Context: an optimization exercise on an open-source flow, tuned for small area, a short achievable clock period and few clock cycles. The choices shown serve that exercise and are no tape-out recipe. At most, simulation tests tie the RTL to the original design; equivalence was not proved. Some runs may be left out. An edit can pass the tests and still lose a function that they never use. The RTL of run 7 was laid out without a check of its function.

### constraint.sdc
create_clock -name core_clock -period 10.0 [get_ports {clk}]
set_input_delay 2.0000 -clock core_clock [delete_from_list [all_inputs] [get_ports {clk}]]
set_output_delay 2.0000 -clock core_clock [all_outputs]
set_load 0.01 [all_outputs]
### run.sh
#!/bin/bash
# synth_recipe.tcl (not shown) runs the flow's synth.tcl, then flattens the netlist and writes it again
# the make line also repeats each setting of config.mk as NAME=value (left out here)
make -C /OpenROAD-flow-scripts/flow DESIGN_CONFIG=/design/flow/config.mk WORK_HOME=/design/flow/orfs CLKGATE_MAP_FILE= SYNTH_SCRIPT=/design/flow/synth_recipe.tcl finish
### design.v
`default_nettype none
module RiscvFemto (
    input var logic clk,
    input var logic rstn,
    input var logic [31:0] memIn,
    output var logic [31:0] memAddr,
    output var logic memRead,
    output var logic [3:0] memWstrb,
    output var logic [31:0] memWrite
);
logic [31:0] instr;
logic [31:0] pc;
logic signed [31:0] regFile [32];
logic signed [31:0] rs1;
logic signed [31:0] rs2;
wire isAluReg = (instr[6:0] == 7'b01_100_11);  
wire isAluImm = (instr[6:0] == 7'b00_100_11);  
wire isBranch = (instr[6:0] == 7'b11_000_11);  
wire isJalr   = (instr[6:0] == 7'b11_001_11);  
wire isJal    = (instr[6:0] == 7'b11_011_11);  
wire isAuiPc  = (instr[6:0] == 7'b00_101_11);  
wire isLui    = (instr[6:0] == 7'b01_101_11);  
wire isLoad   = (instr[6:0] == 7'b00_000_11);  
wire isStore  = (instr[6:0] == 7'b01_000_11);  
wire isSystem = (instr[6:0] == 7'b11_100_11);  
wire [4:0] rs1Id = instr[19:15];
wire [4:0] rs2Id = instr[24:20];
wire [4:0] rdId = instr[11:7];
wire [2:0] funct3 = instr[14:12];
wire [6:0] funct7 = instr[31:25];
wire signed [31:0] immU = signed'({instr[31], instr[30:12], 12'b0});
wire signed [31:0] immI = signed'({instr[31], instr[30:20]});
wire signed [31:0] immS = signed'({instr[31], instr[30:25], instr[11:7]});
wire signed [31:0] immB = signed'({instr[31], instr[7], instr[30:25], instr[11:8], 1'b0});
wire signed [31:0] immJ = signed'({instr[31], instr[19:12], instr[20], instr[30:21], 1'b0});
wire signed [31:0] aluIn1 = rs1;
wire signed [31:0] aluIn2 = (isAluReg | isBranch) ? rs2 : immI;
logic signed [31:0] aluOut;
wire aluSubtract = (isAluReg && funct7[5]) || isBranch
    || ((isAluReg || isAluImm) && (funct3[2:1] == 2'b01));
wire signed [32:0] aluAdder = aluSubtract ? (aluIn1-aluIn2) : (aluIn1+aluIn2);
wire aluEq = aluAdder[31:0] == 32'd0;
wire aluLtu = aluIn1[31] ^ aluIn2[31] ^ aluAdder[32];
wire aluLt = aluAdder[32];
logic takeBranch;
wire [4:0] shamt = aluIn2[4:0];
wire [31:0] flipAluIn1;
for (genvar i=0; i<32; i++) assign flipAluIn1[i] = aluIn1[31-i];
wire [31:0] shifterIn = (funct3 == 3'b001) ? flipAluIn1 : aluIn1;
wire [31:0] shifter = signed'({funct7[5]&aluIn1[31], shifterIn}) >>> shamt;
wire [31:0] leftShift;
for (genvar i=0; i<32; i++) assign leftShift[i] = shifter[31-i];
always_comb begin
    case (funct3)
        3'b000: aluOut = aluAdder;
        3'b001: aluOut = leftShift;
        3'b010: aluOut = {31'b0, aluLt};
        3'b011: aluOut = {31'b0, aluLtu};
        3'b100: aluOut = aluIn1 ^ aluIn2;
        3'b101: aluOut = shifter;
        3'b110: aluOut = aluIn1 | aluIn2;
        3'b111: aluOut = aluIn1 & aluIn2;
    endcase
end
always_comb begin
    case(funct3)
        3'b000: takeBranch = aluEq;
        3'b001: takeBranch = !aluEq;
        3'b100: takeBranch = aluLt;
        3'b101: takeBranch = !aluLt;
        3'b110: takeBranch = aluLtu;
        3'b111: takeBranch = !aluLtu;
        default: takeBranch = 1'b0;
    endcase
end
enum {
    ST_FETCH_INSTR,
    ST_WAIT_INSTR,
    ST_FETCH_REGS,
    ST_EXECUTE,
    ST_LOAD,
    ST_WAIT_DATA,
    ST_STORE
} state;
wire [31:0] loadstoreAddr = rs1 + (isStore ? immS : immI);
wire memByteAccess = funct3[1:0] == 2'b00;
wire memHalfwordAccess = funct3[1:0] == 2'b01;
wire [15:0] loadHalfword = loadstoreAddr[1] ? memIn[31:16] : memIn[15:0];
wire [7:0] loadByte = loadstoreAddr[0] ? loadHalfword[15:8] : loadHalfword[7:0];
wire loadSign = !funct3[2] & (memByteAccess ? loadByte[7] : loadHalfword[15]);
wire [31:0] loadData = memByteAccess ? {{24{loadSign}}, loadByte}
    : memHalfwordAccess ? {{16{loadSign}}, loadHalfword}
    : memIn;
assign memWrite[ 7: 0] = rs2[7:0];
assign memWrite[15: 8] = loadstoreAddr[0] ? rs2[7:0] : rs2[15: 8];
assign memWrite[23:16] = loadstoreAddr[1] ? rs2[7:0] : rs2[23:16];
assign memWrite[31:24] = loadstoreAddr[0] ? rs2[7:0]
    : loadstoreAddr[1] ? rs2[15:8] : rs2[31:24];
wire [3:0] storeMask = memByteAccess
    ? (loadstoreAddr[1]
        ? (loadstoreAddr[0] ? 4'b1000 : 4'b0100)
        : (loadstoreAddr[0] ? 4'b0010 : 4'b0001)
    )
    : memHalfwordAccess ? (loadstoreAddr[1] ? 4'b1100 : 4'b0011)
    : 4'b1111;
wire [31:0] pcPlus4 = pc + 4;
wire [31:0] pcPlusImm = pc + (instr[3] ? immJ : instr[4] ? immU : immB);
wire [31:0] nextPC = (isBranch && takeBranch || isJal) ? pcPlusImm
    : isJalr ? {aluAdder[31:1], 1'b0}
    : pcPlus4;
wire [31:0] writeBackData = (isJal || isJalr) ? pcPlus4
    : isLoad ? loadData
    : isLui ? immU
    : isAuiPc ? pcPlusImm
    : aluOut;
wire writeBackEn = (state == ST_EXECUTE && !isBranch && !isStore && !isLoad)
    || (state == ST_WAIT_DATA);
assign memAddr = (state == ST_FETCH_INSTR || state == ST_WAIT_INSTR) ? pc : loadstoreAddr;
assign memRead = state == ST_FETCH_INSTR || state == ST_LOAD;
assign memWstrb = (state == ST_STORE) ? storeMask : '0;
always @(posedge clk) begin
    if (writeBackEn && (rdId != 0)) regFile[rdId] <= writeBackData;
    case(state)
        ST_FETCH_INSTR: state <= ST_WAIT_INSTR;
        ST_WAIT_INSTR: begin
            instr <= memIn;
            state <= ST_FETCH_REGS;
        end
        ST_FETCH_REGS: begin
            rs1 <= (rs1Id == 5'd0) ? '0 : regFile[rs1Id];
            rs2 <= (rs2Id == 5'd0) ? '0 : regFile[rs2Id];
            state <= ST_EXECUTE;
        end
        ST_EXECUTE: begin
            if (!isSystem) pc <= nextPC;
            state <= isLoad ? ST_LOAD 
                : isStore ? ST_STORE
                : ST_FETCH_INSTR;
        end
        ST_LOAD: state <= ST_WAIT_DATA;
        ST_WAIT_DATA: state <= ST_FETCH_INSTR;
        ST_STORE: state <= ST_FETCH_INSTR;
    endcase
    if (!rstn) begin
        pc <= '0;
        state <= ST_FETCH_INSTR;
    end
end
endmodule
`default_nettype wire
### config.mk
export PLATFORM = sky130hd
export DESIGN_NAME = RiscvFemto
export DESIGN_NICKNAME = RiscvFemto
export VERILOG_FILES = /design/flow/design.v
export SDC_FILE = /design/flow/constraint.sdc
export NUM_CORES = 4
export LEC_CHECK = 0
export CAP_MARGIN = 20
export CORE_MARGIN = 2
export CORE_UTILIZATION = 40
export SLEW_MARGIN = 20
**Run 1: routing view**

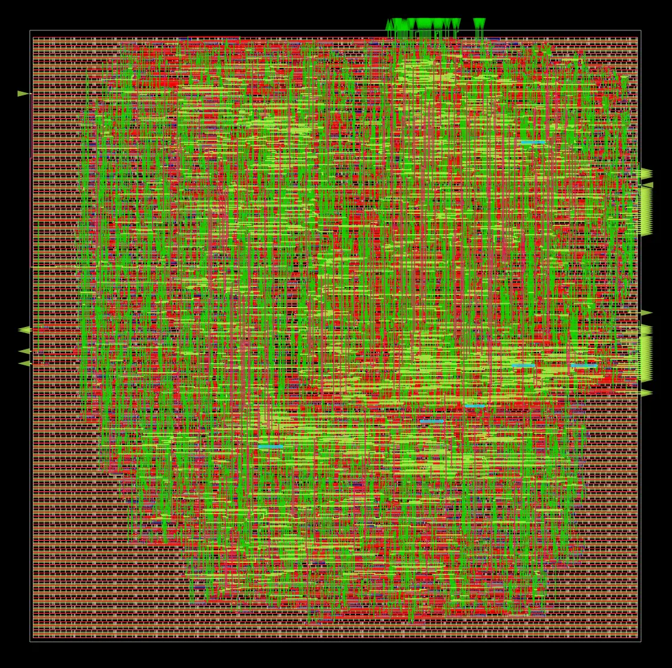
DR vias: 46194
average wire per standard cell: 35.2 um
GRT Util Overall: 0.288
metal3 WL: 24600 um
M1 wire length: 96200 um

**Run 1: clock network drawn from the DEF**

(1.5 px per um)
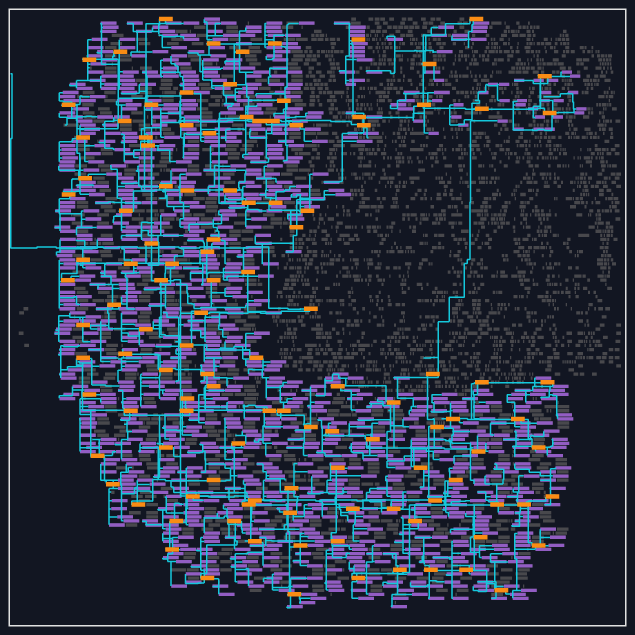
- orange: clock-net drivers (count 117)
- purple: flip-flops (count 1154)
- cyan: clock wires (length 14200 um)
- flops lie: all over the die
Clk Latency, worst-skew pair: 0.78 ns
clock skew: 0.0835 ns

**Run 1: placed cells, one colour a class**

(1.5 px per um) Fill, decap, tap and diode cells in grey.
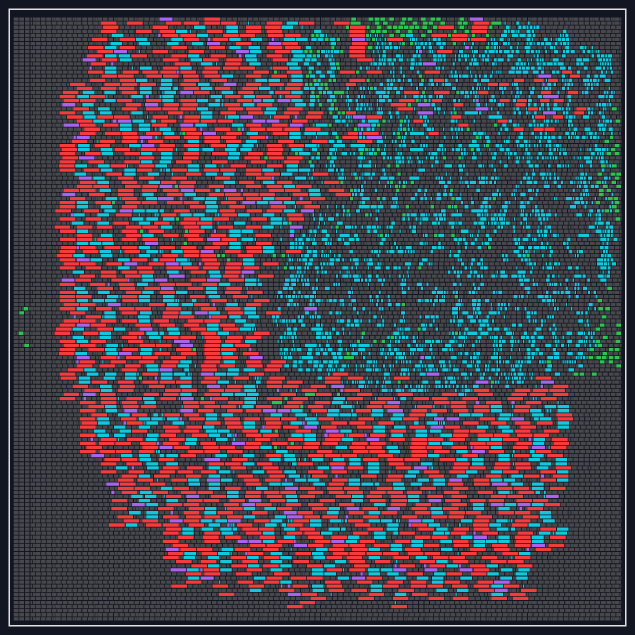
- green: remaining buffers and delay cells (cells 257)
- purple: clock drivers and dummy loads (cells 215)
- cyan: remaining logic cells (cells 3166)
- red: registers (cells 1154)

**Run 1: power grid**

(1 px per um) Pins as bars on the die edge. Tap cells in grey.
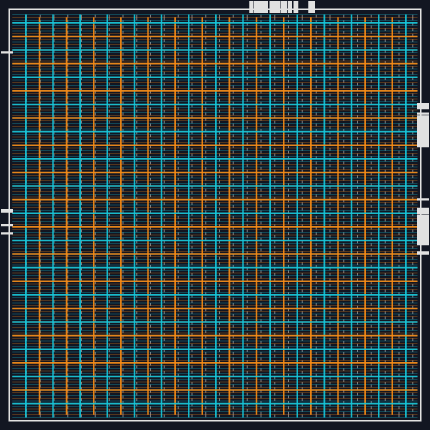
- orange: VDD
- cyan: VSS
- signal pins: 103
- met1 rails: 149
- met4 straps: 29

==> flow_metrics.py, run 1 <==
metrics = {
    "synthesis": {
        "syn_area_sq_um": 65900,
        "synth-compound-area-share": 0.0907,
        "synth-xor-area-share": 0.0182,
        "avgSynthCellArea_sq_um": 14.3,
        "yosysSeqAreaShare": 0.520,
        "synth_seq_cells": 1154,
        "synth_common_cells": "1120 x edfxtp_1, 643 x mux4_2, 287 x nand2_1",
        "synthMuxAreaShare": 0.243,
        "synth_top_family_by_area": "multiplexers",
        "synthTopCellsByArea": "edfxtp_1 51%, mux4_2 22%, ha_1 3.0%, o21ai_0 2.0%, mux2i_1 2.0%",
        "ys_warn_count": 1,
        "synth_edf_count": 1120,
        "ys_types": 100,
        "synth_top_area_frac": 0.510,
        "synth_top_cell_by_area": "edfxtp_1",
        "synth_most_common_cell": "edfxtp_1",
    },
    "placed_design": {
        "placed_area_sq_um": 70200,
        "dp_slack_ns": 1.96,
        "dpl.cell_count": 6752,
        "dpl.hpwl_um": 158000,
    },
    "floorplan": {
        "pin_count": 103,
        "die_y_um": 410,
        "initial_utilization": 0.404,
        "fp-row-count": 148,
    },
    "sta": {
        "finalCriticalPeriod_ns": 8.67,
        "final-hold-violation-count": 0,
        "relSlewSlack": 0.165,
        "slew_viol_final": 0,
        "rsz0062_at_grt": "false",
        "max_freq_ghz": 0.115,
    },
    "global_routing": {
        "antenna_found_initial": 12,
        "overflow": 0,
        "busiest_layer": "met2",
        "met1_usage": 0.394,
        "first_global_vias": 44780,
        "grt_max_degree": 127,
        "grt_pass1_wl_um": 343000,
    },
    "min_path": {
        "hp-class": "flip-flop to flip-flop",
        "hold_depth": 2,
        "hold_start": "pc[24]",
    },
    "cells_and_area": {
        "clock_buffers": 137,
        "n_all_buffers": 257,
        "syn2layout_area_growth_pct": 12.3,
        "multi_input_gates": 3002,
        "sh_seq_area": 0.463,
        "top_register": "regFile",
        "largest_reg_flops": 1024,
        "diodes": 1,
        "multi_input_area_share": 0.410,
        "nets": 4890,
        "final-clk-cell-share": 0.0514,
        "drive_gt1_frac": 0.230,
        "final_common_cell": "edfxtp_1",
        "multi_input_area_sq_um": 30300,
    },
    "critical_path": {
        "path_common_cell": "a21oi_1",
        "crit_start": "instr[4]",
        "slowest_delay_ns": 0.71,
        "required_ns": 8.00,
        "cp_top_family": "compound AO/OA/AOI/OAI gates",
        "regToRegSetupSlack_ns": 1.73,
        "path_buf_inv": 1,
        "r2r-start": "instr[3]",
        "crit_slowest_cell": "o311ai_0",
        "r2r_cells": 23,
        "path_cells": "nor4_1 > nand2_1 > mux2_2 > ha_1 > a21o_1 > a21oi_1 > o21ai_0 > o311ai_0 > nand3_1 > a31oi_1 > a21oi_1 > a21oi_1 > or3_1 > a31oi_1 > xnor2_1 > o21ai_0 > clkdlybuf4s50_1",
        "worstSetupEndpoint": "memAddr[31]",
        "worst-setup-path-type": "flip-flop to output port",
        "cp_max_fo": 21,
        "critPathArrivalTime_ns": 6.67,
    },
    "routing": {
        "first_pass_iters": 8,
        "topRoutingLayerUsed": "met5",
        "drtIter0Drc": 6574,
        "drc": 0,
        "wl_um": 245000,
        "dr_wl_met2_um": 112000,
    },
    "clock_tree": {
        "cts_tree": "yes",
        "clockBufferDepth": 3,
        "cts_setup_buffers": 0,
        "htree_num_levels": 3,
        "numCtsBuffers": 117,
    },
    "status": {
        "status": "no timing/DRC/antenna violations",
    },
}
Testbench counts for the RTL of run 1, summed over its fixed seeds: cycles 364,425.
--- run 2 (changed files replaced; the others as in run 1) ---
==> design.v <==
`default_nettype none
module RiscvFemto (
    input var logic clk,
    input var logic rstn,
    input var logic [31:0] memIn,
    output var logic [31:0] memAddr,
    output var logic memRead,
    output var logic [3:0] memWstrb,
    output var logic [31:0] memWrite
);
logic [31:0] regFile [32];
logic        wbEn;       
logic [4:0]  wbRd;
logic [31:0] wbData;
always_ff @(posedge clk) begin
    if (wbEn) regFile[wbRd] <= wbData;
end
logic        dArrive;    
logic        dHeld;      
logic [31:0] instrD;
logic [31:2] dPC;        
logic        eValid;
logic        eLoad, eStore, eBranch, eJump, eWr;
logic [4:0]  eRd;
logic [2:0]  eF3;
logic        eSra;
logic        eSelAdd, eSelSll, eSelSlt, eSelSltu, eSelXor, eSelSr, eSelOr, eSelAnd, eSelLink;
logic [31:0] rs1E;
logic [31:0] opBE;       
logic        cinE;       
logic [31:0] sdE;        
logic [31:2] targetE;    
logic        ldPend;     
logic        ldWr;
logic [4:0]  ldRd;
logic [2:0]  ldF3;
logic [1:0]  ldA;
wire [32:0] aluSum = {1'b0, rs1E} + {1'b0, opBE} + {32'b0, cinE};
wire aluCarry = aluSum[32];
wire aluEq = &(rs1E ^ opBE);                  
wire aluLtu = !aluCarry;
wire aluLt = aluCarry ^ rs1E[31] ^ opBE[31];
wire [4:0] shamt = opBE[4:0];
wire [31:0] rs1Flip;
for (genvar i = 0; i < 32; i++) assign rs1Flip[i] = rs1E[31-i];
wire [31:0] shIn = eSelSll ? rs1Flip : rs1E;
wire [31:0] shOut = 32'(signed'({eSra & rs1E[31], shIn}) >>> shamt);
wire [31:0] shFlip;
for (genvar i = 0; i < 32; i++) assign shFlip[i] = shOut[31-i];
wire [31:0] eResult =
      ({32{eSelAdd}}  & aluSum[31:0])
    | ({32{eSelSll}}  & shFlip)
    | ({32{eSelSr}}   & shOut)
    | ({32{eSelSlt}}  & {31'b0, aluLt})
    | ({32{eSelSltu}} & {31'b0, aluLtu})
    | ({32{eSelXor}}  & (rs1E ^ opBE))
    | ({32{eSelOr}}   & (rs1E | opBE))
    | ({32{eSelAnd}}  & (rs1E & opBE))
    | ({32{eSelLink}} & {targetE, 2'b00});
logic takeBranch;
always_comb begin
    case (eF3[2:1])
        2'b00: takeBranch = aluEq;
        2'b10: takeBranch = aluLt;
        2'b11: takeBranch = aluLtu;
        default: takeBranch = 1'b0;
    endcase
    takeBranch = takeBranch ^ eF3[0];
end
wire eMem = eValid & (eLoad | eStore);
wire eToSum = eValid & (eLoad | eStore | eJump);
wire eTaken = eValid & eBranch & takeBranch;
wire redirect = eValid & (eJump | (eBranch & takeBranch));
wire [31:2] fPC = dPC + 30'd1;
assign memRead = 1'b1;
assign memAddr = eToSum ? aluSum[31:0]
    : eTaken ? {targetE, 2'b00}
    : {fPC, 2'b00};
wire [1:0] ea = aluSum[1:0];
wire [3:0] storeMask = (eF3[1:0] == 2'b00) ? (4'b0001 << ea)
    : (eF3[1:0] == 2'b01) ? (ea[1] ? 4'b1100 : 4'b0011)
    : 4'b1111;
assign memWstrb = (eValid & eStore) ? storeMask : 4'b0000;
assign memWrite = sdE;
wire [15:0] ldHalf = ldA[1] ? memIn[31:16] : memIn[15:0];
wire [7:0] ldByte = ldA[0] ? ldHalf[15:8] : ldHalf[7:0];
wire ldSign = !ldF3[2] & (ldF3[0] ? ldHalf[15] : ldByte[7]);
wire [31:0] loadData = (ldF3[1:0] == 2'b00) ? {{24{ldSign}}, ldByte}
    : (ldF3[1:0] == 2'b01) ? {{16{ldSign}}, ldHalf}
    : memIn;
assign wbEn = ldPend ? ldWr : (eValid & eWr);
assign wbRd = ldPend ? ldRd : eRd;
assign wbData = ldPend ? loadData : eResult;
wire [31:0] iD = dArrive ? memIn : instrD;
wire dValid = dArrive | dHeld;
wire [4:0] op = iD[6:2];
wire [2:0] f3 = iD[14:12];
wire [4:0] rdId = iD[11:7];
wire [4:0] rs1Id = iD[19:15];
wire [4:0] rs2Id = iD[24:20];
wire dLoad   = !op[4] & !op[3] & !op[2];
wire dStore  = !op[4] &  op[3] & !op[2];
wire dOpImm  = !op[4] & !op[3] &  op[2] & !op[0];
wire dAuipc  = !op[4] & !op[3] &  op[2] &  op[0];
wire dOp     = !op[4] &  op[3] &  op[2] & !op[0];
wire dLui    = !op[4] &  op[3] &  op[2] &  op[0];
wire dBranch =  op[4] & !op[0];
wire dJalr   =  op[4] &  op[0] & !op[1];
wire dJal    =  op[4] &  op[1];
wire dAlu = dOp | dOpImm;
wire [31:0] immI = {{20{iD[31]}}, iD[31:20]};
wire [31:0] immS = {{20{iD[31]}}, iD[31:25], iD[11:7]};
wire [31:0] immB = {{19{iD[31]}}, iD[31], iD[7], iD[30:25], iD[11:8], 1'b0};
wire [31:0] immJ = {{11{iD[31]}}, iD[31], iD[19:12], iD[20], iD[30:21], 1'b0};
wire [31:0] immU = {iD[31:12], 12'b0};
wire [31:0] rf1 = regFile[rs1Id];
wire [31:0] rf2 = regFile[rs2Id];
wire [31:0] rs1v = (rs1Id == 5'd0) ? 32'd0 : (wbEn && wbRd == rs1Id) ? wbData : rf1;
wire [31:0] rs2v = (rs2Id == 5'd0) ? 32'd0 : (wbEn && wbRd == rs2Id) ? wbData : rf2;
wire dSub = dBranch | (dOp & iD[30] & (f3 == 3'b000)) | (dAlu & (f3[2:1] == 2'b01));
wire [31:0] immOp = dStore ? immS : dJal ? immJ : (dLui | dAuipc) ? immU : immI;
wire [31:0] opB = (dOp | dBranch) ? rs2v : immOp;
wire [31:0] opA = dLui ? 32'd0 : (dAuipc | dJal) ? {dPC, 2'b00} : rs1v;
wire [31:2] pcPlusImm = dPC + (dBranch ? immB[31:2] : 30'd1);
wire dAdvance = dValid & !redirect & !(eValid & eLoad);
always_ff @(posedge clk) begin
    rs1E <= opA;
    opBE <= dSub ? ~opB : opB;
    cinE <= dSub;
    sdE <= (f3[1:0] == 2'b00) ? {4{rs2v[7:0]}}
        : (f3[1:0] == 2'b01) ? {2{rs2v[15:0]}}
        : rs2v;
    targetE <= pcPlusImm;
    eLoad <= dLoad;
    eStore <= dStore;
    eBranch <= dBranch;
    eJump <= dJal | dJalr;
    eWr <= !(dBranch | dStore | dLoad) & (rdId != 5'd0);
    eRd <= rdId;
    eF3 <= f3;
    eSra <= iD[30];
    eSelAdd  <= (dAlu & (f3 == 3'b000)) | dLui | dAuipc;
    eSelSll  <= dAlu & (f3 == 3'b001);
    eSelSlt  <= dAlu & (f3 == 3'b010);
    eSelSltu <= dAlu & (f3 == 3'b011);
    eSelXor  <= dAlu & (f3 == 3'b100);
    eSelSr   <= dAlu & (f3 == 3'b101);
    eSelOr   <= dAlu & (f3 == 3'b110);
    eSelAnd  <= dAlu & (f3 == 3'b111);
    eSelLink <= dJal | dJalr;
    instrD <= iD;
    if (!eMem) dPC <= memAddr[31:2];
    ldWr <= eLoad & (eRd != 5'd0);
    ldRd <= eRd;
    ldF3 <= eF3;
    ldA <= ea;
    dArrive <= !eMem;
    dHeld <= dValid & !redirect & eValid & eLoad;
    eValid <= dAdvance;
    ldPend <= eValid & eLoad;
    if (!rstn) begin
        dArrive <= 1'b0;
        dHeld <= 1'b0;
        eValid <= 1'b0;
        ldPend <= 1'b0;
        dPC <= '1;
    end
end
endmodule
`default_nettype wire
==> run 2 against run 1 <==
Compared with the run above: critical endpoint is now memAddr[2]; via count grew 35%; largest cell class unchanged; non-clock buffer count rose by 1; still clean; fmax rose by 5.1%; setup slack better by 0.42 ns; clock skew down 0.042 ns; critical path type unchanged.
==> flow_metrics.py, run 2 <==
metrics = {
    "routing": {
        "met1_length_um": 116000,
        "vias_per_cell": 6.54,
        "vias": 62317,
        "routedWlPerCell_um": 32.1,
        "wl_met3_um": 37400,
        "topRoutingLayerUsed": "met5",
        "first_pass_iters": 8,
        "drtIter0Drc": 9744,
        "drc": 0,
        "dr_wl_met2_um": 130000,
    },
    "synthesis": {
        "synth_edf_count": 1024,
        "synth_top_family_by_area": "simple AND/OR/NAND/NOR gates",
        "synth_top_cell_by_area": "edfxtp_1",
        "synth-compound-area-share": 0.123,
        "synthFlopType": "edfxtp_1",
        "ys_warn_count": 1,
        "ys_types": 95,
        "yosysSeqAreaShare": 0.515,
        "synth_top_area_frac": 0.452,
        "synth-adder-area-share": 0.0182,
        "syn_area_sq_um": 68000,
        "synth-xor-area-share": 0.0156,
        "synthTopCellsByArea": "edfxtp_1 45%, nand2_1 12%, nand3_1 6.9%, dfxtp_1 6.3%, a311oi_1 3.1%",
        "synth_most_common_cell": "nand2_1",
        "synth_seq_cells": 1239,
        "synthMuxAreaShare": 0.0466,
        "avgSynthCellArea_sq_um": 9.25,
        "synth_common_cells": "2210 x nand2_1, 1024 x edfxtp_1, 932 x nand3_1",
    },
    "clock_tree": {
        "cts_tree": "yes",
        "clockBufferDepth": 3,
        "clock_latency_ns": 0.82,
        "htree_num_levels": 4,
        "cts_setup_buffers": 0,
        "numCtsBuffers": 143,
    },
    "placed_design": {
        "dpl.cell_count": 9271,
        "dp_slack_ns": 2.75,
        "dpl.hpwl_um": 189000,
        "placed_area_sq_um": 71600,
    },
    "global_routing": {
        "met1_usage": 0.451,
        "grt_pass1_wl_um": 426000,
        "busiest_layer": "met2",
        "overflow": 0,
        "grt_max_degree": 171,
        "antenna_found_initial": 20,
        "grt_util_met2": 0.500,
        "grt_use_total": 0.341,
        "first_global_vias": 57045,
    },
    "cells_and_area": {
        "sh_seq_area": 0.460,
        "multi_input_gates": 5408,
        "nets": 7329,
        "final_common_cell": "nand2_1",
        "drive_gt1_frac": 0.0786,
        "n_all_buffers": 258,
        "multi_input_area_share": 0.404,
        "syn2layout_area_growth_pct": 11.9,
        "multi_input_area_sq_um": 30800,
        "largest_reg_flops": 1024,
        "inverters": 148,
        "layout.area.seq_sq_um": 35100,
        "final-clk-cell-share": 0.0598,
        "top_register": "regFile",
        "clock_buffers": 186,
        "design_area_sq_um": 76200,
        "diodes": 6,
    },
    "critical_path": {
        "critPathArrivalTime_ns": 6.25,
        "cp_top_family": "simple AND/OR/NAND/NOR gates",
        "cp_max_fo": 22,
        "r2r_cells": 12,
        "path_cells": "fa_1 > inv_1 > fa_1 > nand2b_1 > a21oi_1 > o31ai_4 > o21ai_2 > a311o_1 > and4_1 > or3_1 > and2_0 > buf_4 > nor3_1 > nor3_1 > clkdlybuf4s50_1",
        "regToRegEndpoint": "opBE[3]",
        "required_ns": 8.00,
        "path_buf_inv": 3,
        "regToRegSetupSlack_ns": 4.01,
        "crit_start": "rs1E[0]",
        "crit_slowest_cell": "or3_1",
        "slowest_delay_ns": 0.73,
        "worst-setup-path-type": "flip-flop to output port",
        "r2r-start": "dArrive",
        "worstSetupEndpoint": "memAddr[2]",
    },
    "status": {
        "status": "no timing/DRC/antenna violations",
    },
    "min_path": {
        "hold_depth": 0,
        "hp-class": "flip-flop to flip-flop",
        "min_to": "ldRd[3]",
        "hold_start": "eRd[3]",
    },
    "sta": {
        "relSlewSlack": 0.0614,
        "rsz0062_at_grt": "false",
        "finalCriticalPeriod_ns": 8.25,
        "slew_viol_final": 0,
        "finalSetupTns_ns": 0,
        "final-hold-violation-count": 0,
        "max_freq_ghz": 0.121,
    },
    "floorplan": {
        "initial_utilization": 0.402,
    },
}
Testbench counts for the RTL of run 2, summed over its fixed seeds: cycles 114,489.
**Run 2: clock network drawn from the DEF**

(1.5 px per um)
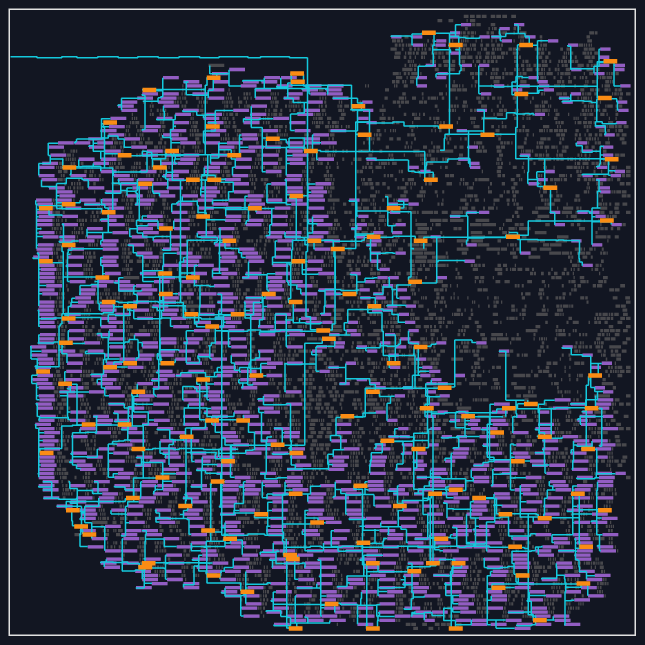
clock skew: 0.0416 ns

**Run 2: wiring by layer**

(1.5 px per um)
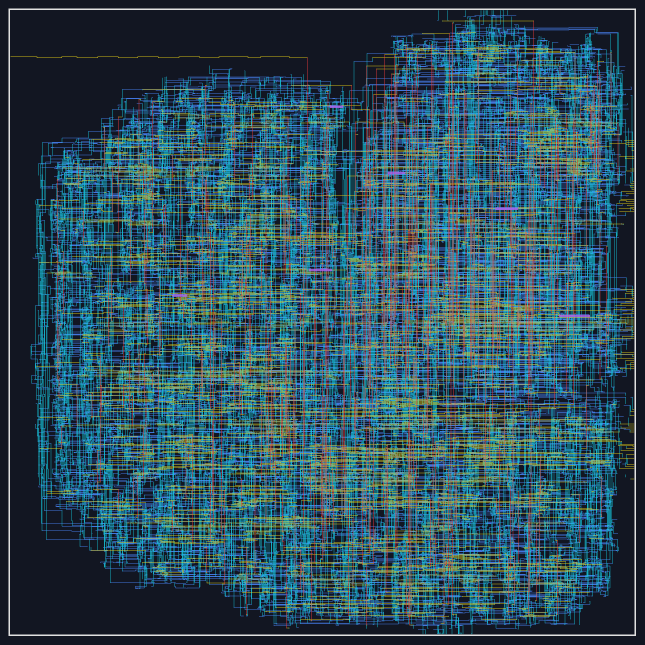
- cyan: M2 (wire length 130 mm)
- yellow: M3 (wire length 37.4 mm)
- purple: M5 (wire length 72.7 um)
- blue: M1 (wire length 116 mm)
- red: M4 (wire length 23.0 mm)

**Run 2: the whole layout, all layers**

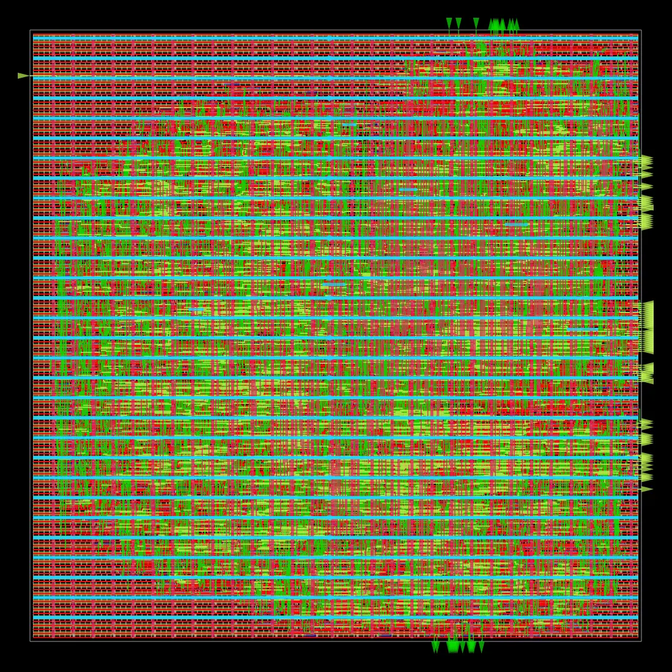
Final Util: 0.450
IO Pins: 103
WL final: 306000 um
site row count: 151

**Run 2: power grid**

(1 px per um) Pins as bars on the die edge. Tap cells in grey.
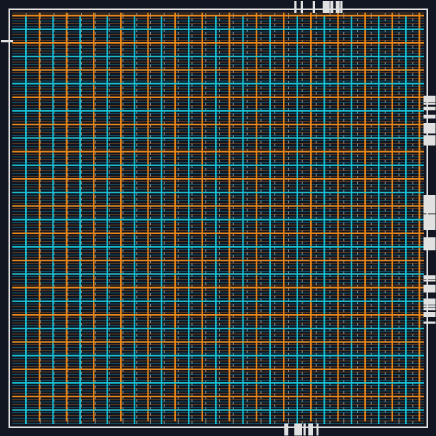
- orange: VDD
- cyan: VSS
- met1 rails: 152
- rows: 151
- met4 straps: 30
- signal pins: 103
- met5 straps: 30
Die W: 416 um
core area: 169000 sq um

==> run 3: a larger rewrite; changed files in full <==
==> design.v <==
`default_nettype none
module RiscvFemto (
    input var logic clk,
    input var logic rstn,
    input var logic [31:0] memIn,
    output var logic [31:0] memAddr,
    output var logic memRead,
    output var logic [3:0] memWstrb,
    output var logic [31:0] memWrite
);
logic [31:0] regFile [1:31];
logic        wbEn;       
logic [4:0]  wbRd;
logic [31:0] wbData;
always_ff @(posedge clk) begin
    if (wbEn) regFile[wbRd] <= wbData;
end
logic [31:2] busAddr;
logic        busFetch;   
logic        busLoad;    
logic [3:0]  busWstrb;
logic [31:0] busWdata;
logic [31:2] nextFetch;  
logic        btbV;       
logic [31:2] btbPC;
logic [31:2] btbTgt;
logic        iPred;      
logic        dArrive;    
logic        dHeld;      
logic [31:0] instrD;
logic        predD;      
logic [31:2] dPC;        
logic        eValid;
logic        eLoad, eStore, eBranch, eJal, eJalr, eWr;
logic        ePred;      
logic [4:0]  eRd;
logic [2:0]  eF3;
logic        eSra;
logic        eSelAdd, eSelSll, eSelSlt, eSelSltu, eSelXor, eSelSr, eSelOr, eSelAnd, eSelLink;
logic [31:0] rs1E;
logic [31:0] opBE;       
logic        cinE;       
logic [31:0] sdE;        
logic [31:2] targetE;    
logic        ldWrM, ldW, ldWrW;
logic [4:0]  ldRdM, ldRdW;
logic [2:0]  ldF3M, ldF3W;
logic [1:0]  ldAM, ldAW;
wire [32:0] aluSum = {1'b0, rs1E} + {1'b0, opBE} + {32'b0, cinE};
wire aluCarry = aluSum[32];
wire aluEq = &(rs1E ^ opBE);                  
wire aluLtu = !aluCarry;
wire aluLt = aluCarry ^ rs1E[31] ^ opBE[31];
wire [4:0] shamt = opBE[4:0];
wire [31:0] rs1Flip;
for (genvar i = 0; i < 32; i++) assign rs1Flip[i] = rs1E[31-i];
wire [31:0] shIn = eSelSll ? rs1Flip : rs1E;
wire [31:0] shOut = 32'(signed'({eSra & rs1E[31], shIn}) >>> shamt);
wire [31:0] shFlip;
for (genvar i = 0; i < 32; i++) assign shFlip[i] = shOut[31-i];
wire [31:0] eResult =
      ({32{eSelAdd}}  & aluSum[31:0])
    | ({32{eSelSll}}  & shFlip)
    | ({32{eSelSr}}   & shOut)
    | ({32{eSelSlt}}  & {31'b0, aluLt})
    | ({32{eSelSltu}} & {31'b0, aluLtu})
    | ({32{eSelXor}}  & (rs1E ^ opBE))
    | ({32{eSelOr}}   & (rs1E | opBE))
    | ({32{eSelAnd}}  & (rs1E & opBE))
    | ({32{eSelLink}} & {targetE, 2'b00});
logic takeBranch;
always_comb begin
    case (eF3[2:1])
        2'b00: takeBranch = aluEq;
        2'b10: takeBranch = aluLt;
        2'b11: takeBranch = aluLtu;
        default: takeBranch = 1'b0;
    endcase
    takeBranch = takeBranch ^ eF3[0];
end
wire eMem = eValid & (eLoad | eStore);
wire redirect = eValid & (eJalr | (eJal & !ePred) | (eBranch & (takeBranch ^ ePred)));
wire [1:0] ea = aluSum[1:0];
wire [3:0] storeMask = (eF3[1:0] == 2'b00) ? (4'b0001 << ea)
    : (eF3[1:0] == 2'b01) ? (ea[1] ? 4'b1100 : 4'b0011)
    : 4'b1111;
wire [15:0] ldHalf = ldAW[1] ? memIn[31:16] : memIn[15:0];
wire [7:0] ldByte = ldAW[0] ? ldHalf[15:8] : ldHalf[7:0];
wire ldSign = !ldF3W[2] & (ldF3W[0] ? ldHalf[15] : ldByte[7]);
wire [31:0] loadData = (ldF3W[1:0] == 2'b00) ? {{24{ldSign}}, ldByte}
    : (ldF3W[1:0] == 2'b01) ? {{16{ldSign}}, ldHalf}
    : memIn;
assign wbEn = ldW ? ldWrW : (eValid & eWr);
assign wbRd = ldW ? ldRdW : eRd;
assign wbData = ldW ? loadData : eResult;
wire [31:0] iD = dArrive ? memIn : instrD;
wire dPred = dArrive ? iPred : predD;
wire dValid = dArrive | dHeld;
wire [4:0] op = iD[6:2];
wire [2:0] f3 = iD[14:12];
wire [4:0] rdId = iD[11:7];
wire [4:0] rs1Id = iD[19:15];
wire [4:0] rs2Id = iD[24:20];
wire dLoad   = !op[4] & !op[3] & !op[2];
wire dStore  = !op[4] &  op[3] & !op[2];
wire dOpImm  = !op[4] & !op[3] &  op[2] & !op[0];
wire dAuipc  = !op[4] & !op[3] &  op[2] &  op[0];
wire dOp     = !op[4] &  op[3] &  op[2] & !op[0];
wire dLui    = !op[4] &  op[3] &  op[2] &  op[0];
wire dBranch =  op[4] & !op[0];
wire dJalr   =  op[4] &  op[0] & !op[1];
wire dJal    =  op[4] &  op[1];
wire dAlu = dOp | dOpImm;
wire dUseRs1 = !(dLui | dAuipc | dJal);
wire dUseRs2 = dOp | dBranch | dStore;
wire [31:0] immI = {{20{iD[31]}}, iD[31:20]};
wire [31:0] immS = {{20{iD[31]}}, iD[31:25], iD[11:7]};
wire [31:0] immB = {{19{iD[31]}}, iD[31], iD[7], iD[30:25], iD[11:8], 1'b0};
wire [31:0] immJ = {{11{iD[31]}}, iD[31], iD[19:12], iD[20], iD[30:21], 1'b0};
wire [31:0] immU = {iD[31:12], 12'b0};
logic [31:0] rf1, rf2;
always_comb begin
    rf1 = '0;
    rf2 = '0;
    for (int i = 1; i < 32; i++) begin
        rf1 = rf1 | (regFile[i] & {32{rs1Id == 5'(i)}});
        rf2 = rf2 | (regFile[i] & {32{rs2Id == 5'(i)}});
    end
end
wire [31:0] rs1v = (wbEn && wbRd == rs1Id) ? wbData : rf1;
wire [31:0] rs2v = (wbEn && wbRd == rs2Id) ? wbData : rf2;
wire dSub = dBranch | (dOp & iD[30] & (f3 == 3'b000)) | (dAlu & (f3[2:1] == 2'b01));
wire [31:0] immOp = dStore ? immS : dJal ? immJ : (dLui | dAuipc) ? immU : immI;
wire [31:0] opB = (dOp | dBranch) ? rs2v : immOp;
wire [31:0] opA = dLui ? 32'd0 : (dAuipc | dJal) ? {dPC, 2'b00} : rs1v;
wire [31:2] pcPlusImm = dPC + (dJal ? immJ[31:2] : immB[31:2]);
wire [31:2] pcPlus4 = dPC + 30'd1;
wire hazard = eValid & eLoad & (eRd != 5'd0)
    & ((dUseRs1 & (rs1Id == eRd)) | (dUseRs2 & (rs2Id == eRd))
       | (!(dBranch | dStore) & (rdId == eRd)));
wire dAdvance = dValid & !redirect & !busLoad & !hazard;
wire dHold = dValid & !redirect & !dAdvance;
wire predict = dValid & !dPred & !redirect & !busLoad & !eMem & (dJal | (dBranch & iD[31]));
wire fetchKept = busFetch & !redirect & !dHold & !predict;
wire btbHit = btbV & (busAddr == btbPC);
wire [31:2] predFetch = btbHit ? btbTgt : busAddr + 30'd1;
wire [31:2] seqFetch = busFetch ? predFetch : nextFetch;
assign memRead = 1'b1;
assign memAddr = {busAddr, 2'b00};
assign memWstrb = busWstrb;
assign memWrite = busWdata;
always_ff @(posedge clk) begin
    rs1E <= opA;
    opBE <= dSub ? ~opB : opB;
    cinE <= dSub;
    sdE <= (f3[1:0] == 2'b00) ? {4{rs2v[7:0]}}
        : (f3[1:0] == 2'b01) ? {2{rs2v[15:0]}}
        : rs2v;
    targetE <= (dJal | dJalr | (dBranch & (predict | dPred))) ? pcPlus4 : pcPlusImm;
    ePred <= predict | dPred;
    eLoad <= dLoad;
    eStore <= dStore;
    eBranch <= dBranch;
    eJal <= dJal;
    eJalr <= dJalr;
    eWr <= !(dBranch | dStore | dLoad) & (rdId != 5'd0);
    eRd <= rdId;
    eF3 <= f3;
    eSra <= iD[30];
    eSelAdd  <= (dAlu & (f3 == 3'b000)) | dLui | dAuipc;
    eSelSll  <= dAlu & (f3 == 3'b001);
    eSelSlt  <= dAlu & (f3 == 3'b010);
    eSelSltu <= dAlu & (f3 == 3'b011);
    eSelXor  <= dAlu & (f3 == 3'b100);
    eSelSr   <= dAlu & (f3 == 3'b101);
    eSelOr   <= dAlu & (f3 == 3'b110);
    eSelAnd  <= dAlu & (f3 == 3'b111);
    eSelLink <= dJal | dJalr;
    instrD <= iD;
    predD <= dPred;
    if (dValid & dBranch & iD[31]) begin
        btbV <= 1'b1;
        btbPC <= dPC;
        btbTgt <= pcPlusImm;
    end
    if (busFetch & !(dValid & hazard)) dPC <= busAddr;
    if (busFetch) nextFetch <= (dValid & hazard) ? busAddr : predFetch;
    iPred <= btbHit;
    busWdata <= sdE;
    if (eMem) begin
        busAddr <= aluSum[31:2];
        busFetch <= 1'b0;
    end else if (redirect) begin
        busAddr <= (eJal | eJalr) ? aluSum[31:2] : targetE;
        busFetch <= 1'b1;
    end else if (predict) begin
        busAddr <= pcPlusImm;
        busFetch <= 1'b1;
    end else begin
        busAddr <= seqFetch;
        busFetch <= 1'b1;
    end
    busWstrb <= (eValid & eStore) ? storeMask : 4'b0000;
    busLoad <= eValid & eLoad;
    ldWrM <= eRd != 5'd0;
    ldRdM <= eRd;
    ldF3M <= eF3;
    ldAM <= ea;
    ldW <= busLoad;
    ldWrW <= ldWrM;
    ldRdW <= ldRdM;
    ldF3W <= ldF3M;
    ldAW <= ldAM;
    dArrive <= fetchKept;
    dHeld <= dHold;
    eValid <= dAdvance;
    if (!rstn) begin
        busAddr <= '0;
        busFetch <= 1'b1;
        busLoad <= 1'b0;
        busWstrb <= 4'b0000;
        ldW <= 1'b0;
        dArrive <= 1'b0;
        dHeld <= 1'b0;
        eValid <= 1'b0;
        btbV <= 1'b0;
    end
end
endmodule
`default_nettype wire
==> config.mk <==
export PLATFORM = sky130hd
export DESIGN_NAME = RiscvFemto
export DESIGN_NICKNAME = RiscvFemto
export VERILOG_FILES = /design/flow/design.v
export SDC_FILE = /design/flow/constraint.sdc
export NUM_CORES = 4
export LEC_CHECK = 0
export CAP_MARGIN = 30
export CORE_MARGIN = 2
export CORE_UTILIZATION = 40
export CTS_BUF_LIST = sky130_fd_sc_hd__clkbuf_4 sky130_fd_sc_hd__clkbuf_8
export SETUP_SLACK_MARGIN = 5
export SLEW_MARGIN = 40
**Run 3: placed cells, one colour a class**

(1.5 px per um) Fill, decap, tap and diode cells in grey.
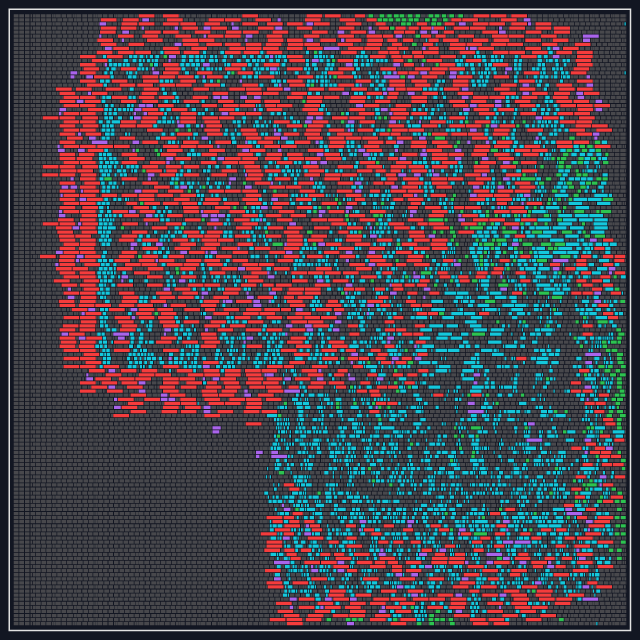
- green: remaining buffers and delay cells (cells 389)
- purple: clock drivers and dummy loads (cells 420)
- red: registers (cells 1382)
- cyan: remaining logic cells (cells 3704)
sequential cell area share: 0.495
design area: 78300 sq um
site row count: 150
core area: 167000 sq um

**Run 3: wiring by layer**

(1.5 px per um)
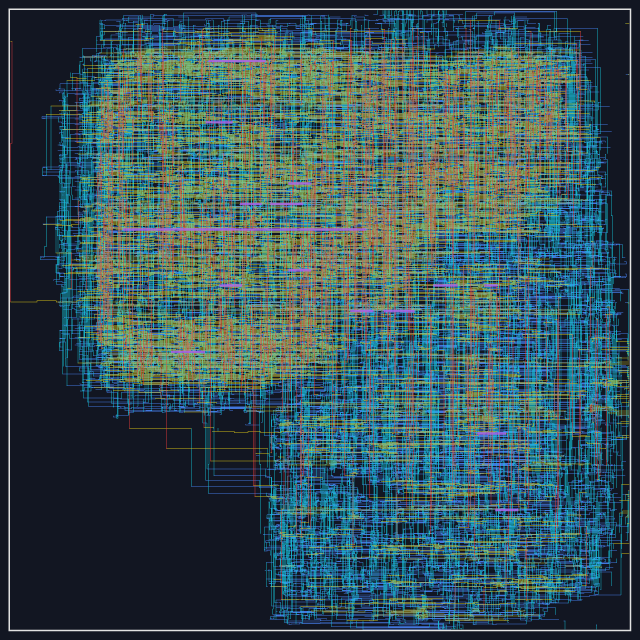
DR vias: 61343
WL final: 350000 um
GRT Util Overall: 0.394

**Run 3: the whole layout, all layers**

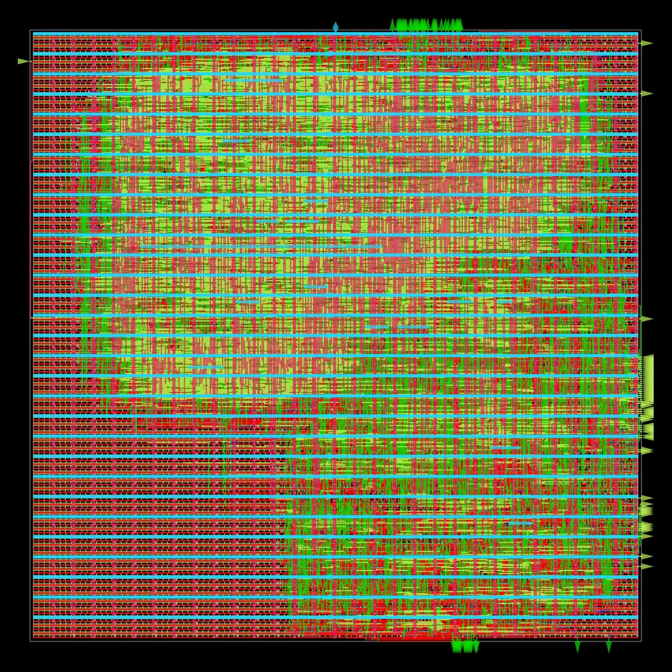
Die W: 413 um
Cell Count, Final, Fillers Out: 8118

**Run 3: clock network drawn from the DEF**

(1.5 px per um)
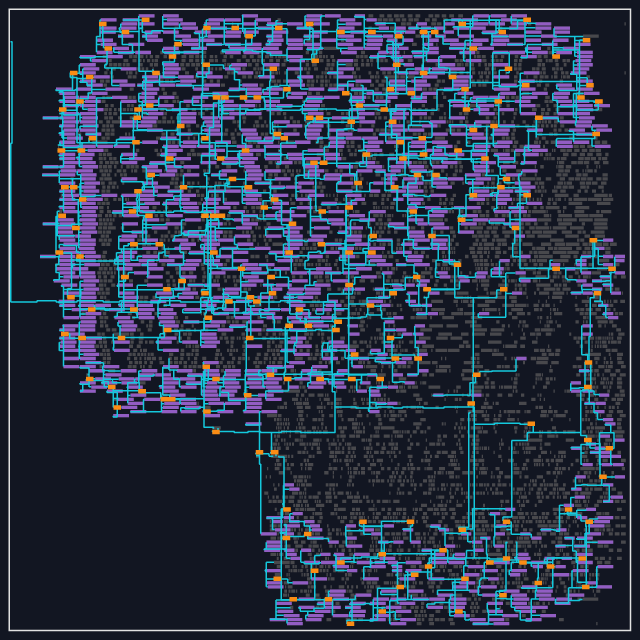
- purple: flip-flops (count 1382)
- cyan: clock wires (length 17900 um)
- orange: clock-net drivers (count 220)
- routed clock nets: 221
clock skew: 0.111 ns
Clk Latency, worst-skew pair: 1.05 ns

==> run 3 against run 2 <==
Compared with the run above: critical path depth shrank 4; setup slack gained 3.1 ns; cell count shrank 15%; non-clock buffer count grew 131; clock skew grew 0.069 ns; final area grew 2.9%; register-to-register slack gained 0.92 ns; synthesized cell count shrank 26%; sequential cell count grew 143.
==> flow_metrics.py, run 3 <==
metrics = {
    "routing": {
        "wl_met3_um": 64300,
        "drc": 0,
        "dr_wl_met2_um": 134000,
        "vias_per_cell": 7.56,
        "met1_length_um": 121000,
        "topRoutingLayerUsed": "met5",
        "drtAntennaViolNets": 0,
        "first_pass_iters": 15,
        "routedWlPerCell_um": 43.1,
        "drtIter0Drc": 14829,
    },
    "clock_tree": {
        "cts_resized": 59,
        "clk_pin_slew_ns": 0.06,
        "cts_setup_buffers": 35,
        "clockBufferDepth": 3,
        "cts-root-buf": "clkbuf_8",
        "numCtsBuffers": 220,
        "htree_num_levels": 4,
        "cts_tree": "yes",
        "cts.sinks": 1382,
        "cts_hold_buffers": 0,
    },
    "placed_design": {
        "port_buffers": 99,
        "placed_area_sq_um": 72200,
        "dpl.cell_count": 7614,
        "dpl.hpwl_um": 214000,
        "dp_slack_ns": 2.85,
        "finalWeightedCongestion": 1.06,
    },
    "global_routing": {
        "overflow": 0,
        "busiest_layer": "met2",
        "first_global_vias": 55934,
        "grt_util_met2": 0.527,
        "antenna_found_initial": 28,
        "grt_max_degree": 62,
        "grtUsageMet3": 0.210,
        "met1_usage": 0.494,
        "grt_pass1_wl_um": 463000,
    },
    "sta": {
        "hold_slack_ns": 0.267,
        "relSlewSlack": 0.292,
        "rsz0062_at_grt": "true",
        "slew_viol_final": 0,
        "max_freq_ghz": 0.193,
        "final-hold-violation-count": 0,
        "setup_slack_ns": 4.83,
        "finalCriticalPeriod_ns": 5.17,
        "finalSetupViolCount": 0,
        "finalSetupTns_ns": 0,
        "post-route-period-util": 0.517,
        "worstMarginPinSlew_ns": 1.06,
    },
    "critical_path": {
        "regToRegEndpoint": "rs1E[16]",
        "r2r_cells": 16,
        "crit_start": "memIn[16]",
        "path_depth": 11,
        "path_buf_inv": 2,
        "critPathArrivalTime_ns": 6.08,
        "critPathLaunchType": "input port",
        "path_cells": "clkdlybuf4s50_1 > mux2i_4 > nand3_1 > nor2_4 > buf_4 > a22oi_1 > nand3_1 > nor4_1 > a21oi_1 > o21ai_1 > a21oi_1",
        "r2r-start": "opBE[0]",
        "slowest_delay_ns": 0.89,
        "crit_slowest_cell": "nor2_4",
        "required_ns": 10.91,
        "regToRegSetupSlack_ns": 4.93,
        "end_kind": "flip-flop",
        "cp_top_family": "simple AND/OR/NAND/NOR gates",
        "worst-setup-path-type": "input port to flip-flop",
        "cp_max_fo": 15,
        "worstSetupEndpoint": "rs1E[29]",
    },
    "synthesis": {
        "syn_area_sq_um": 67000,
        "synth_top_family_by_area": "compound AO/OA/AOI/OAI gates",
        "synth_cells": 5472,
        "yosys.area_share.simple": 0.0886,
        "synth_most_common_cell": "edfxtp_1",
        "synthTopCellsByArea": "edfxtp_1 50%, dfxtp_1 8.1%, a22oi_1 5.8%, a221oi_1 2.9%, a22o_1 2.7%",
        "async_reset_ff_frac": 0,
        "synth-compound-area-share": 0.206,
        "avgSynthCellArea_sq_um": 12.2,
        "synth_common_cells": "1112 x edfxtp_1, 515 x a22oi_1, 284 x nor2_1",
        "yosysSeqAreaShare": 0.579,
        "synth_seq_cells": 1382,
        "ys_warn_count": 1,
        "synth_top_area_frac": 0.499,
        "synth_top_cell_by_area": "edfxtp_1",
        "synthFlopType": "edfxtp_1",
        "synth-xor-area-share": 0.0242,
        "synthMuxAreaShare": 0.0468,
        "synth_edf_count": 1112,
        "ys_types": 112,
        "synth-adder-area-share": 0.0186,
    },
    "min_path": {
        "hold_start": "ldWrM",
        "hold_depth": 0,
        "hp-class": "flip-flop to flip-flop",
        "min_to": "ldWrW",
    },
    "cells_and_area": {
        "buffer_area_frac": 0.0482,
        "final_common_cell": "edfxtp_1",
        "n_all_buffers": 389,
        "clock_buffers": 309,
        "multi_input_area_share": 0.350,
        "nets": 5829,
        "diodes": 19,
        "largest_cell_class": "flip-flops and latches",
        "syn2layout_area_growth_pct": 16.9,
        "drive_gt1_frac": 0.182,
        "fillCellCount": 14912,
        "layout_common_cells": "1112 x edfxtp_1, 514 x a22oi_1, 276 x nand2_1",
        "seq_cell_count": 1382,
        "final-clk-cell-share": 0.0629,
        "multi_input_gates": 3544,
        "inverters": 160,
        "largest_reg_flops": 992,
        "post-route-util": 0.470,
        "layout.area.seq_sq_um": 38800,
        "top_register": "regFile",
        "multi_input_area_sq_um": 27400,
    },
    "floorplan": {
        "initial_utilization": 0.402,
        "dieArea_sq_um": 171000,
        "pin_count": 103,
        "tapCellCount": 2204,
    },
    "status": {
        "status": "no timing/DRC/antenna violations",
    },
    "run": {
        "cap_violations": 0,
    },
}
Testbench counts for the RTL of run 3, summed over its fixed seeds: cycles 117,232.
**Run 3: power grid**

(1 px per um) Pins as bars on the die edge. Tap cells in grey.
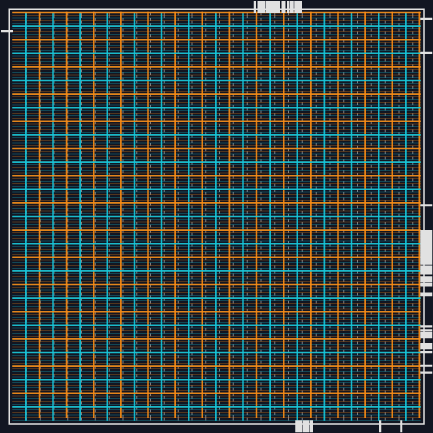

--- run 4 (diff from run 3) ---
--- a/design.v
+++ b/design.v
@@ -35,2 +35,4 @@
 logic        ePred;      
+logic        eOff4, eOff8;  
+logic        skipNext;   
 logic [4:0]  eRd;
@@ -81,3 +83,5 @@
 wire eMem = eValid & (eLoad | eStore);
-wire redirect = eValid & (eJalr | (eJal & !ePred) | (eBranch & (takeBranch ^ ePred)));
+wire redirect = eValid & (eJalr | (eJal & !ePred)
+    | (eBranch & (takeBranch ? !(ePred | eOff4 | eOff8) : ePred)));
+wire skip = eValid & eBranch & takeBranch & eOff8;
 wire [1:0] ea = aluSum[1:0];
@@ -97,3 +101,3 @@
 wire dPred = dArrive ? iPred : predD;
-wire dValid = dArrive | dHeld;
+wire dValid = (dArrive & !skipNext) | dHeld;
 wire [4:0] op = iD[6:2];
@@ -140,5 +144,6 @@
        | (!(dBranch | dStore) & (rdId == eRd)));
-wire dAdvance = dValid & !redirect & !busLoad & !hazard;
-wire dHold = dValid & !redirect & !dAdvance;
-wire predict = dValid & !dPred & !redirect & !busLoad & !eMem & (dJal | (dBranch & iD[31]));
+wire dAdvance = dValid & !redirect & !skip & !busLoad & !hazard;
+wire dHold = dValid & !redirect & !skip & !dAdvance;
+wire predict = dValid & !dPred & !redirect & !busLoad & !eMem & !(eValid & eBranch & eOff8)
+    & (dJal | (dBranch & iD[31]));
 wire fetchKept = busFetch & !redirect & !dHold & !predict;
@@ -160,2 +165,4 @@
     ePred <= predict | dPred;
+    eOff4 <= immB == 32'd4;
+    eOff8 <= immB == 32'd8;
     eLoad <= dLoad;
@@ -215,2 +222,3 @@
     dHeld <= dHold;
+    skipNext <= !redirect & (skip ? !dValid : (skipNext & !dArrive));
     eValid <= dAdvance;
@@ -226,2 +234,3 @@
         btbV <= 1'b0;
+        skipNext <= 1'b0;
     end
--- a/config.mk
+++ b/config.mk
@@ -10,3 +10,4 @@
 export CORE_UTILIZATION = 40
-export CTS_BUF_LIST = sky130_fd_sc_hd__clkbuf_4 sky130_fd_sc_hd__clkbuf_8
+export CTS_CLUSTER_DIAMETER = 60
+export CTS_CLUSTER_SIZE = 30
 export SETUP_SLACK_MARGIN = 5
**Run 4: power grid**

(1 px per um) Pins as bars on the die edge. Tap cells in grey.
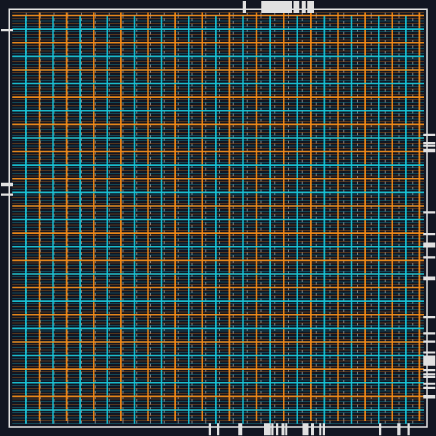
- cyan: VSS
- orange: VDD
- tap cells: 2218
- met5 straps: 30

**Run 4: the whole layout, all layers**

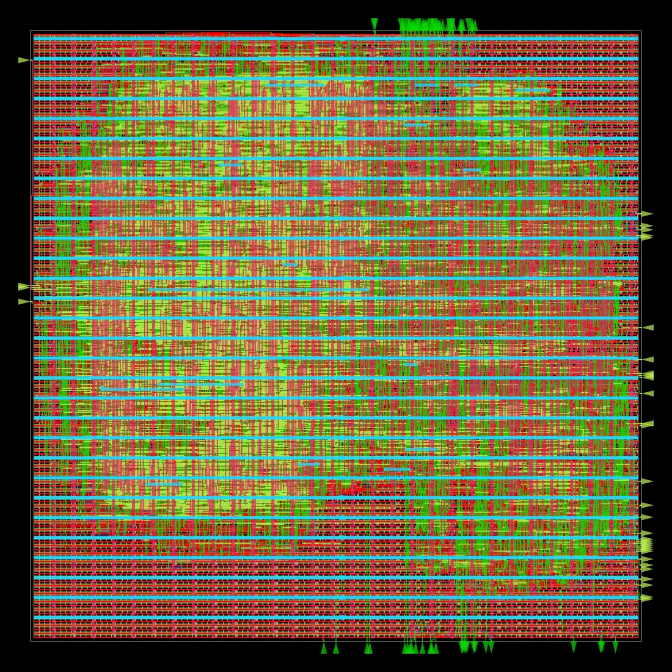
Die W: 416 um
WL final: 363000 um
design area: 79700 sq um

**Run 4: clock network drawn from the DEF**

(1.5 px per um)
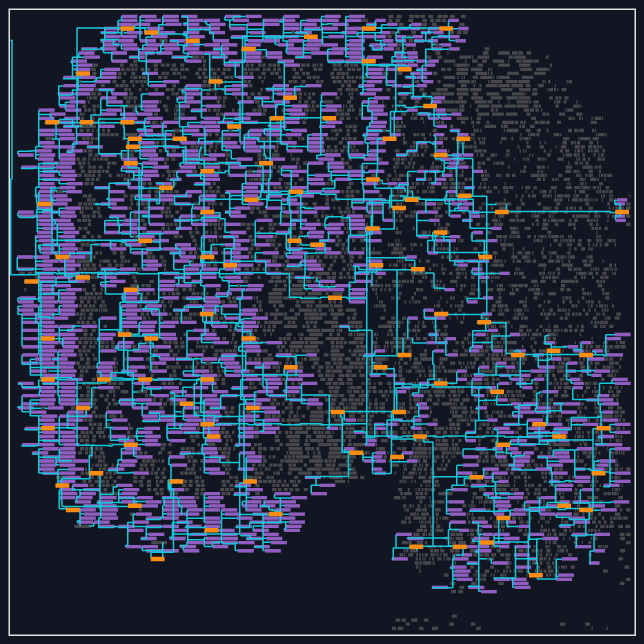
- orange: clock-net drivers (count 107)
- purple: flip-flops (count 1385)
- cyan: clock wires (length 15900 um)
- flops lie: all over the die

**Run 4: placed cells, one colour a class**

(1.5 px per um) Fill, decap, tap and diode cells in grey.
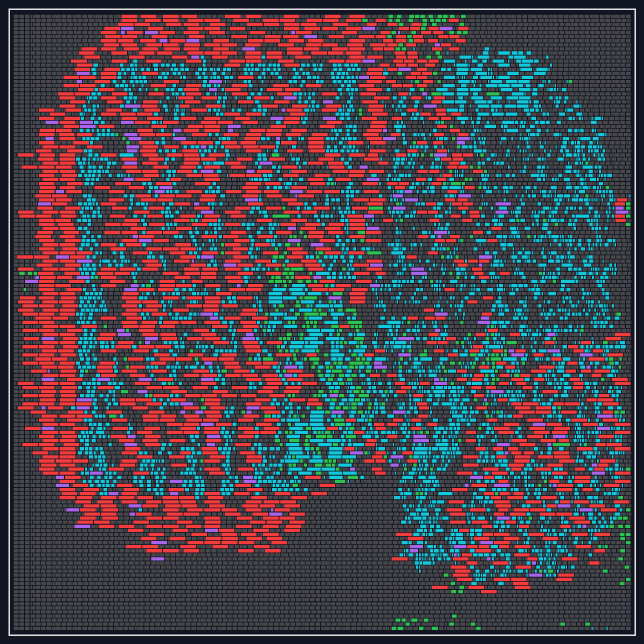
- green: remaining buffers and delay cells (cells 432)
- cyan: remaining logic cells (cells 3846)
- red: registers (cells 1385)
- purple: clock drivers and dummy loads (cells 202)
site row count: 151
Final Util: 0.471

==> run 4 against run 3 <==
Compared with the run above: still clean; sequential share of layout area decreased by 0.78 points; first-iteration DRC count decreased by 2.2%; synthesized cell count rose by 3.1%; global-route usage increased by 0.83 points; utilization up 0.14 points; fmax rose by 0.31%.
==> flow_metrics.py, run 4 <==
metrics = {
    "status": {
        "status": "no timing/DRC/antenna violations",
    },
    "sta": {
        "hold_slack_ns": 0.330,
        "max_freq_ghz": 0.194,
        "finalCriticalPeriod_ns": 5.15,
        "final-hold-violation-count": 0,
        "relSlewSlack": 0.319,
        "skew_ns": 0.0888,
        "worstMarginPinSlew_ns": 1.01,
        "rsz0062_at_grt": "true",
        "finalSetupViolCount": 0,
        "finalSetupTns_ns": 0,
        "slew_viol_final": 0,
        "setup_slack_ns": 4.85,
        "post-route-period-util": 0.515,
    },
    "cells_and_area": {
        "fillCellCount": 14877,
        "inverters": 194,
        "largest_cell_class": "flip-flops and latches",
        "drive_gt1_frac": 0.164,
        "layout.area.seq_sq_um": 38900,
        "n_all_buffers": 432,
        "sh_seq_area": 0.488,
        "clock_buffers": 108,
        "syn2layout_area_growth_pct": 17.3,
        "nets": 5904,
        "buffer_area_frac": 0.0527,
        "top_register": "regFile",
        "diodes": 15,
        "final_common_cell": "edfxtp_1",
        "multi_input_area_sq_um": 28900,
        "multi_input_gates": 3652,
        "layout_common_cells": "1112 x edfxtp_1, 406 x a22oi_1, 334 x nand2_1",
        "largest_reg_flops": 992,
        "fin_cells": 8098,
        "final-clk-cell-share": 0.0520,
        "seq_cell_count": 1385,
        "multi_input_area_share": 0.363,
    },
    "synthesis": {
        "async_reset_ff_frac": 0,
        "synth_top_area_frac": 0.491,
        "syn_area_sq_um": 68000,
        "synth-adder-area-share": 0.0184,
        "synth_common_cells": "1112 x edfxtp_1, 410 x a22oi_1, 342 x nand2_1",
        "synth_seq_cells": 1385,
        "synth_cells": 5639,
        "yosysSeqAreaShare": 0.572,
        "ys_types": 93,
        "synth-compound-area-share": 0.214,
        "synth_edf_count": 1112,
        "synthTopCellsByArea": "edfxtp_1 49%, dfxtp_1 8.0%, a22oi_1 4.5%, a221oi_1 4.0%, a22o_1 3.3%",
        "synth-xor-area-share": 0.0225,
        "synthFlopType": "edfxtp_1",
        "synth_top_cell_by_area": "edfxtp_1",
        "synthMuxAreaShare": 0.0474,
        "ys_warn_count": 1,
        "yosys.area_share.simple": 0.0901,
        "avgSynthCellArea_sq_um": 12.1,
        "synth_top_family_by_area": "compound AO/OA/AOI/OAI gates",
        "synth_most_common_cell": "edfxtp_1",
    },
    "critical_path": {
        "worst-setup-path-type": "input port to flip-flop",
        "regToRegEndpoint": "opBE[12]",
        "crit_start": "memIn[18]",
        "r2r_cells": 11,
        "path_buf_inv": 5,
        "end_kind": "flip-flop",
        "path_depth": 13,
        "r2r-start": "dArrive",
        "path_cells": "clkdlybuf4s50_1 > buf_4 > nand3b_1 > buf_12 > a221oi_4 > buf_4 > buf_4 > a22o_1 > a221oi_1 > nand4_1 > nor3_1 > a21oi_1 > a22o_1",
        "critPathLaunchType": "input port",
        "cp_top_family": "buffers and inverters",
        "path_common_cell": "buf_4",
        "cp_max_fo": 21,
        "crit_slowest_cell": "buf_4",
        "required_ns": 10.68,
        "critPathArrivalTime_ns": 5.84,
        "regToRegSetupSlack_ns": 4.98,
        "slowest_delay_ns": 0.61,
        "worstSetupEndpoint": "rs1E[20]",
    },
    "min_path": {
        "hold_start": "ldF3M[0]",
        "hold_depth": 0,
        "min_to": "ldF3W[0]",
        "hp-class": "flip-flop to flip-flop",
    },
    "clock_tree": {
        "numCtsBuffers": 107,
        "cts_resized": 127,
        "cts-root-buf": "clkbuf_16",
        "cts.sinks": 1385,
        "clock_latency_ns": 0.82,
        "cts_hold_buffers": 0,
        "clockBufferDepth": 3,
        "clk_pin_slew_ns": 0.07,
        "htree_num_levels": 3,
        "cts_setup_buffers": 48,
        "cts_tree": "yes",
    },
    "global_routing": {
        "grt_pass1_wl_um": 480000,
        "grt_util_met2": 0.562,
        "overflow": 0,
        "met1_usage": 0.473,
        "grtUsageMet3": 0.185,
        "grt_max_degree": 69,
        "antenna_found_initial": 31,
        "first_global_vias": 56382,
        "busiest_layer": "met2",
        "grt_use_total": 0.402,
    },
    "floorplan": {
        "tapCellCount": 2218,
        "initial_utilization": 0.402,
        "pin_count": 103,
        "coreArea_sq_um": 169000,
        "dieArea_sq_um": 173000,
    },
    "placed_design": {
        "dpl.cell_count": 7799,
        "dpl.hpwl_um": 226000,
        "placed_area_sq_um": 73900,
        "finalWeightedCongestion": 1.05,
        "dp_slack_ns": 3.15,
        "port_buffers": 99,
    },
    "routing": {
        "vias_per_cell": 7.64,
        "drtIter0Drc": 14505,
        "topRoutingLayerUsed": "met5",
        "vias": 61871,
        "drc": 0,
        "first_pass_iters": 14,
        "wl_met3_um": 58700,
        "met1_length_um": 120000,
        "routedWlPerCell_um": 44.8,
        "drtAntennaViolNets": 0,
        "dr_wl_met2_um": 144000,
    },
    "run": {
        "cap_violations": 0,
    },
}
Testbench counts for the RTL of run 4, summed over its fixed seeds: cycles 113,844.
--- run 5 (diff from run 4) ---
--- a/design.v
+++ b/design.v
@@ -139,3 +139,8 @@
 wire [31:0] opA = dLui ? 32'd0 : (dAuipc | dJal) ? {dPC, 2'b00} : rs1v;
-wire [31:2] pcPlusImm = dPC + (dJal ? immJ[31:2] : immB[31:2]);
+wire [31:21] pcHi = dPC[31:21];
+wire [31:21] pcHiInc = pcHi + 11'd1;
+wire [31:21] pcHiDec = pcHi - 11'd1;
+wire [21:2] pcLoSum = {1'b0, dPC[20:2]} + {1'b0, dJal ? immJ[20:2] : immB[20:2]};
+wire [31:21] pcHiSum = pcLoSum[21] ? (iD[31] ? pcHi : pcHiInc) : (iD[31] ? pcHiDec : pcHi);
+wire [31:2] pcPlusImm = {pcHiSum, pcLoSum[20:2]};
 wire [31:2] pcPlus4 = dPC + 30'd1;
--- a/config.mk
+++ b/config.mk
@@ -10,4 +10,2 @@
 export CORE_UTILIZATION = 40
-export CTS_CLUSTER_DIAMETER = 60
-export CTS_CLUSTER_SIZE = 30
 export SETUP_SLACK_MARGIN = 5
**Run 5: the whole layout, all layers**

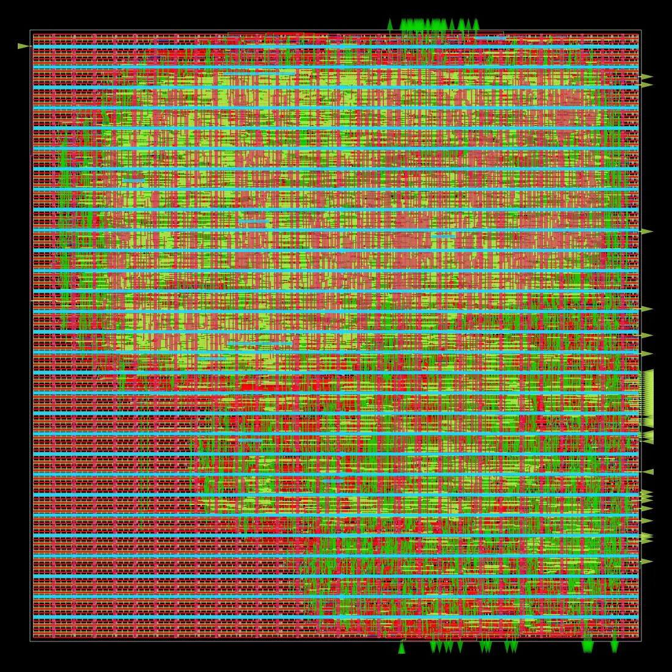
design area: 77000 sq um
Die W: 408 um
Cell Count, Final, Fillers Out: 7810
height of the die: 408 um
Final Util: 0.474

**Run 5: wiring by layer**

(1.5 px per um)
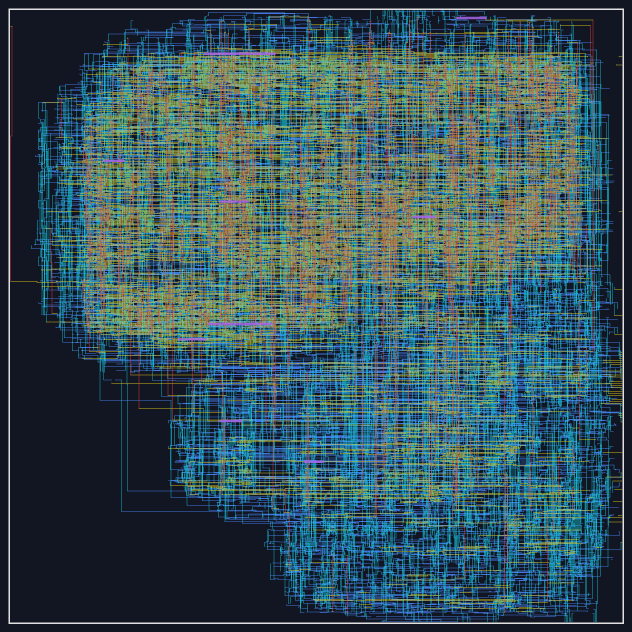
DR vias: 58543
GRT Util Overall: 0.390

**Run 5: routing view**

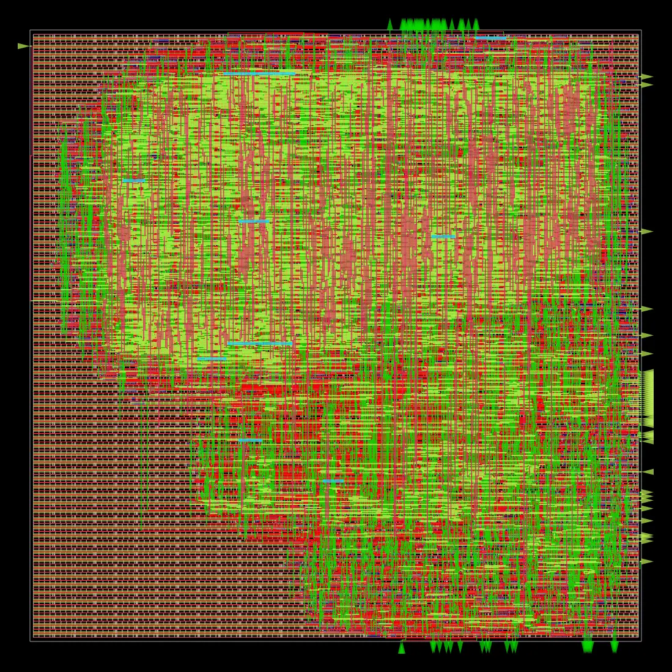
average wire per standard cell: 43.3 um
M1 wire length: 121000 um
metal3 WL: 59800 um
WL final: 338000 um
routed wl met2: 130000 um

**Run 5: clock network drawn from the DEF**

(1.5 px per um)
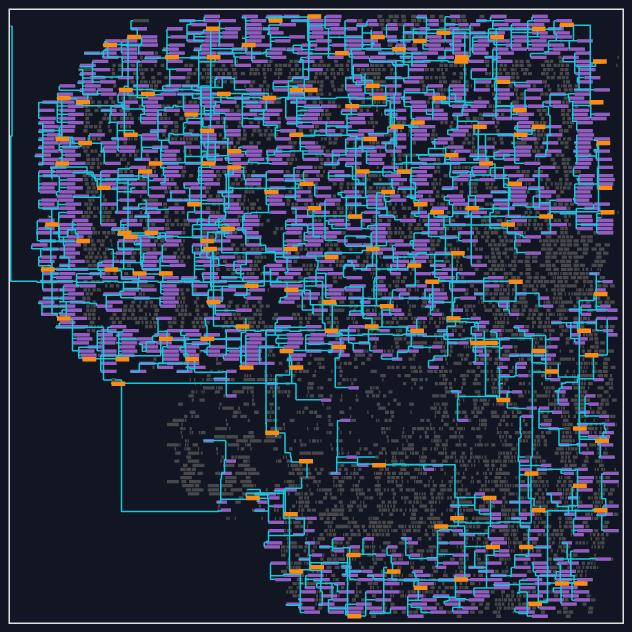
- cyan: clock wires (length 17700 um)
- orange: clock-net drivers (count 146)
- purple: flip-flops (count 1385)
- routed clock nets: 147
clock skew: 0.0696 ns
Clk Latency, worst-skew pair: 0.85 ns

==> run 5 against run 4 <==
Compared with the run above: still clean on timing, DRC and antenna; hold slack lost 0.0074 ns; wire length shrank 6.6%; synthesized cell count shrank 5.8%; first-iteration DRC count shrank 1.8%.
==> flow_metrics.py, run 5 <==
metrics = {
    "status": {
        "status": "no timing/DRC/antenna violations",
    },
    "clock_tree": {
        "cts-root-buf": "clkbuf_16",
        "cts_resized": 106,
        "cts_setup_buffers": 24,
        "cts_tree": "yes",
        "cts.sinks": 1385,
        "clk_pin_slew_ns": 0.06,
        "htree_num_levels": 4,
        "cts_hold_buffers": 0,
        "clockBufferDepth": 3,
        "numCtsBuffers": 146,
    },
    "sta": {
        "finalCriticalPeriod_ns": 5.16,
        "finalSetupViolCount": 0,
        "finalSetupTns_ns": 0,
        "slew_viol_final": 0,
        "max_freq_ghz": 0.194,
        "setup_slack_ns": 4.84,
        "rsz0062_at_grt": "true",
        "relSlewSlack": 0.286,
        "worstMarginPinSlew_ns": 1.07,
        "post-route-period-util": 0.516,
        "hold_slack_ns": 0.322,
        "final-hold-violation-count": 0,
    },
    "placed_design": {
        "placed_area_sq_um": 70700,
        "dpl.hpwl_um": 204000,
        "finalWeightedCongestion": 1.01,
        "dpl.cell_count": 7461,
        "port_buffers": 99,
        "dp_slack_ns": 3.08,
    },
    "critical_path": {
        "required_ns": 10.63,
        "crit_slowest_cell": "buf_4",
        "worstSetupEndpoint": "rs1E[0]",
        "path_depth": 12,
        "worst-setup-path-type": "input port to flip-flop",
        "r2r_cells": 16,
        "path_cells": "clkdlybuf4s50_1 > mux2i_1 > buf_4 > inv_1 > nand2_1 > nor2_4 > buf_4 > a22o_1 > a221oi_1 > nand4_1 > nor3_1 > nor3_1",
        "cp_top_family": "buffers and inverters",
        "slowest_delay_ns": 0.79,
        "end_kind": "flip-flop",
        "crit_start": "memIn[19]",
        "regToRegEndpoint": "opBE[22]",
        "critPathLaunchType": "input port",
        "r2r-start": "opBE[0]",
        "critPathArrivalTime_ns": 5.78,
        "regToRegSetupSlack_ns": 5.04,
    },
    "floorplan": {
        "tapCellCount": 2175,
        "coreArea_sq_um": 163000,
        "dieArea_sq_um": 167000,
        "initial_utilization": 0.402,
        "pin_count": 103,
        "fp-row-count": 148,
    },
    "global_routing": {
        "grt_util_met2": 0.515,
        "first_global_vias": 52921,
        "busiest_layer": "met2",
        "grtUsageMet3": 0.184,
        "grt_pass1_wl_um": 449000,
        "overflow": 0,
        "antenna_found_initial": 27,
        "met1_usage": 0.513,
        "grt_max_degree": 64,
    },
    "cells_and_area": {
        "sh_seq_area": 0.505,
        "final_common_cell": "edfxtp_1",
        "multi_input_area_share": 0.335,
        "drive_gt1_frac": 0.165,
        "largest_cell_class": "flip-flops and latches",
        "inverters": 199,
        "multi_input_area_sq_um": 25800,
        "buffer_area_frac": 0.0482,
        "final-clk-cell-share": 0.0662,
        "clock_buffers": 198,
        "layout_common_cells": "1112 x edfxtp_1, 385 x a22oi_1, 320 x nand2_1",
        "fillCellCount": 14461,
        "multi_input_gates": 3356,
        "top_register": "regFile",
        "n_all_buffers": 405,
        "layout.area.seq_sq_um": 38900,
        "nets": 5617,
    },
    "synthesis": {
        "synthTopCellsByArea": "edfxtp_1 51%, dfxtp_1 8.4%, a22oi_1 4.5%, a221oi_1 4.0%, a22o_1 3.5%",
        "synth_seq_cells": 1385,
        "synthFlopType": "edfxtp_1",
        "synthMuxAreaShare": 0.0487,
        "synth_most_common_cell": "edfxtp_1",
        "yosys.area_share.simple": 0.0835,
        "syn_area_sq_um": 65400,
        "synth_top_family_by_area": "compound AO/OA/AOI/OAI gates",
        "synth_top_area_frac": 0.511,
        "synth_cells": 5310,
        "avgSynthCellArea_sq_um": 12.3,
        "synth-adder-area-share": 0.0176,
        "synth_top_cell_by_area": "edfxtp_1",
        "async_reset_ff_frac": 0,
        "ys_warn_count": 1,
        "synth-xor-area-share": 0.0252,
        "ys_types": 90,
        "synth-compound-area-share": 0.196,
        "synth_edf_count": 1112,
        "synth_common_cells": "1112 x edfxtp_1, 393 x a22oi_1, 324 x nand2_1",
        "yosysSeqAreaShare": 0.594,
    },
    "min_path": {
        "hold_start": "ldRdM[0]",
        "hp-class": "flip-flop to flip-flop",
        "min_to": "ldRdW[0]",
    },
    "run": {
        "cap_violations": 0,
    },
    "routing": {
        "drtAntennaViolNets": 0,
        "topRoutingLayerUsed": "met5",
        "vias_per_cell": 7.50,
    },
}
Testbench counts for the RTL of run 5, summed over its fixed seeds: cycles 113,844.
**Run 5: placed cells, one colour a class**

(1.5 px per um) Fill, decap, tap and diode cells in grey.
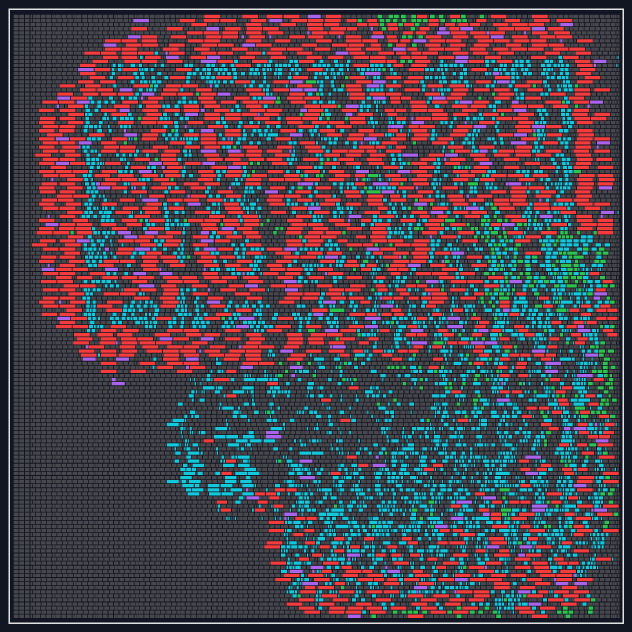

--- run 6 (diff from run 5) ---
--- a/design.v
+++ b/design.v
@@ -50,7 +50,8 @@
 logic [1:0]  ldAM, ldAW;
-wire [32:0] aluSum = {1'b0, rs1E} + {1'b0, opBE} + {32'b0, cinE};
+wire [31:0] opBx = cinE ? ~opBE : opBE;
+wire [32:0] aluSum = {1'b0, rs1E} + {1'b0, opBx} + {32'b0, cinE};
 wire aluCarry = aluSum[32];
-wire aluEq = &(rs1E ^ opBE);                  
+wire aluEq = rs1E == opBE;
 wire aluLtu = !aluCarry;
-wire aluLt = aluCarry ^ rs1E[31] ^ opBE[31];
+wire aluLt = aluCarry ^ rs1E[31] ^ opBx[31];
 wire [4:0] shamt = opBE[4:0];
@@ -133,8 +134,14 @@
 end
-wire [31:0] rs1v = (wbEn && wbRd == rs1Id) ? wbData : rf1;
-wire [31:0] rs2v = (wbEn && wbRd == rs2Id) ? wbData : rf2;
+wire byp1 = wbEn && wbRd == rs1Id;
+wire byp2 = wbEn && wbRd == rs2Id;
+wire [31:0] rs2v = byp2 ? wbData : rf2;
 wire dSub = dBranch | (dOp & iD[30] & (f3 == 3'b000)) | (dAlu & (f3[2:1] == 2'b01));
 wire [31:0] immOp = dStore ? immS : dJal ? immJ : (dLui | dAuipc) ? immU : immI;
-wire [31:0] opB = (dOp | dBranch) ? rs2v : immOp;
-wire [31:0] opA = dLui ? 32'd0 : (dAuipc | dJal) ? {dPC, 2'b00} : rs1v;
+wire selPC = dAuipc | dJal;
+wire selReg1 = !(dLui | selPC);
+wire selReg2 = dOp | dBranch;
+wire [31:0] opA = ({32{selReg1 & !byp1}} & rf1) | ({32{selReg1 & byp1}} & wbData)
+    | ({32{selPC}} & {dPC, 2'b00});
+wire [31:0] opB = ({32{selReg2 & !byp2}} & rf2) | ({32{selReg2 & byp2}} & wbData)
+    | ({32{!selReg2}} & immOp);
 wire [31:21] pcHi = dPC[31:21];
@@ -163,7 +170,5 @@
     rs1E <= opA;
-    opBE <= dSub ? ~opB : opB;
+    opBE <= opB;
     cinE <= dSub;
-    sdE <= (f3[1:0] == 2'b00) ? {4{rs2v[7:0]}}
-        : (f3[1:0] == 2'b01) ? {2{rs2v[15:0]}}
-        : rs2v;
+    sdE <= rs2v;
     targetE <= (dJal | dJalr | (dBranch & (predict | dPred))) ? pcPlus4 : pcPlusImm;
@@ -200,3 +205,5 @@
     iPred <= btbHit;
-    busWdata <= sdE;
+    busWdata <= (eF3[1:0] == 2'b00) ? {4{sdE[7:0]}}
+        : (eF3[1:0] == 2'b01) ? {2{sdE[15:0]}}
+        : sdE;
     if (eMem) begin
**Run 6: placed cells, one colour a class**

(1.5 px per um) Fill, decap, tap and diode cells in grey.
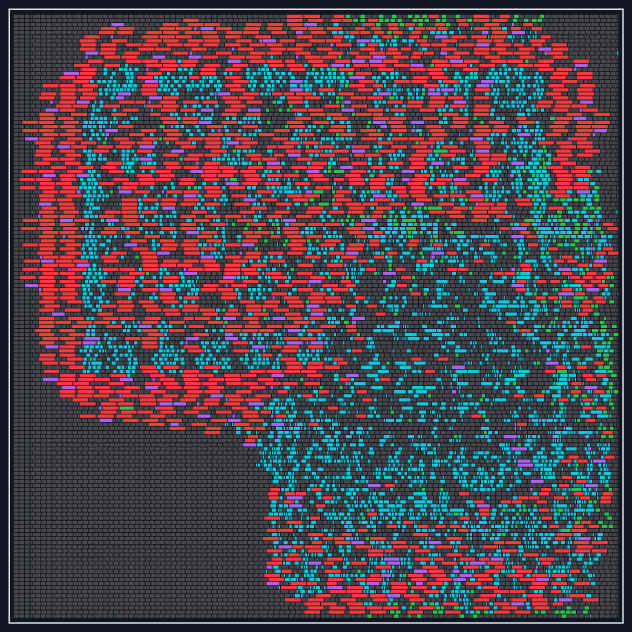
- red: registers (cells 1385)
- cyan: remaining logic cells (cells 3508)
- green: remaining buffers and delay cells (cells 407)
- purple: clock drivers and dummy loads (cells 274)

**Run 6: power grid**

(1 px per um) Pins as bars on the die edge. Tap cells in grey.
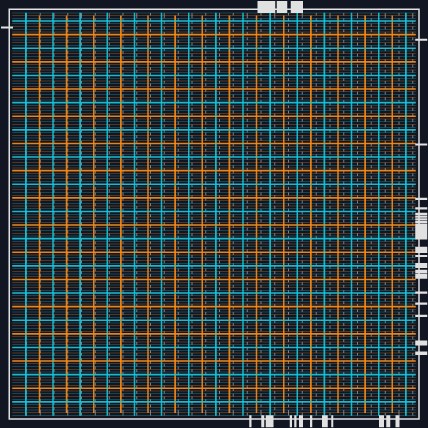
- cyan: VSS
- orange: VDD
- rows: 148
- signal pins: 103
- met4 straps: 29
core area: 162000 sq um

**Run 6: the whole layout, all layers**

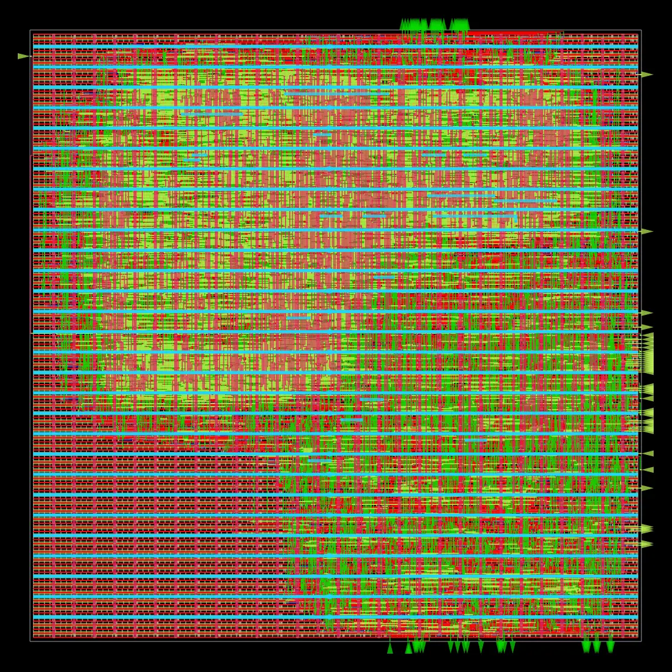
Final Util: 0.474
Die W: 408 um
site row count: 148
die area: 167000 sq um
Cell Count, Final, Fillers Out: 7758

**Run 6: clock network drawn from the DEF**

(1.5 px per um)
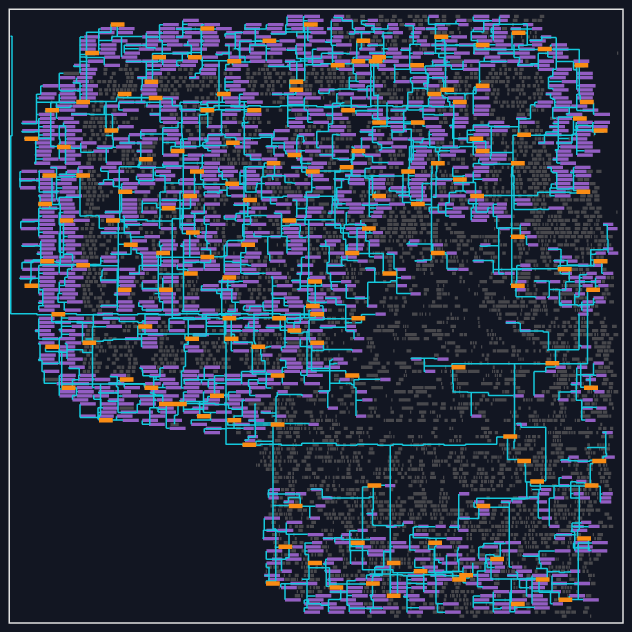
- orange: clock-net drivers (count 150)
- purple: flip-flops (count 1385)
- cyan: clock wires (length 17100 um)
- flops lie: all over the die
- routed clock nets: 151
clock skew: 0.0672 ns

==> run 6 against run 5 <==
Compared with the run above: via count is 0.89% lower; hold slack gained 0.0032 ns; sequential cell count unchanged; utilization rose by 0.059 points; wire length up 0.87%; clock skew decreased by 0.0024 ns; highest routed layer unchanged; synthesized cell count down 1.3%; synthesized area hardly changed; cell count decreased by 0.67%; global-route usage increased by 0.28 points; setup slack got worse by 0.10 ns.
==> flow_metrics.py, run 6 <==
metrics = {
    "status": {
        "status": "no timing/DRC/antenna violations",
    },
    "critical_path": {
        "end_kind": "flip-flop",
        "required_ns": 10.78,
        "path_depth": 12,
        "path_cells": "clkdlybuf4s50_1 > mux2i_4 > buf_4 > or2_2 > nor2_4 > buf_4 > a22o_1 > a221oi_1 > nand4_1 > nor3_4 > nor2_1 > a221o_1",
        "cp_top_family": "simple AND/OR/NAND/NOR gates",
        "slowest_delay_ns": 0.66,
        "path_common_cell": "buf_4",
        "r2r-start": "opBE[1]",
        "regToRegEndpoint": "opBE[24]",
        "cp_max_fo": 25,
        "r2r_cells": 15,
        "critPathLaunchType": "input port",
        "worst-setup-path-type": "input port to flip-flop",
        "critPathArrivalTime_ns": 6.04,
        "worstSetupEndpoint": "rs1E[11]",
        "crit_slowest_cell": "buf_4",
        "regToRegSetupSlack_ns": 4.91,
        "path_buf_inv": 3,
        "crit_start": "memIn[19]",
    },
    "synthesis": {
        "ys_types": 96,
        "synth_top_cell_by_area": "edfxtp_1",
        "synth-adder-area-share": 0.0232,
        "yosys.area_share.simple": 0.0817,
        "synth_cells": 5241,
        "async_reset_ff_frac": 0,
        "synthFlopType": "edfxtp_1",
        "synthMuxAreaShare": 0.0535,
        "syn_area_sq_um": 65300,
        "synth_top_family_by_area": "compound AO/OA/AOI/OAI gates",
        "synth-compound-area-share": 0.188,
        "synth_most_common_cell": "edfxtp_1",
        "synth_seq_cells": 1385,
        "synth-xor-area-share": 0.0267,
        "synth_top_area_frac": 0.511,
        "synth_edf_count": 1112,
        "avgSynthCellArea_sq_um": 12.5,
        "synth_common_cells": "1112 x edfxtp_1, 504 x a22oi_1, 278 x nand2_1",
        "yosysSeqAreaShare": 0.595,
        "ys_warn_count": 1,
        "synthTopCellsByArea": "edfxtp_1 51%, dfxtp_1 8.4%, a22oi_1 5.8%, a221oi_1 3.4%, a22o_1 2.9%",
    },
    "floorplan": {
        "tapCellCount": 2175,
        "pin_count": 103,
        "initial_utilization": 0.402,
    },
    "routing": {
        "dr_wl_met2_um": 130000,
        "drtIter0Drc": 14137,
        "met1_length_um": 121000,
        "drtAntennaViolNets": 0,
        "drc": 0,
        "vias_per_cell": 7.48,
        "routedWlPerCell_um": 44.0,
        "topRoutingLayerUsed": "met5",
        "wl_met3_um": 60300,
        "first_pass_iters": 14,
        "vias": 58023,
        "wl_um": 341000,
    },
    "clock_tree": {
        "clockBufferDepth": 3,
        "cts_hold_buffers": 0,
        "clock_latency_ns": 0.85,
        "cts_setup_buffers": 14,
        "cts_tree": "yes",
        "htree_num_levels": 4,
        "cts_resized": 86,
        "numCtsBuffers": 150,
        "cts.sinks": 1385,
        "cts-root-buf": "clkbuf_16",
        "clk_pin_slew_ns": 0.06,
    },
    "placed_design": {
        "finalWeightedCongestion": 1.01,
        "port_buffers": 99,
        "dpl.cell_count": 7419,
        "dpl.hpwl_um": 213000,
        "dp_slack_ns": 3.13,
        "placed_area_sq_um": 70900,
    },
    "global_routing": {
        "met1_usage": 0.505,
        "grtUsageMet3": 0.194,
        "antenna_found_initial": 19,
        "overflow": 0,
        "grt_util_met2": 0.525,
        "first_global_vias": 52739,
        "grt_max_degree": 62,
        "busiest_layer": "met2",
        "grt_pass1_wl_um": 451000,
        "grt_use_total": 0.393,
    },
    "sta": {
        "setup_slack_ns": 4.74,
        "finalCriticalPeriod_ns": 5.26,
        "rsz0062_at_grt": "true",
        "worstMarginPinSlew_ns": 1.04,
        "relSlewSlack": 0.304,
        "finalSetupViolCount": 0,
        "slew_viol_final": 0,
        "finalSetupTns_ns": 0,
        "max_freq_ghz": 0.190,
        "hold_slack_ns": 0.325,
        "final-hold-violation-count": 0,
        "post-route-period-util": 0.526,
    },
    "min_path": {
        "min_to": "ldRdW[3]",
        "hp-class": "flip-flop to flip-flop",
        "hold_depth": 0,
        "hold_start": "ldRdM[3]",
    },
    "cells_and_area": {
        "top_register": "regFile",
        "multi_input_gates": 3332,
        "multi_input_area_sq_um": 26100,
        "nets": 5606,
        "layout_common_cells": "1112 x edfxtp_1, 502 x a22oi_1, 274 x nand2_1",
        "clock_buffers": 193,
        "design_area_sq_um": 77000,
        "drive_gt1_frac": 0.170,
        "diodes": 9,
        "inverters": 176,
        "seq_cell_count": 1385,
        "buffer_area_frac": 0.0475,
        "multi_input_area_share": 0.339,
        "sh_seq_area": 0.504,
        "final_common_cell": "edfxtp_1",
        "fillCellCount": 14432,
        "largest_reg_flops": 992,
        "final-clk-cell-share": 0.0645,
        "n_all_buffers": 407,
        "largest_cell_class": "flip-flops and latches",
        "layout.area.seq_sq_um": 38900,
        "syn2layout_area_growth_pct": 17.9,
    },
    "run": {
        "cap_violations": 0,
    },
}
Testbench counts for the RTL of run 6, summed over its fixed seeds: cycles 113,844.
**Run 6: wiring by layer**

(1.5 px per um)
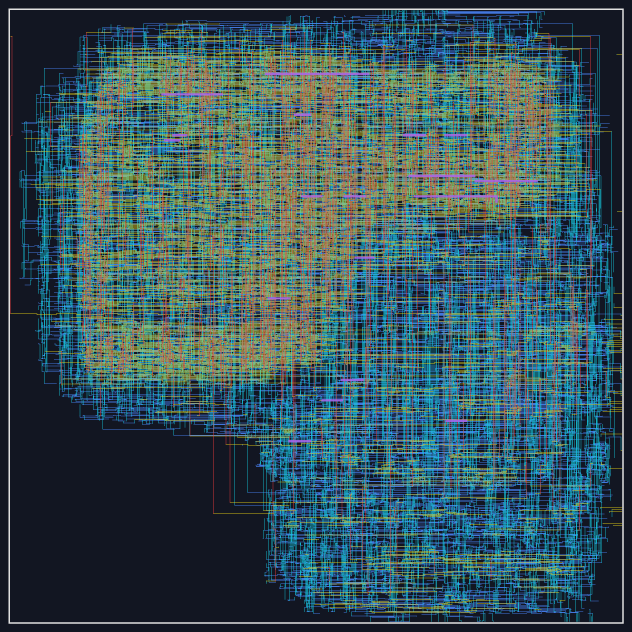

==> run 7: a larger rewrite; changed files in full <==
==> design.v <==
`default_nettype none
module RiscvFemto (
    input var logic clk,
    input var logic rstn,
    input var logic [31:0] memIn,
    output var logic [31:0] memAddr,
    output var logic memRead,
    output var logic [3:0] memWstrb,
    output var logic [31:0] memWrite
);
logic [31:0] regFile [1:31];
logic        wbEn;       
logic [4:0]  wbRd;
logic [31:0] wbData;
always_ff @(posedge clk) begin
    if (wbEn) regFile[wbRd] <= wbData;
end
logic [31:2] busAddr;
logic        busFetch;   
logic        busLoad;    
logic [3:0]  busWstrb;
logic [31:0] busWdata;
logic [31:2] lastFetch;  
logic [31:2] nextFetch;  
logic        btbV;       
logic [31:2] btbPC;
logic [31:2] btbTgt;
logic        iArrive;
logic        iPred;      
logic        dV, sV;
logic        dPred, sPred;
logic [31:0] IR, SK;
logic [31:2] dPC;        
logic        eValid;
logic        eLoad, eStore, eBranch, eJal, eJalr, eWr;
logic        ePred;      
logic [4:0]  eRd;
logic [2:0]  eF3;
logic        eSra, eSub;
logic        eSelAdd, eSelSll, eSelSlt, eSelSltu, eSelXor, eSelSr, eSelOr, eSelAnd, eSelLink;
logic [31:0] rs1E;
logic [31:0] opBE;       
logic [31:0] sdE;        
logic        fwdA, fwdB, fwdS;  
logic [31:2] targetE;    
logic [31:0] fwd;        
logic        ldWrM, ldW, ldWrW;
logic [4:0]  ldRdM, ldRdW;
logic [2:0]  ldF3M, ldF3W;
logic [1:0]  ldAM, ldAW;
wire [31:0] aluA = fwdA ? fwd : rs1E;
wire [31:0] aluB = fwdB ? fwd : opBE;
wire [31:0] aluBx = eSub ? ~aluB : aluB;
wire [32:0] aluSum = {1'b0, aluA} + {1'b0, aluBx} + {32'b0, eSub};
wire aluCarry = aluSum[32];
wire aluEq = aluA == aluB;
wire aluLtu = !aluCarry;
wire aluLt = aluCarry ^ aluA[31] ^ aluBx[31];
wire [4:0] shamt = aluB[4:0];
wire [31:0] aFlip;
for (genvar i = 0; i < 32; i++) assign aFlip[i] = aluA[31-i];
wire [31:0] shIn = eSelSll ? aFlip : aluA;
wire [31:0] shOut = 32'(signed'({eSra & aluA[31], shIn}) >>> shamt);
wire [31:0] shFlip;
for (genvar i = 0; i < 32; i++) assign shFlip[i] = shOut[31-i];
wire [31:0] eResult =
      ({32{eSelAdd}}  & aluSum[31:0])
    | ({32{eSelSll}}  & shFlip)
    | ({32{eSelSr}}   & shOut)
    | ({32{eSelSlt}}  & {31'b0, aluLt})
    | ({32{eSelSltu}} & {31'b0, aluLtu})
    | ({32{eSelXor}}  & (aluA ^ aluB))
    | ({32{eSelOr}}   & (aluA | aluB))
    | ({32{eSelAnd}}  & (aluA & aluB))
    | ({32{eSelLink}} & {targetE, 2'b00});
logic takeBranch;
always_comb begin
    case (eF3[2:1])
        2'b00: takeBranch = aluEq;
        2'b10: takeBranch = aluLt;
        2'b11: takeBranch = aluLtu;
        default: takeBranch = 1'b0;
    endcase
    takeBranch = takeBranch ^ eF3[0];
end
wire eMem = eValid & (eLoad | eStore);
wire redirect = eValid & (eJalr | (eJal & !ePred) | (eBranch & (takeBranch ^ ePred)));
wire [1:0] ea = aluSum[1:0];
wire [3:0] storeMask = (eF3[1:0] == 2'b00) ? (4'b0001 << ea)
    : (eF3[1:0] == 2'b01) ? (ea[1] ? 4'b1100 : 4'b0011)
    : 4'b1111;
wire [31:0] storeData = !fwdS ? sdE
    : (eF3[1:0] == 2'b00) ? {4{fwd[7:0]}}
    : (eF3[1:0] == 2'b01) ? {2{fwd[15:0]}}
    : fwd;
wire [15:0] ldHalf = ldAW[1] ? memIn[31:16] : memIn[15:0];
wire [7:0] ldByte = ldAW[0] ? ldHalf[15:8] : ldHalf[7:0];
wire ldSign = !ldF3W[2] & (ldF3W[0] ? ldHalf[15] : ldByte[7]);
wire [31:0] loadData = (ldF3W[1:0] == 2'b00) ? {{24{ldSign}}, ldByte}
    : (ldF3W[1:0] == 2'b01) ? {{16{ldSign}}, ldHalf}
    : memIn;
assign wbEn = ldW ? ldWrW : (eValid & eWr);
assign wbRd = ldW ? ldRdW : eRd;
assign wbData = ldW ? loadData : eResult;
wire [4:0] op = IR[6:2];
wire [2:0] f3 = IR[14:12];
wire [4:0] rdId = IR[11:7];
wire [4:0] rs1Id = IR[19:15];
wire [4:0] rs2Id = IR[24:20];
wire dLoad   = !op[4] & !op[3] & !op[2];
wire dStore  = !op[4] &  op[3] & !op[2];
wire dOpImm  = !op[4] & !op[3] &  op[2] & !op[0];
wire dAuipc  = !op[4] & !op[3] &  op[2] &  op[0];
wire dOp     = !op[4] &  op[3] &  op[2] & !op[0];
wire dLui    = !op[4] &  op[3] &  op[2] &  op[0];
wire dBranch =  op[4] & !op[0];
wire dJalr   =  op[4] &  op[0] & !op[1];
wire dJal    =  op[4] &  op[1];
wire dAlu = dOp | dOpImm;
wire dUseRs1 = !(dLui | dAuipc | dJal);
wire dUseRs2 = dOp | dBranch | dStore;
wire [31:0] immI = {{20{IR[31]}}, IR[31:20]};
wire [31:0] immS = {{20{IR[31]}}, IR[31:25], IR[11:7]};
wire [31:0] immB = {{19{IR[31]}}, IR[31], IR[7], IR[30:25], IR[11:8], 1'b0};
wire [31:0] immJ = {{11{IR[31]}}, IR[31], IR[19:12], IR[20], IR[30:21], 1'b0};
wire [31:0] immU = {IR[31:12], 12'b0};
logic [31:0] rf1, rf2;
always_comb begin
    rf1 = '0;
    rf2 = '0;
    for (int i = 1; i < 32; i++) begin
        rf1 = rf1 | (regFile[i] & {32{rs1Id == 5'(i)}});
        rf2 = rf2 | (regFile[i] & {32{rs2Id == 5'(i)}});
    end
end
wire byp1 = wbEn & (wbRd == rs1Id);
wire byp2 = wbEn & (wbRd == rs2Id);
wire dSub = dBranch | (dOp & IR[30] & (f3 == 3'b000)) | (dAlu & (f3[2:1] == 2'b01));
wire [31:0] immOp = dStore ? immS : dJal ? immJ : (dLui | dAuipc) ? immU : immI;
wire [31:2] pcPlusImm = dPC + immB[31:2];
wire [31:2] pcPlus4 = dPC + 30'd1;
wire hazard = eValid & eLoad & (eRd != 5'd0)
    & ((dUseRs1 & (rs1Id == eRd)) | (dUseRs2 & (rs2Id == eRd))
       | (!(dBranch | dStore) & (rdId == eRd)));
wire dGo = dV & !busLoad & !hazard;
wire dAdvance = dGo & !redirect;
wire drop = iArrive & dV & sV & !dGo;
wire btbHit = btbV & (busAddr == btbPC);
wire [31:2] predFetch = btbHit ? btbTgt : busAddr + 30'd1;
wire [31:2] seqFetch = drop ? lastFetch : busFetch ? predFetch : nextFetch;
assign memRead = 1'b1;
assign memAddr = {busAddr, 2'b00};
assign memWstrb = busWstrb;
assign memWrite = busWdata;
always_ff @(posedge clk) begin
    rs1E <= dLui ? 32'd0 : (dAuipc | dJal) ? {dPC, 2'b00} : rf1;
    opBE <= (dOp | dBranch) ? rf2 : immOp;
    sdE <= (f3[1:0] == 2'b00) ? {4{rf2[7:0]}}
        : (f3[1:0] == 2'b01) ? {2{rf2[15:0]}}
        : rf2;
    fwdA <= dUseRs1 & byp1;
    fwdB <= (dOp | dBranch) & byp2;
    fwdS <= dStore & byp2;
    eSub <= dSub;
    targetE <= (dJal | dJalr | dPred) ? pcPlus4 : pcPlusImm;
    ePred <= dPred;
    eLoad <= dLoad;
    eStore <= dStore;
    eBranch <= dBranch;
    eJal <= dJal;
    eJalr <= dJalr;
    eWr <= !(dBranch | dStore | dLoad) & (rdId != 5'd0);
    eRd <= rdId;
    eF3 <= f3;
    eSra <= IR[30];
    eSelAdd  <= (dAlu & (f3 == 3'b000)) | dLui | dAuipc;
    eSelSll  <= dAlu & (f3 == 3'b001);
    eSelSlt  <= dAlu & (f3 == 3'b010);
    eSelSltu <= dAlu & (f3 == 3'b011);
    eSelXor  <= dAlu & (f3 == 3'b100);
    eSelSr   <= dAlu & (f3 == 3'b101);
    eSelOr   <= dAlu & (f3 == 3'b110);
    eSelAnd  <= dAlu & (f3 == 3'b111);
    eSelLink <= dJal | dJalr;
    fwd <= wbData;
    eValid <= dAdvance;
    if (dV & dBranch & IR[31]) begin
        btbV <= 1'b1;
        btbPC <= dPC;
        btbTgt <= pcPlusImm;
    end
    if (dGo) begin
        if (sV) begin
            IR <= SK;
            dPred <= sPred;
            dPC <= dPred ? pcPlusImm : pcPlus4;
        end else begin
            IR <= memIn;
            dPred <= iPred;
            dPC <= lastFetch;
        end
        SK <= memIn;
        sPred <= iPred;
    end else if (!dV) begin
        IR <= memIn;
        dPred <= iPred;
        dPC <= lastFetch;
    end else if (!sV) begin
        SK <= memIn;
        sPred <= iPred;
    end
    dV <= !redirect & (dGo ? (sV | iArrive) : (dV | iArrive));
    sV <= !redirect & (dGo ? (sV & iArrive) : (dV & (sV | iArrive)));
    if (drop) begin
        nextFetch <= lastFetch;
    end else if (busFetch) begin
        lastFetch <= busAddr;
        nextFetch <= predFetch;
    end
    iArrive <= busFetch & !redirect & !drop;
    iPred <= btbHit;
    busWdata <= storeData;
    if (eMem) begin
        busAddr <= aluSum[31:2];
        busFetch <= 1'b0;
    end else if (redirect) begin
        busAddr <= (eJal | eJalr) ? aluSum[31:2] : targetE;
        busFetch <= 1'b1;
    end else begin
        busAddr <= seqFetch;
        busFetch <= 1'b1;
    end
    busWstrb <= (eValid & eStore) ? storeMask : 4'b0000;
    busLoad <= eValid & eLoad;
    ldWrM <= eRd != 5'd0;
    ldRdM <= eRd;
    ldF3M <= eF3;
    ldAM <= ea;
    ldW <= busLoad;
    ldWrW <= ldWrM;
    ldRdW <= ldRdM;
    ldF3W <= ldF3M;
    ldAW <= ldAM;
    if (!rstn) begin
        busAddr <= '0;
        busFetch <= 1'b1;
        busLoad <= 1'b0;
        busWstrb <= 4'b0000;
        ldW <= 1'b0;
        iArrive <= 1'b0;
        dV <= 1'b0;
        sV <= 1'b0;
        eValid <= 1'b0;
        btbV <= 1'b0;
    end
end
endmodule
`default_nettype wire
==> config.mk <==
export PLATFORM = sky130hd
export DESIGN_NAME = RiscvFemto
export DESIGN_NICKNAME = RiscvFemto
export VERILOG_FILES = /design/flow/design.v
export SDC_FILE = /design/flow/constraint.sdc
export NUM_CORES = 4
export LEC_CHECK = 0
export CAP_MARGIN = 20
export CORE_MARGIN = 2
export CORE_UTILIZATION = 40
export SETUP_SLACK_MARGIN = 4.5
export SLEW_MARGIN = 20
**Run 7: wiring by layer**

(1.5 px per um)
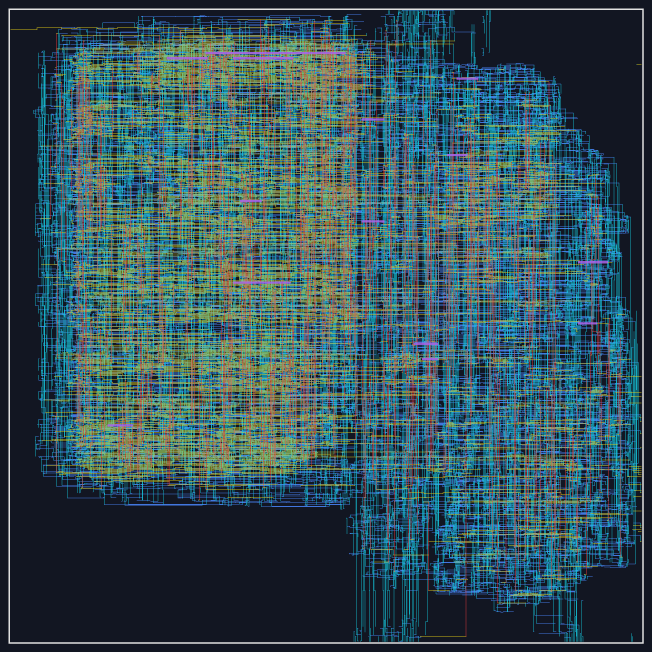
average wire per standard cell: 41.4 um
DR vias: 59570

**Run 7: the whole layout, all layers**

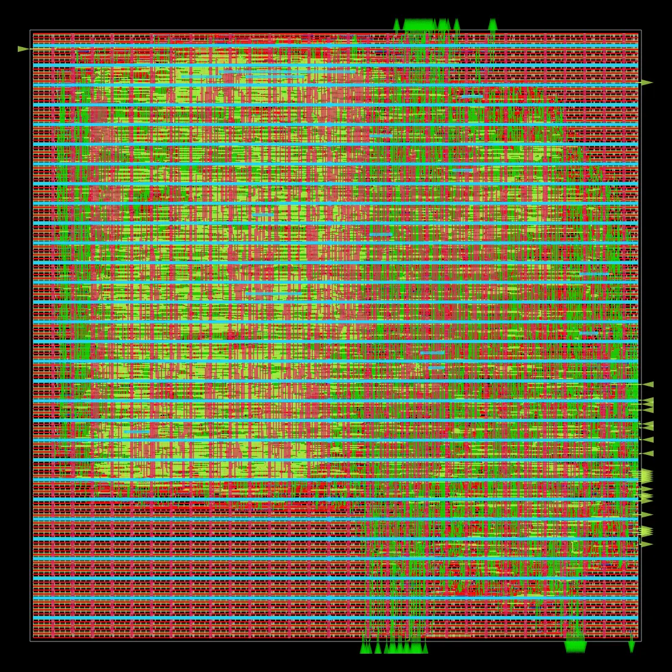
Cell Count, Final, Fillers Out: 8285
WL final: 343000 um
design area: 79700 sq um
die area: 178000 sq um

==> run 7 against run 6 <==
Compared with the run above: now fails the layout checks on slew limit; count of clock-buffer cells in the layout up 2; sequential share of layout area up 1.7 points; clock skew shrank 0.0024 ns; critical endpoint is now regFile[6][28]; setup slack got worse by 0.13 ns.
==> flow_metrics.py, run 7 <==
metrics = {
    "clock_tree": {
        "numCtsBuffers": 157,
        "cts_setup_buffers": 0,
        "cts_hold_buffers": 0,
        "cts_resized": 3,
        "clock_latency_ns": 0.85,
        "cts.sinks": 1488,
        "clockBufferDepth": 3,
        "cts_tree": "yes",
        "htree_num_levels": 4,
        "cts-root-buf": "clkbuf_16",
    },
    "synthesis": {
        "synthTopCellsByArea": "edfxtp_1 51%, dfxtp_1 9.0%, a22oi_1 6.5%, a221oi_1 2.5%, mux2i_1 2.4%",
        "synth_top_cell_by_area": "edfxtp_1",
        "yosys.area_share.simple": 0.0917,
        "syn_area_sq_um": 69700,
        "synth_common_cells": "1174 x edfxtp_1, 604 x a22oi_1, 400 x nand2_1",
        "yosysSeqAreaShare": 0.596,
        "synth_cells": 5774,
        "synth_edf_count": 1174,
        "synth-xor-area-share": 0.0247,
        "synth_top_family_by_area": "compound AO/OA/AOI/OAI gates",
        "synthMuxAreaShare": 0.0519,
        "synth_seq_cells": 1488,
        "async_reset_ff_frac": 0,
        "ys_warn_count": 1,
        "synth-compound-area-share": 0.182,
        "avgSynthCellArea_sq_um": 12.1,
        "synth-adder-area-share": 0.0232,
        "synth_top_area_frac": 0.506,
    },
    "critical_path": {
        "r2r_cells": 15,
        "regToRegSetupSlack_ns": 4.61,
        "path_cells": "buf_4 > mux2i_1 > xnor2_1 > ha_1 > a21oi_1 > o21ai_1 > a311oi_1 > nor3_1 > a21oi_1 > nand2_1 > o21a_1 > o32a_1 > a221oi_1 > nor2_2 > buf_4",
        "end_kind": "flip-flop",
        "worst-setup-path-type": "flip-flop to flip-flop",
        "cp_max_fo": 32,
        "path_depth": 15,
        "cp_top_family": "compound AO/OA/AOI/OAI gates",
        "required_ns": 10.52,
        "slowest_delay_ns": 0.75,
        "path_buf_inv": 2,
        "critPathArrivalTime_ns": 5.92,
        "crit_start": "fwdB",
        "crit_slowest_cell": "a221oi_1",
        "critPathLaunchType": "flip-flop",
    },
    "status": {
        "violations": "slew limit",
        "status": "failed layout checks",
    },
    "sta": {
        "skew_ns": 0.0647,
        "finalCriticalPeriod_ns": 5.39,
        "relSlewSlack": -0.0427,
        "max_freq_ghz": 0.185,
        "rsz0062_at_grt": "false",
        "finalSetupViolCount": 0,
        "setup_slack_ns": 4.61,
        "worstMarginPinSlew_ns": 1.56,
        "final-hold-violation-count": 0,
        "slew_viol_final": 2,
    },
    "cells_and_area": {
        "diodes": 12,
        "layout_common_cells": "1174 x edfxtp_1, 602 x a22oi_1, 399 x nand2_1",
        "buffer_area_frac": 0.0298,
        "post-route-util": 0.460,
        "layout.area.seq_sq_um": 41600,
        "final-clk-cell-share": 0.0650,
        "multi_input_area_share": 0.340,
        "largest_reg_flops": 992,
        "drive_gt1_frac": 0.129,
        "top_register": "regFile",
        "syn2layout_area_growth_pct": 14.3,
        "fillCellCount": 15656,
        "sh_seq_area": 0.521,
        "nets": 5977,
        "seq_cell_count": 1488,
        "multi_input_area_sq_um": 27100,
        "n_all_buffers": 282,
        "multi_input_gates": 3744,
    },
    "placed_design": {
        "placed_area_sq_um": 74300,
        "port_buffers": 99,
        "dpl.cell_count": 7977,
        "dp_slack_ns": 4.26,
        "dpl.hpwl_um": 200000,
        "finalWeightedCongestion": 1.01,
    },
    "global_routing": {
        "grt_use_total": 0.371,
        "grt_util_met2": 0.537,
        "antenna_found_initial": 22,
        "busiest_layer": "met2",
        "grt_max_degree": 91,
        "first_global_vias": 54728,
        "met1_usage": 0.439,
    },
    "routing": {
        "drtAntennaViolNets": 0,
        "vias_per_cell": 7.19,
        "drtIter0Drc": 13340,
        "dr_wl_met2_um": 142000,
        "wl_met3_um": 54400,
    },
    "floorplan": {
        "initial_utilization": 0.402,
        "pin_count": 103,
        "fp-row-count": 153,
        "coreArea_sq_um": 173000,
        "die_w_um": 421,
    },
    "min_path": {
        "hp-class": "flip-flop to flip-flop",
        "hold_depth": 0,
    },
    "run": {
        "cap_violations": 0,
    },
}
**Run 7: placed cells, one colour a class**

(1.5 px per um) Fill, decap, tap and diode cells in grey.
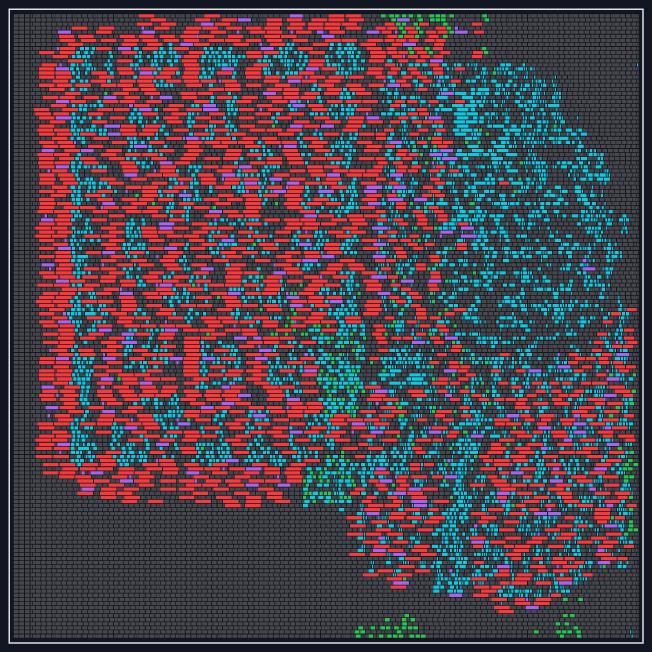
- green: remaining buffers and delay cells (cells 282)
- purple: clock drivers and dummy loads (cells 292)
- cyan: remaining logic cells (cells 3886)
- red: registers (cells 1488)

**Run 7: routing view**

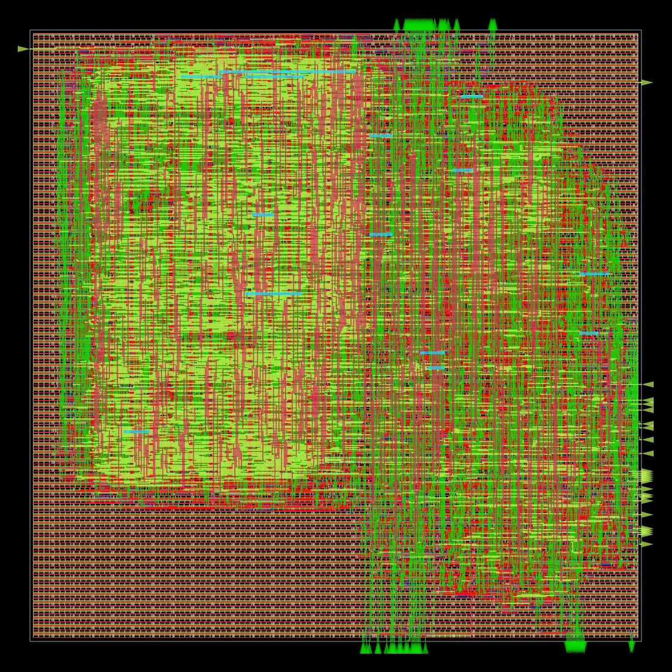
M1 wire length: 114000 um
highest layer used for signal routing: met5


==> gallery <==
Routing view.
picture 1
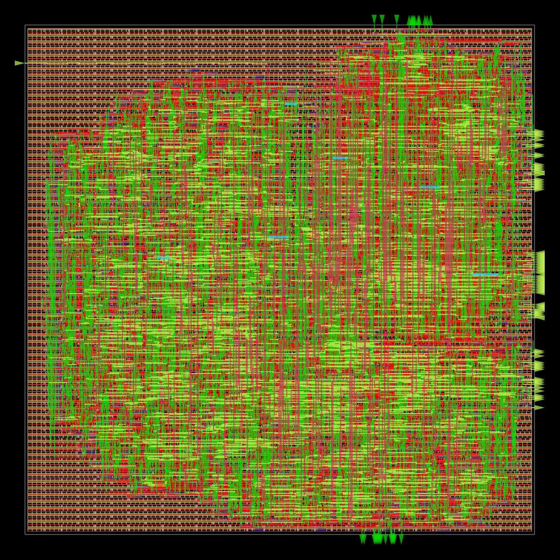
picture 2
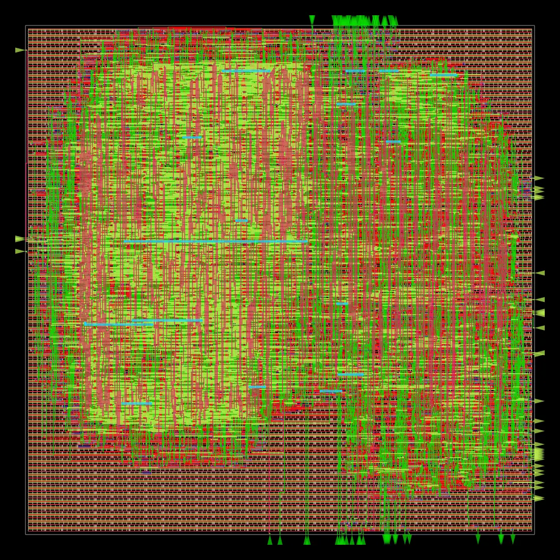
picture 3
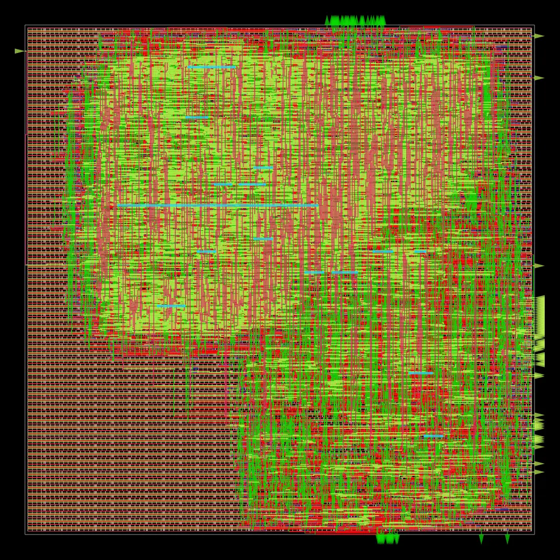
| picture | from |
|---|---|
| picture 2 | run 4 |
| picture 3 | run 3 |
| picture 1 | run 2 |
- least wire per cell: picture 1

[afterwards: timing with drivers on the ports]
In the flow no input, the clock included, has a driving cell. The finished layouts below were timed again as built, in two steps.
Step 1 sets driving cells, clkbuf_16 on the clock port and buf_2 on the other inputs (assumed; they add their load-dependent delay and slew).
Step 2 times the ports against the registers' clock, not the clock port: input delays grow and output delays shrink by t, the midpoint of the rising clock arrivals with the driver on.
Three values: ideal, step 1, step 2; two values: the first two.
run | shift t [ns] | slack for setup (ns) | worst setup path after step 2
run 1 | 0.817 | 1.328 / 1.254 / 1.729 | register to register
run 2 | 0.882 | 1.752 / 1.671 / 2.295 | input to register
run 3 | 1.075 | 4.830 / 4.882 / 3.807 | input to register
run 4 | 0.859 | 4.846 / 4.821 / 3.962 | input to register
run 5 | 0.899 | 4.843 / 4.896 / 3.997 | input to register
run 6 | 0.900 | 4.738 / 4.779 / 3.879 | input to register
run 7 | 0.911 | 4.605 / 4.605 / 4.481 | input to register
The setup slack of run 3, which loses most, moves by +0.052 ns with the drivers and by -1.023 ns with both steps.
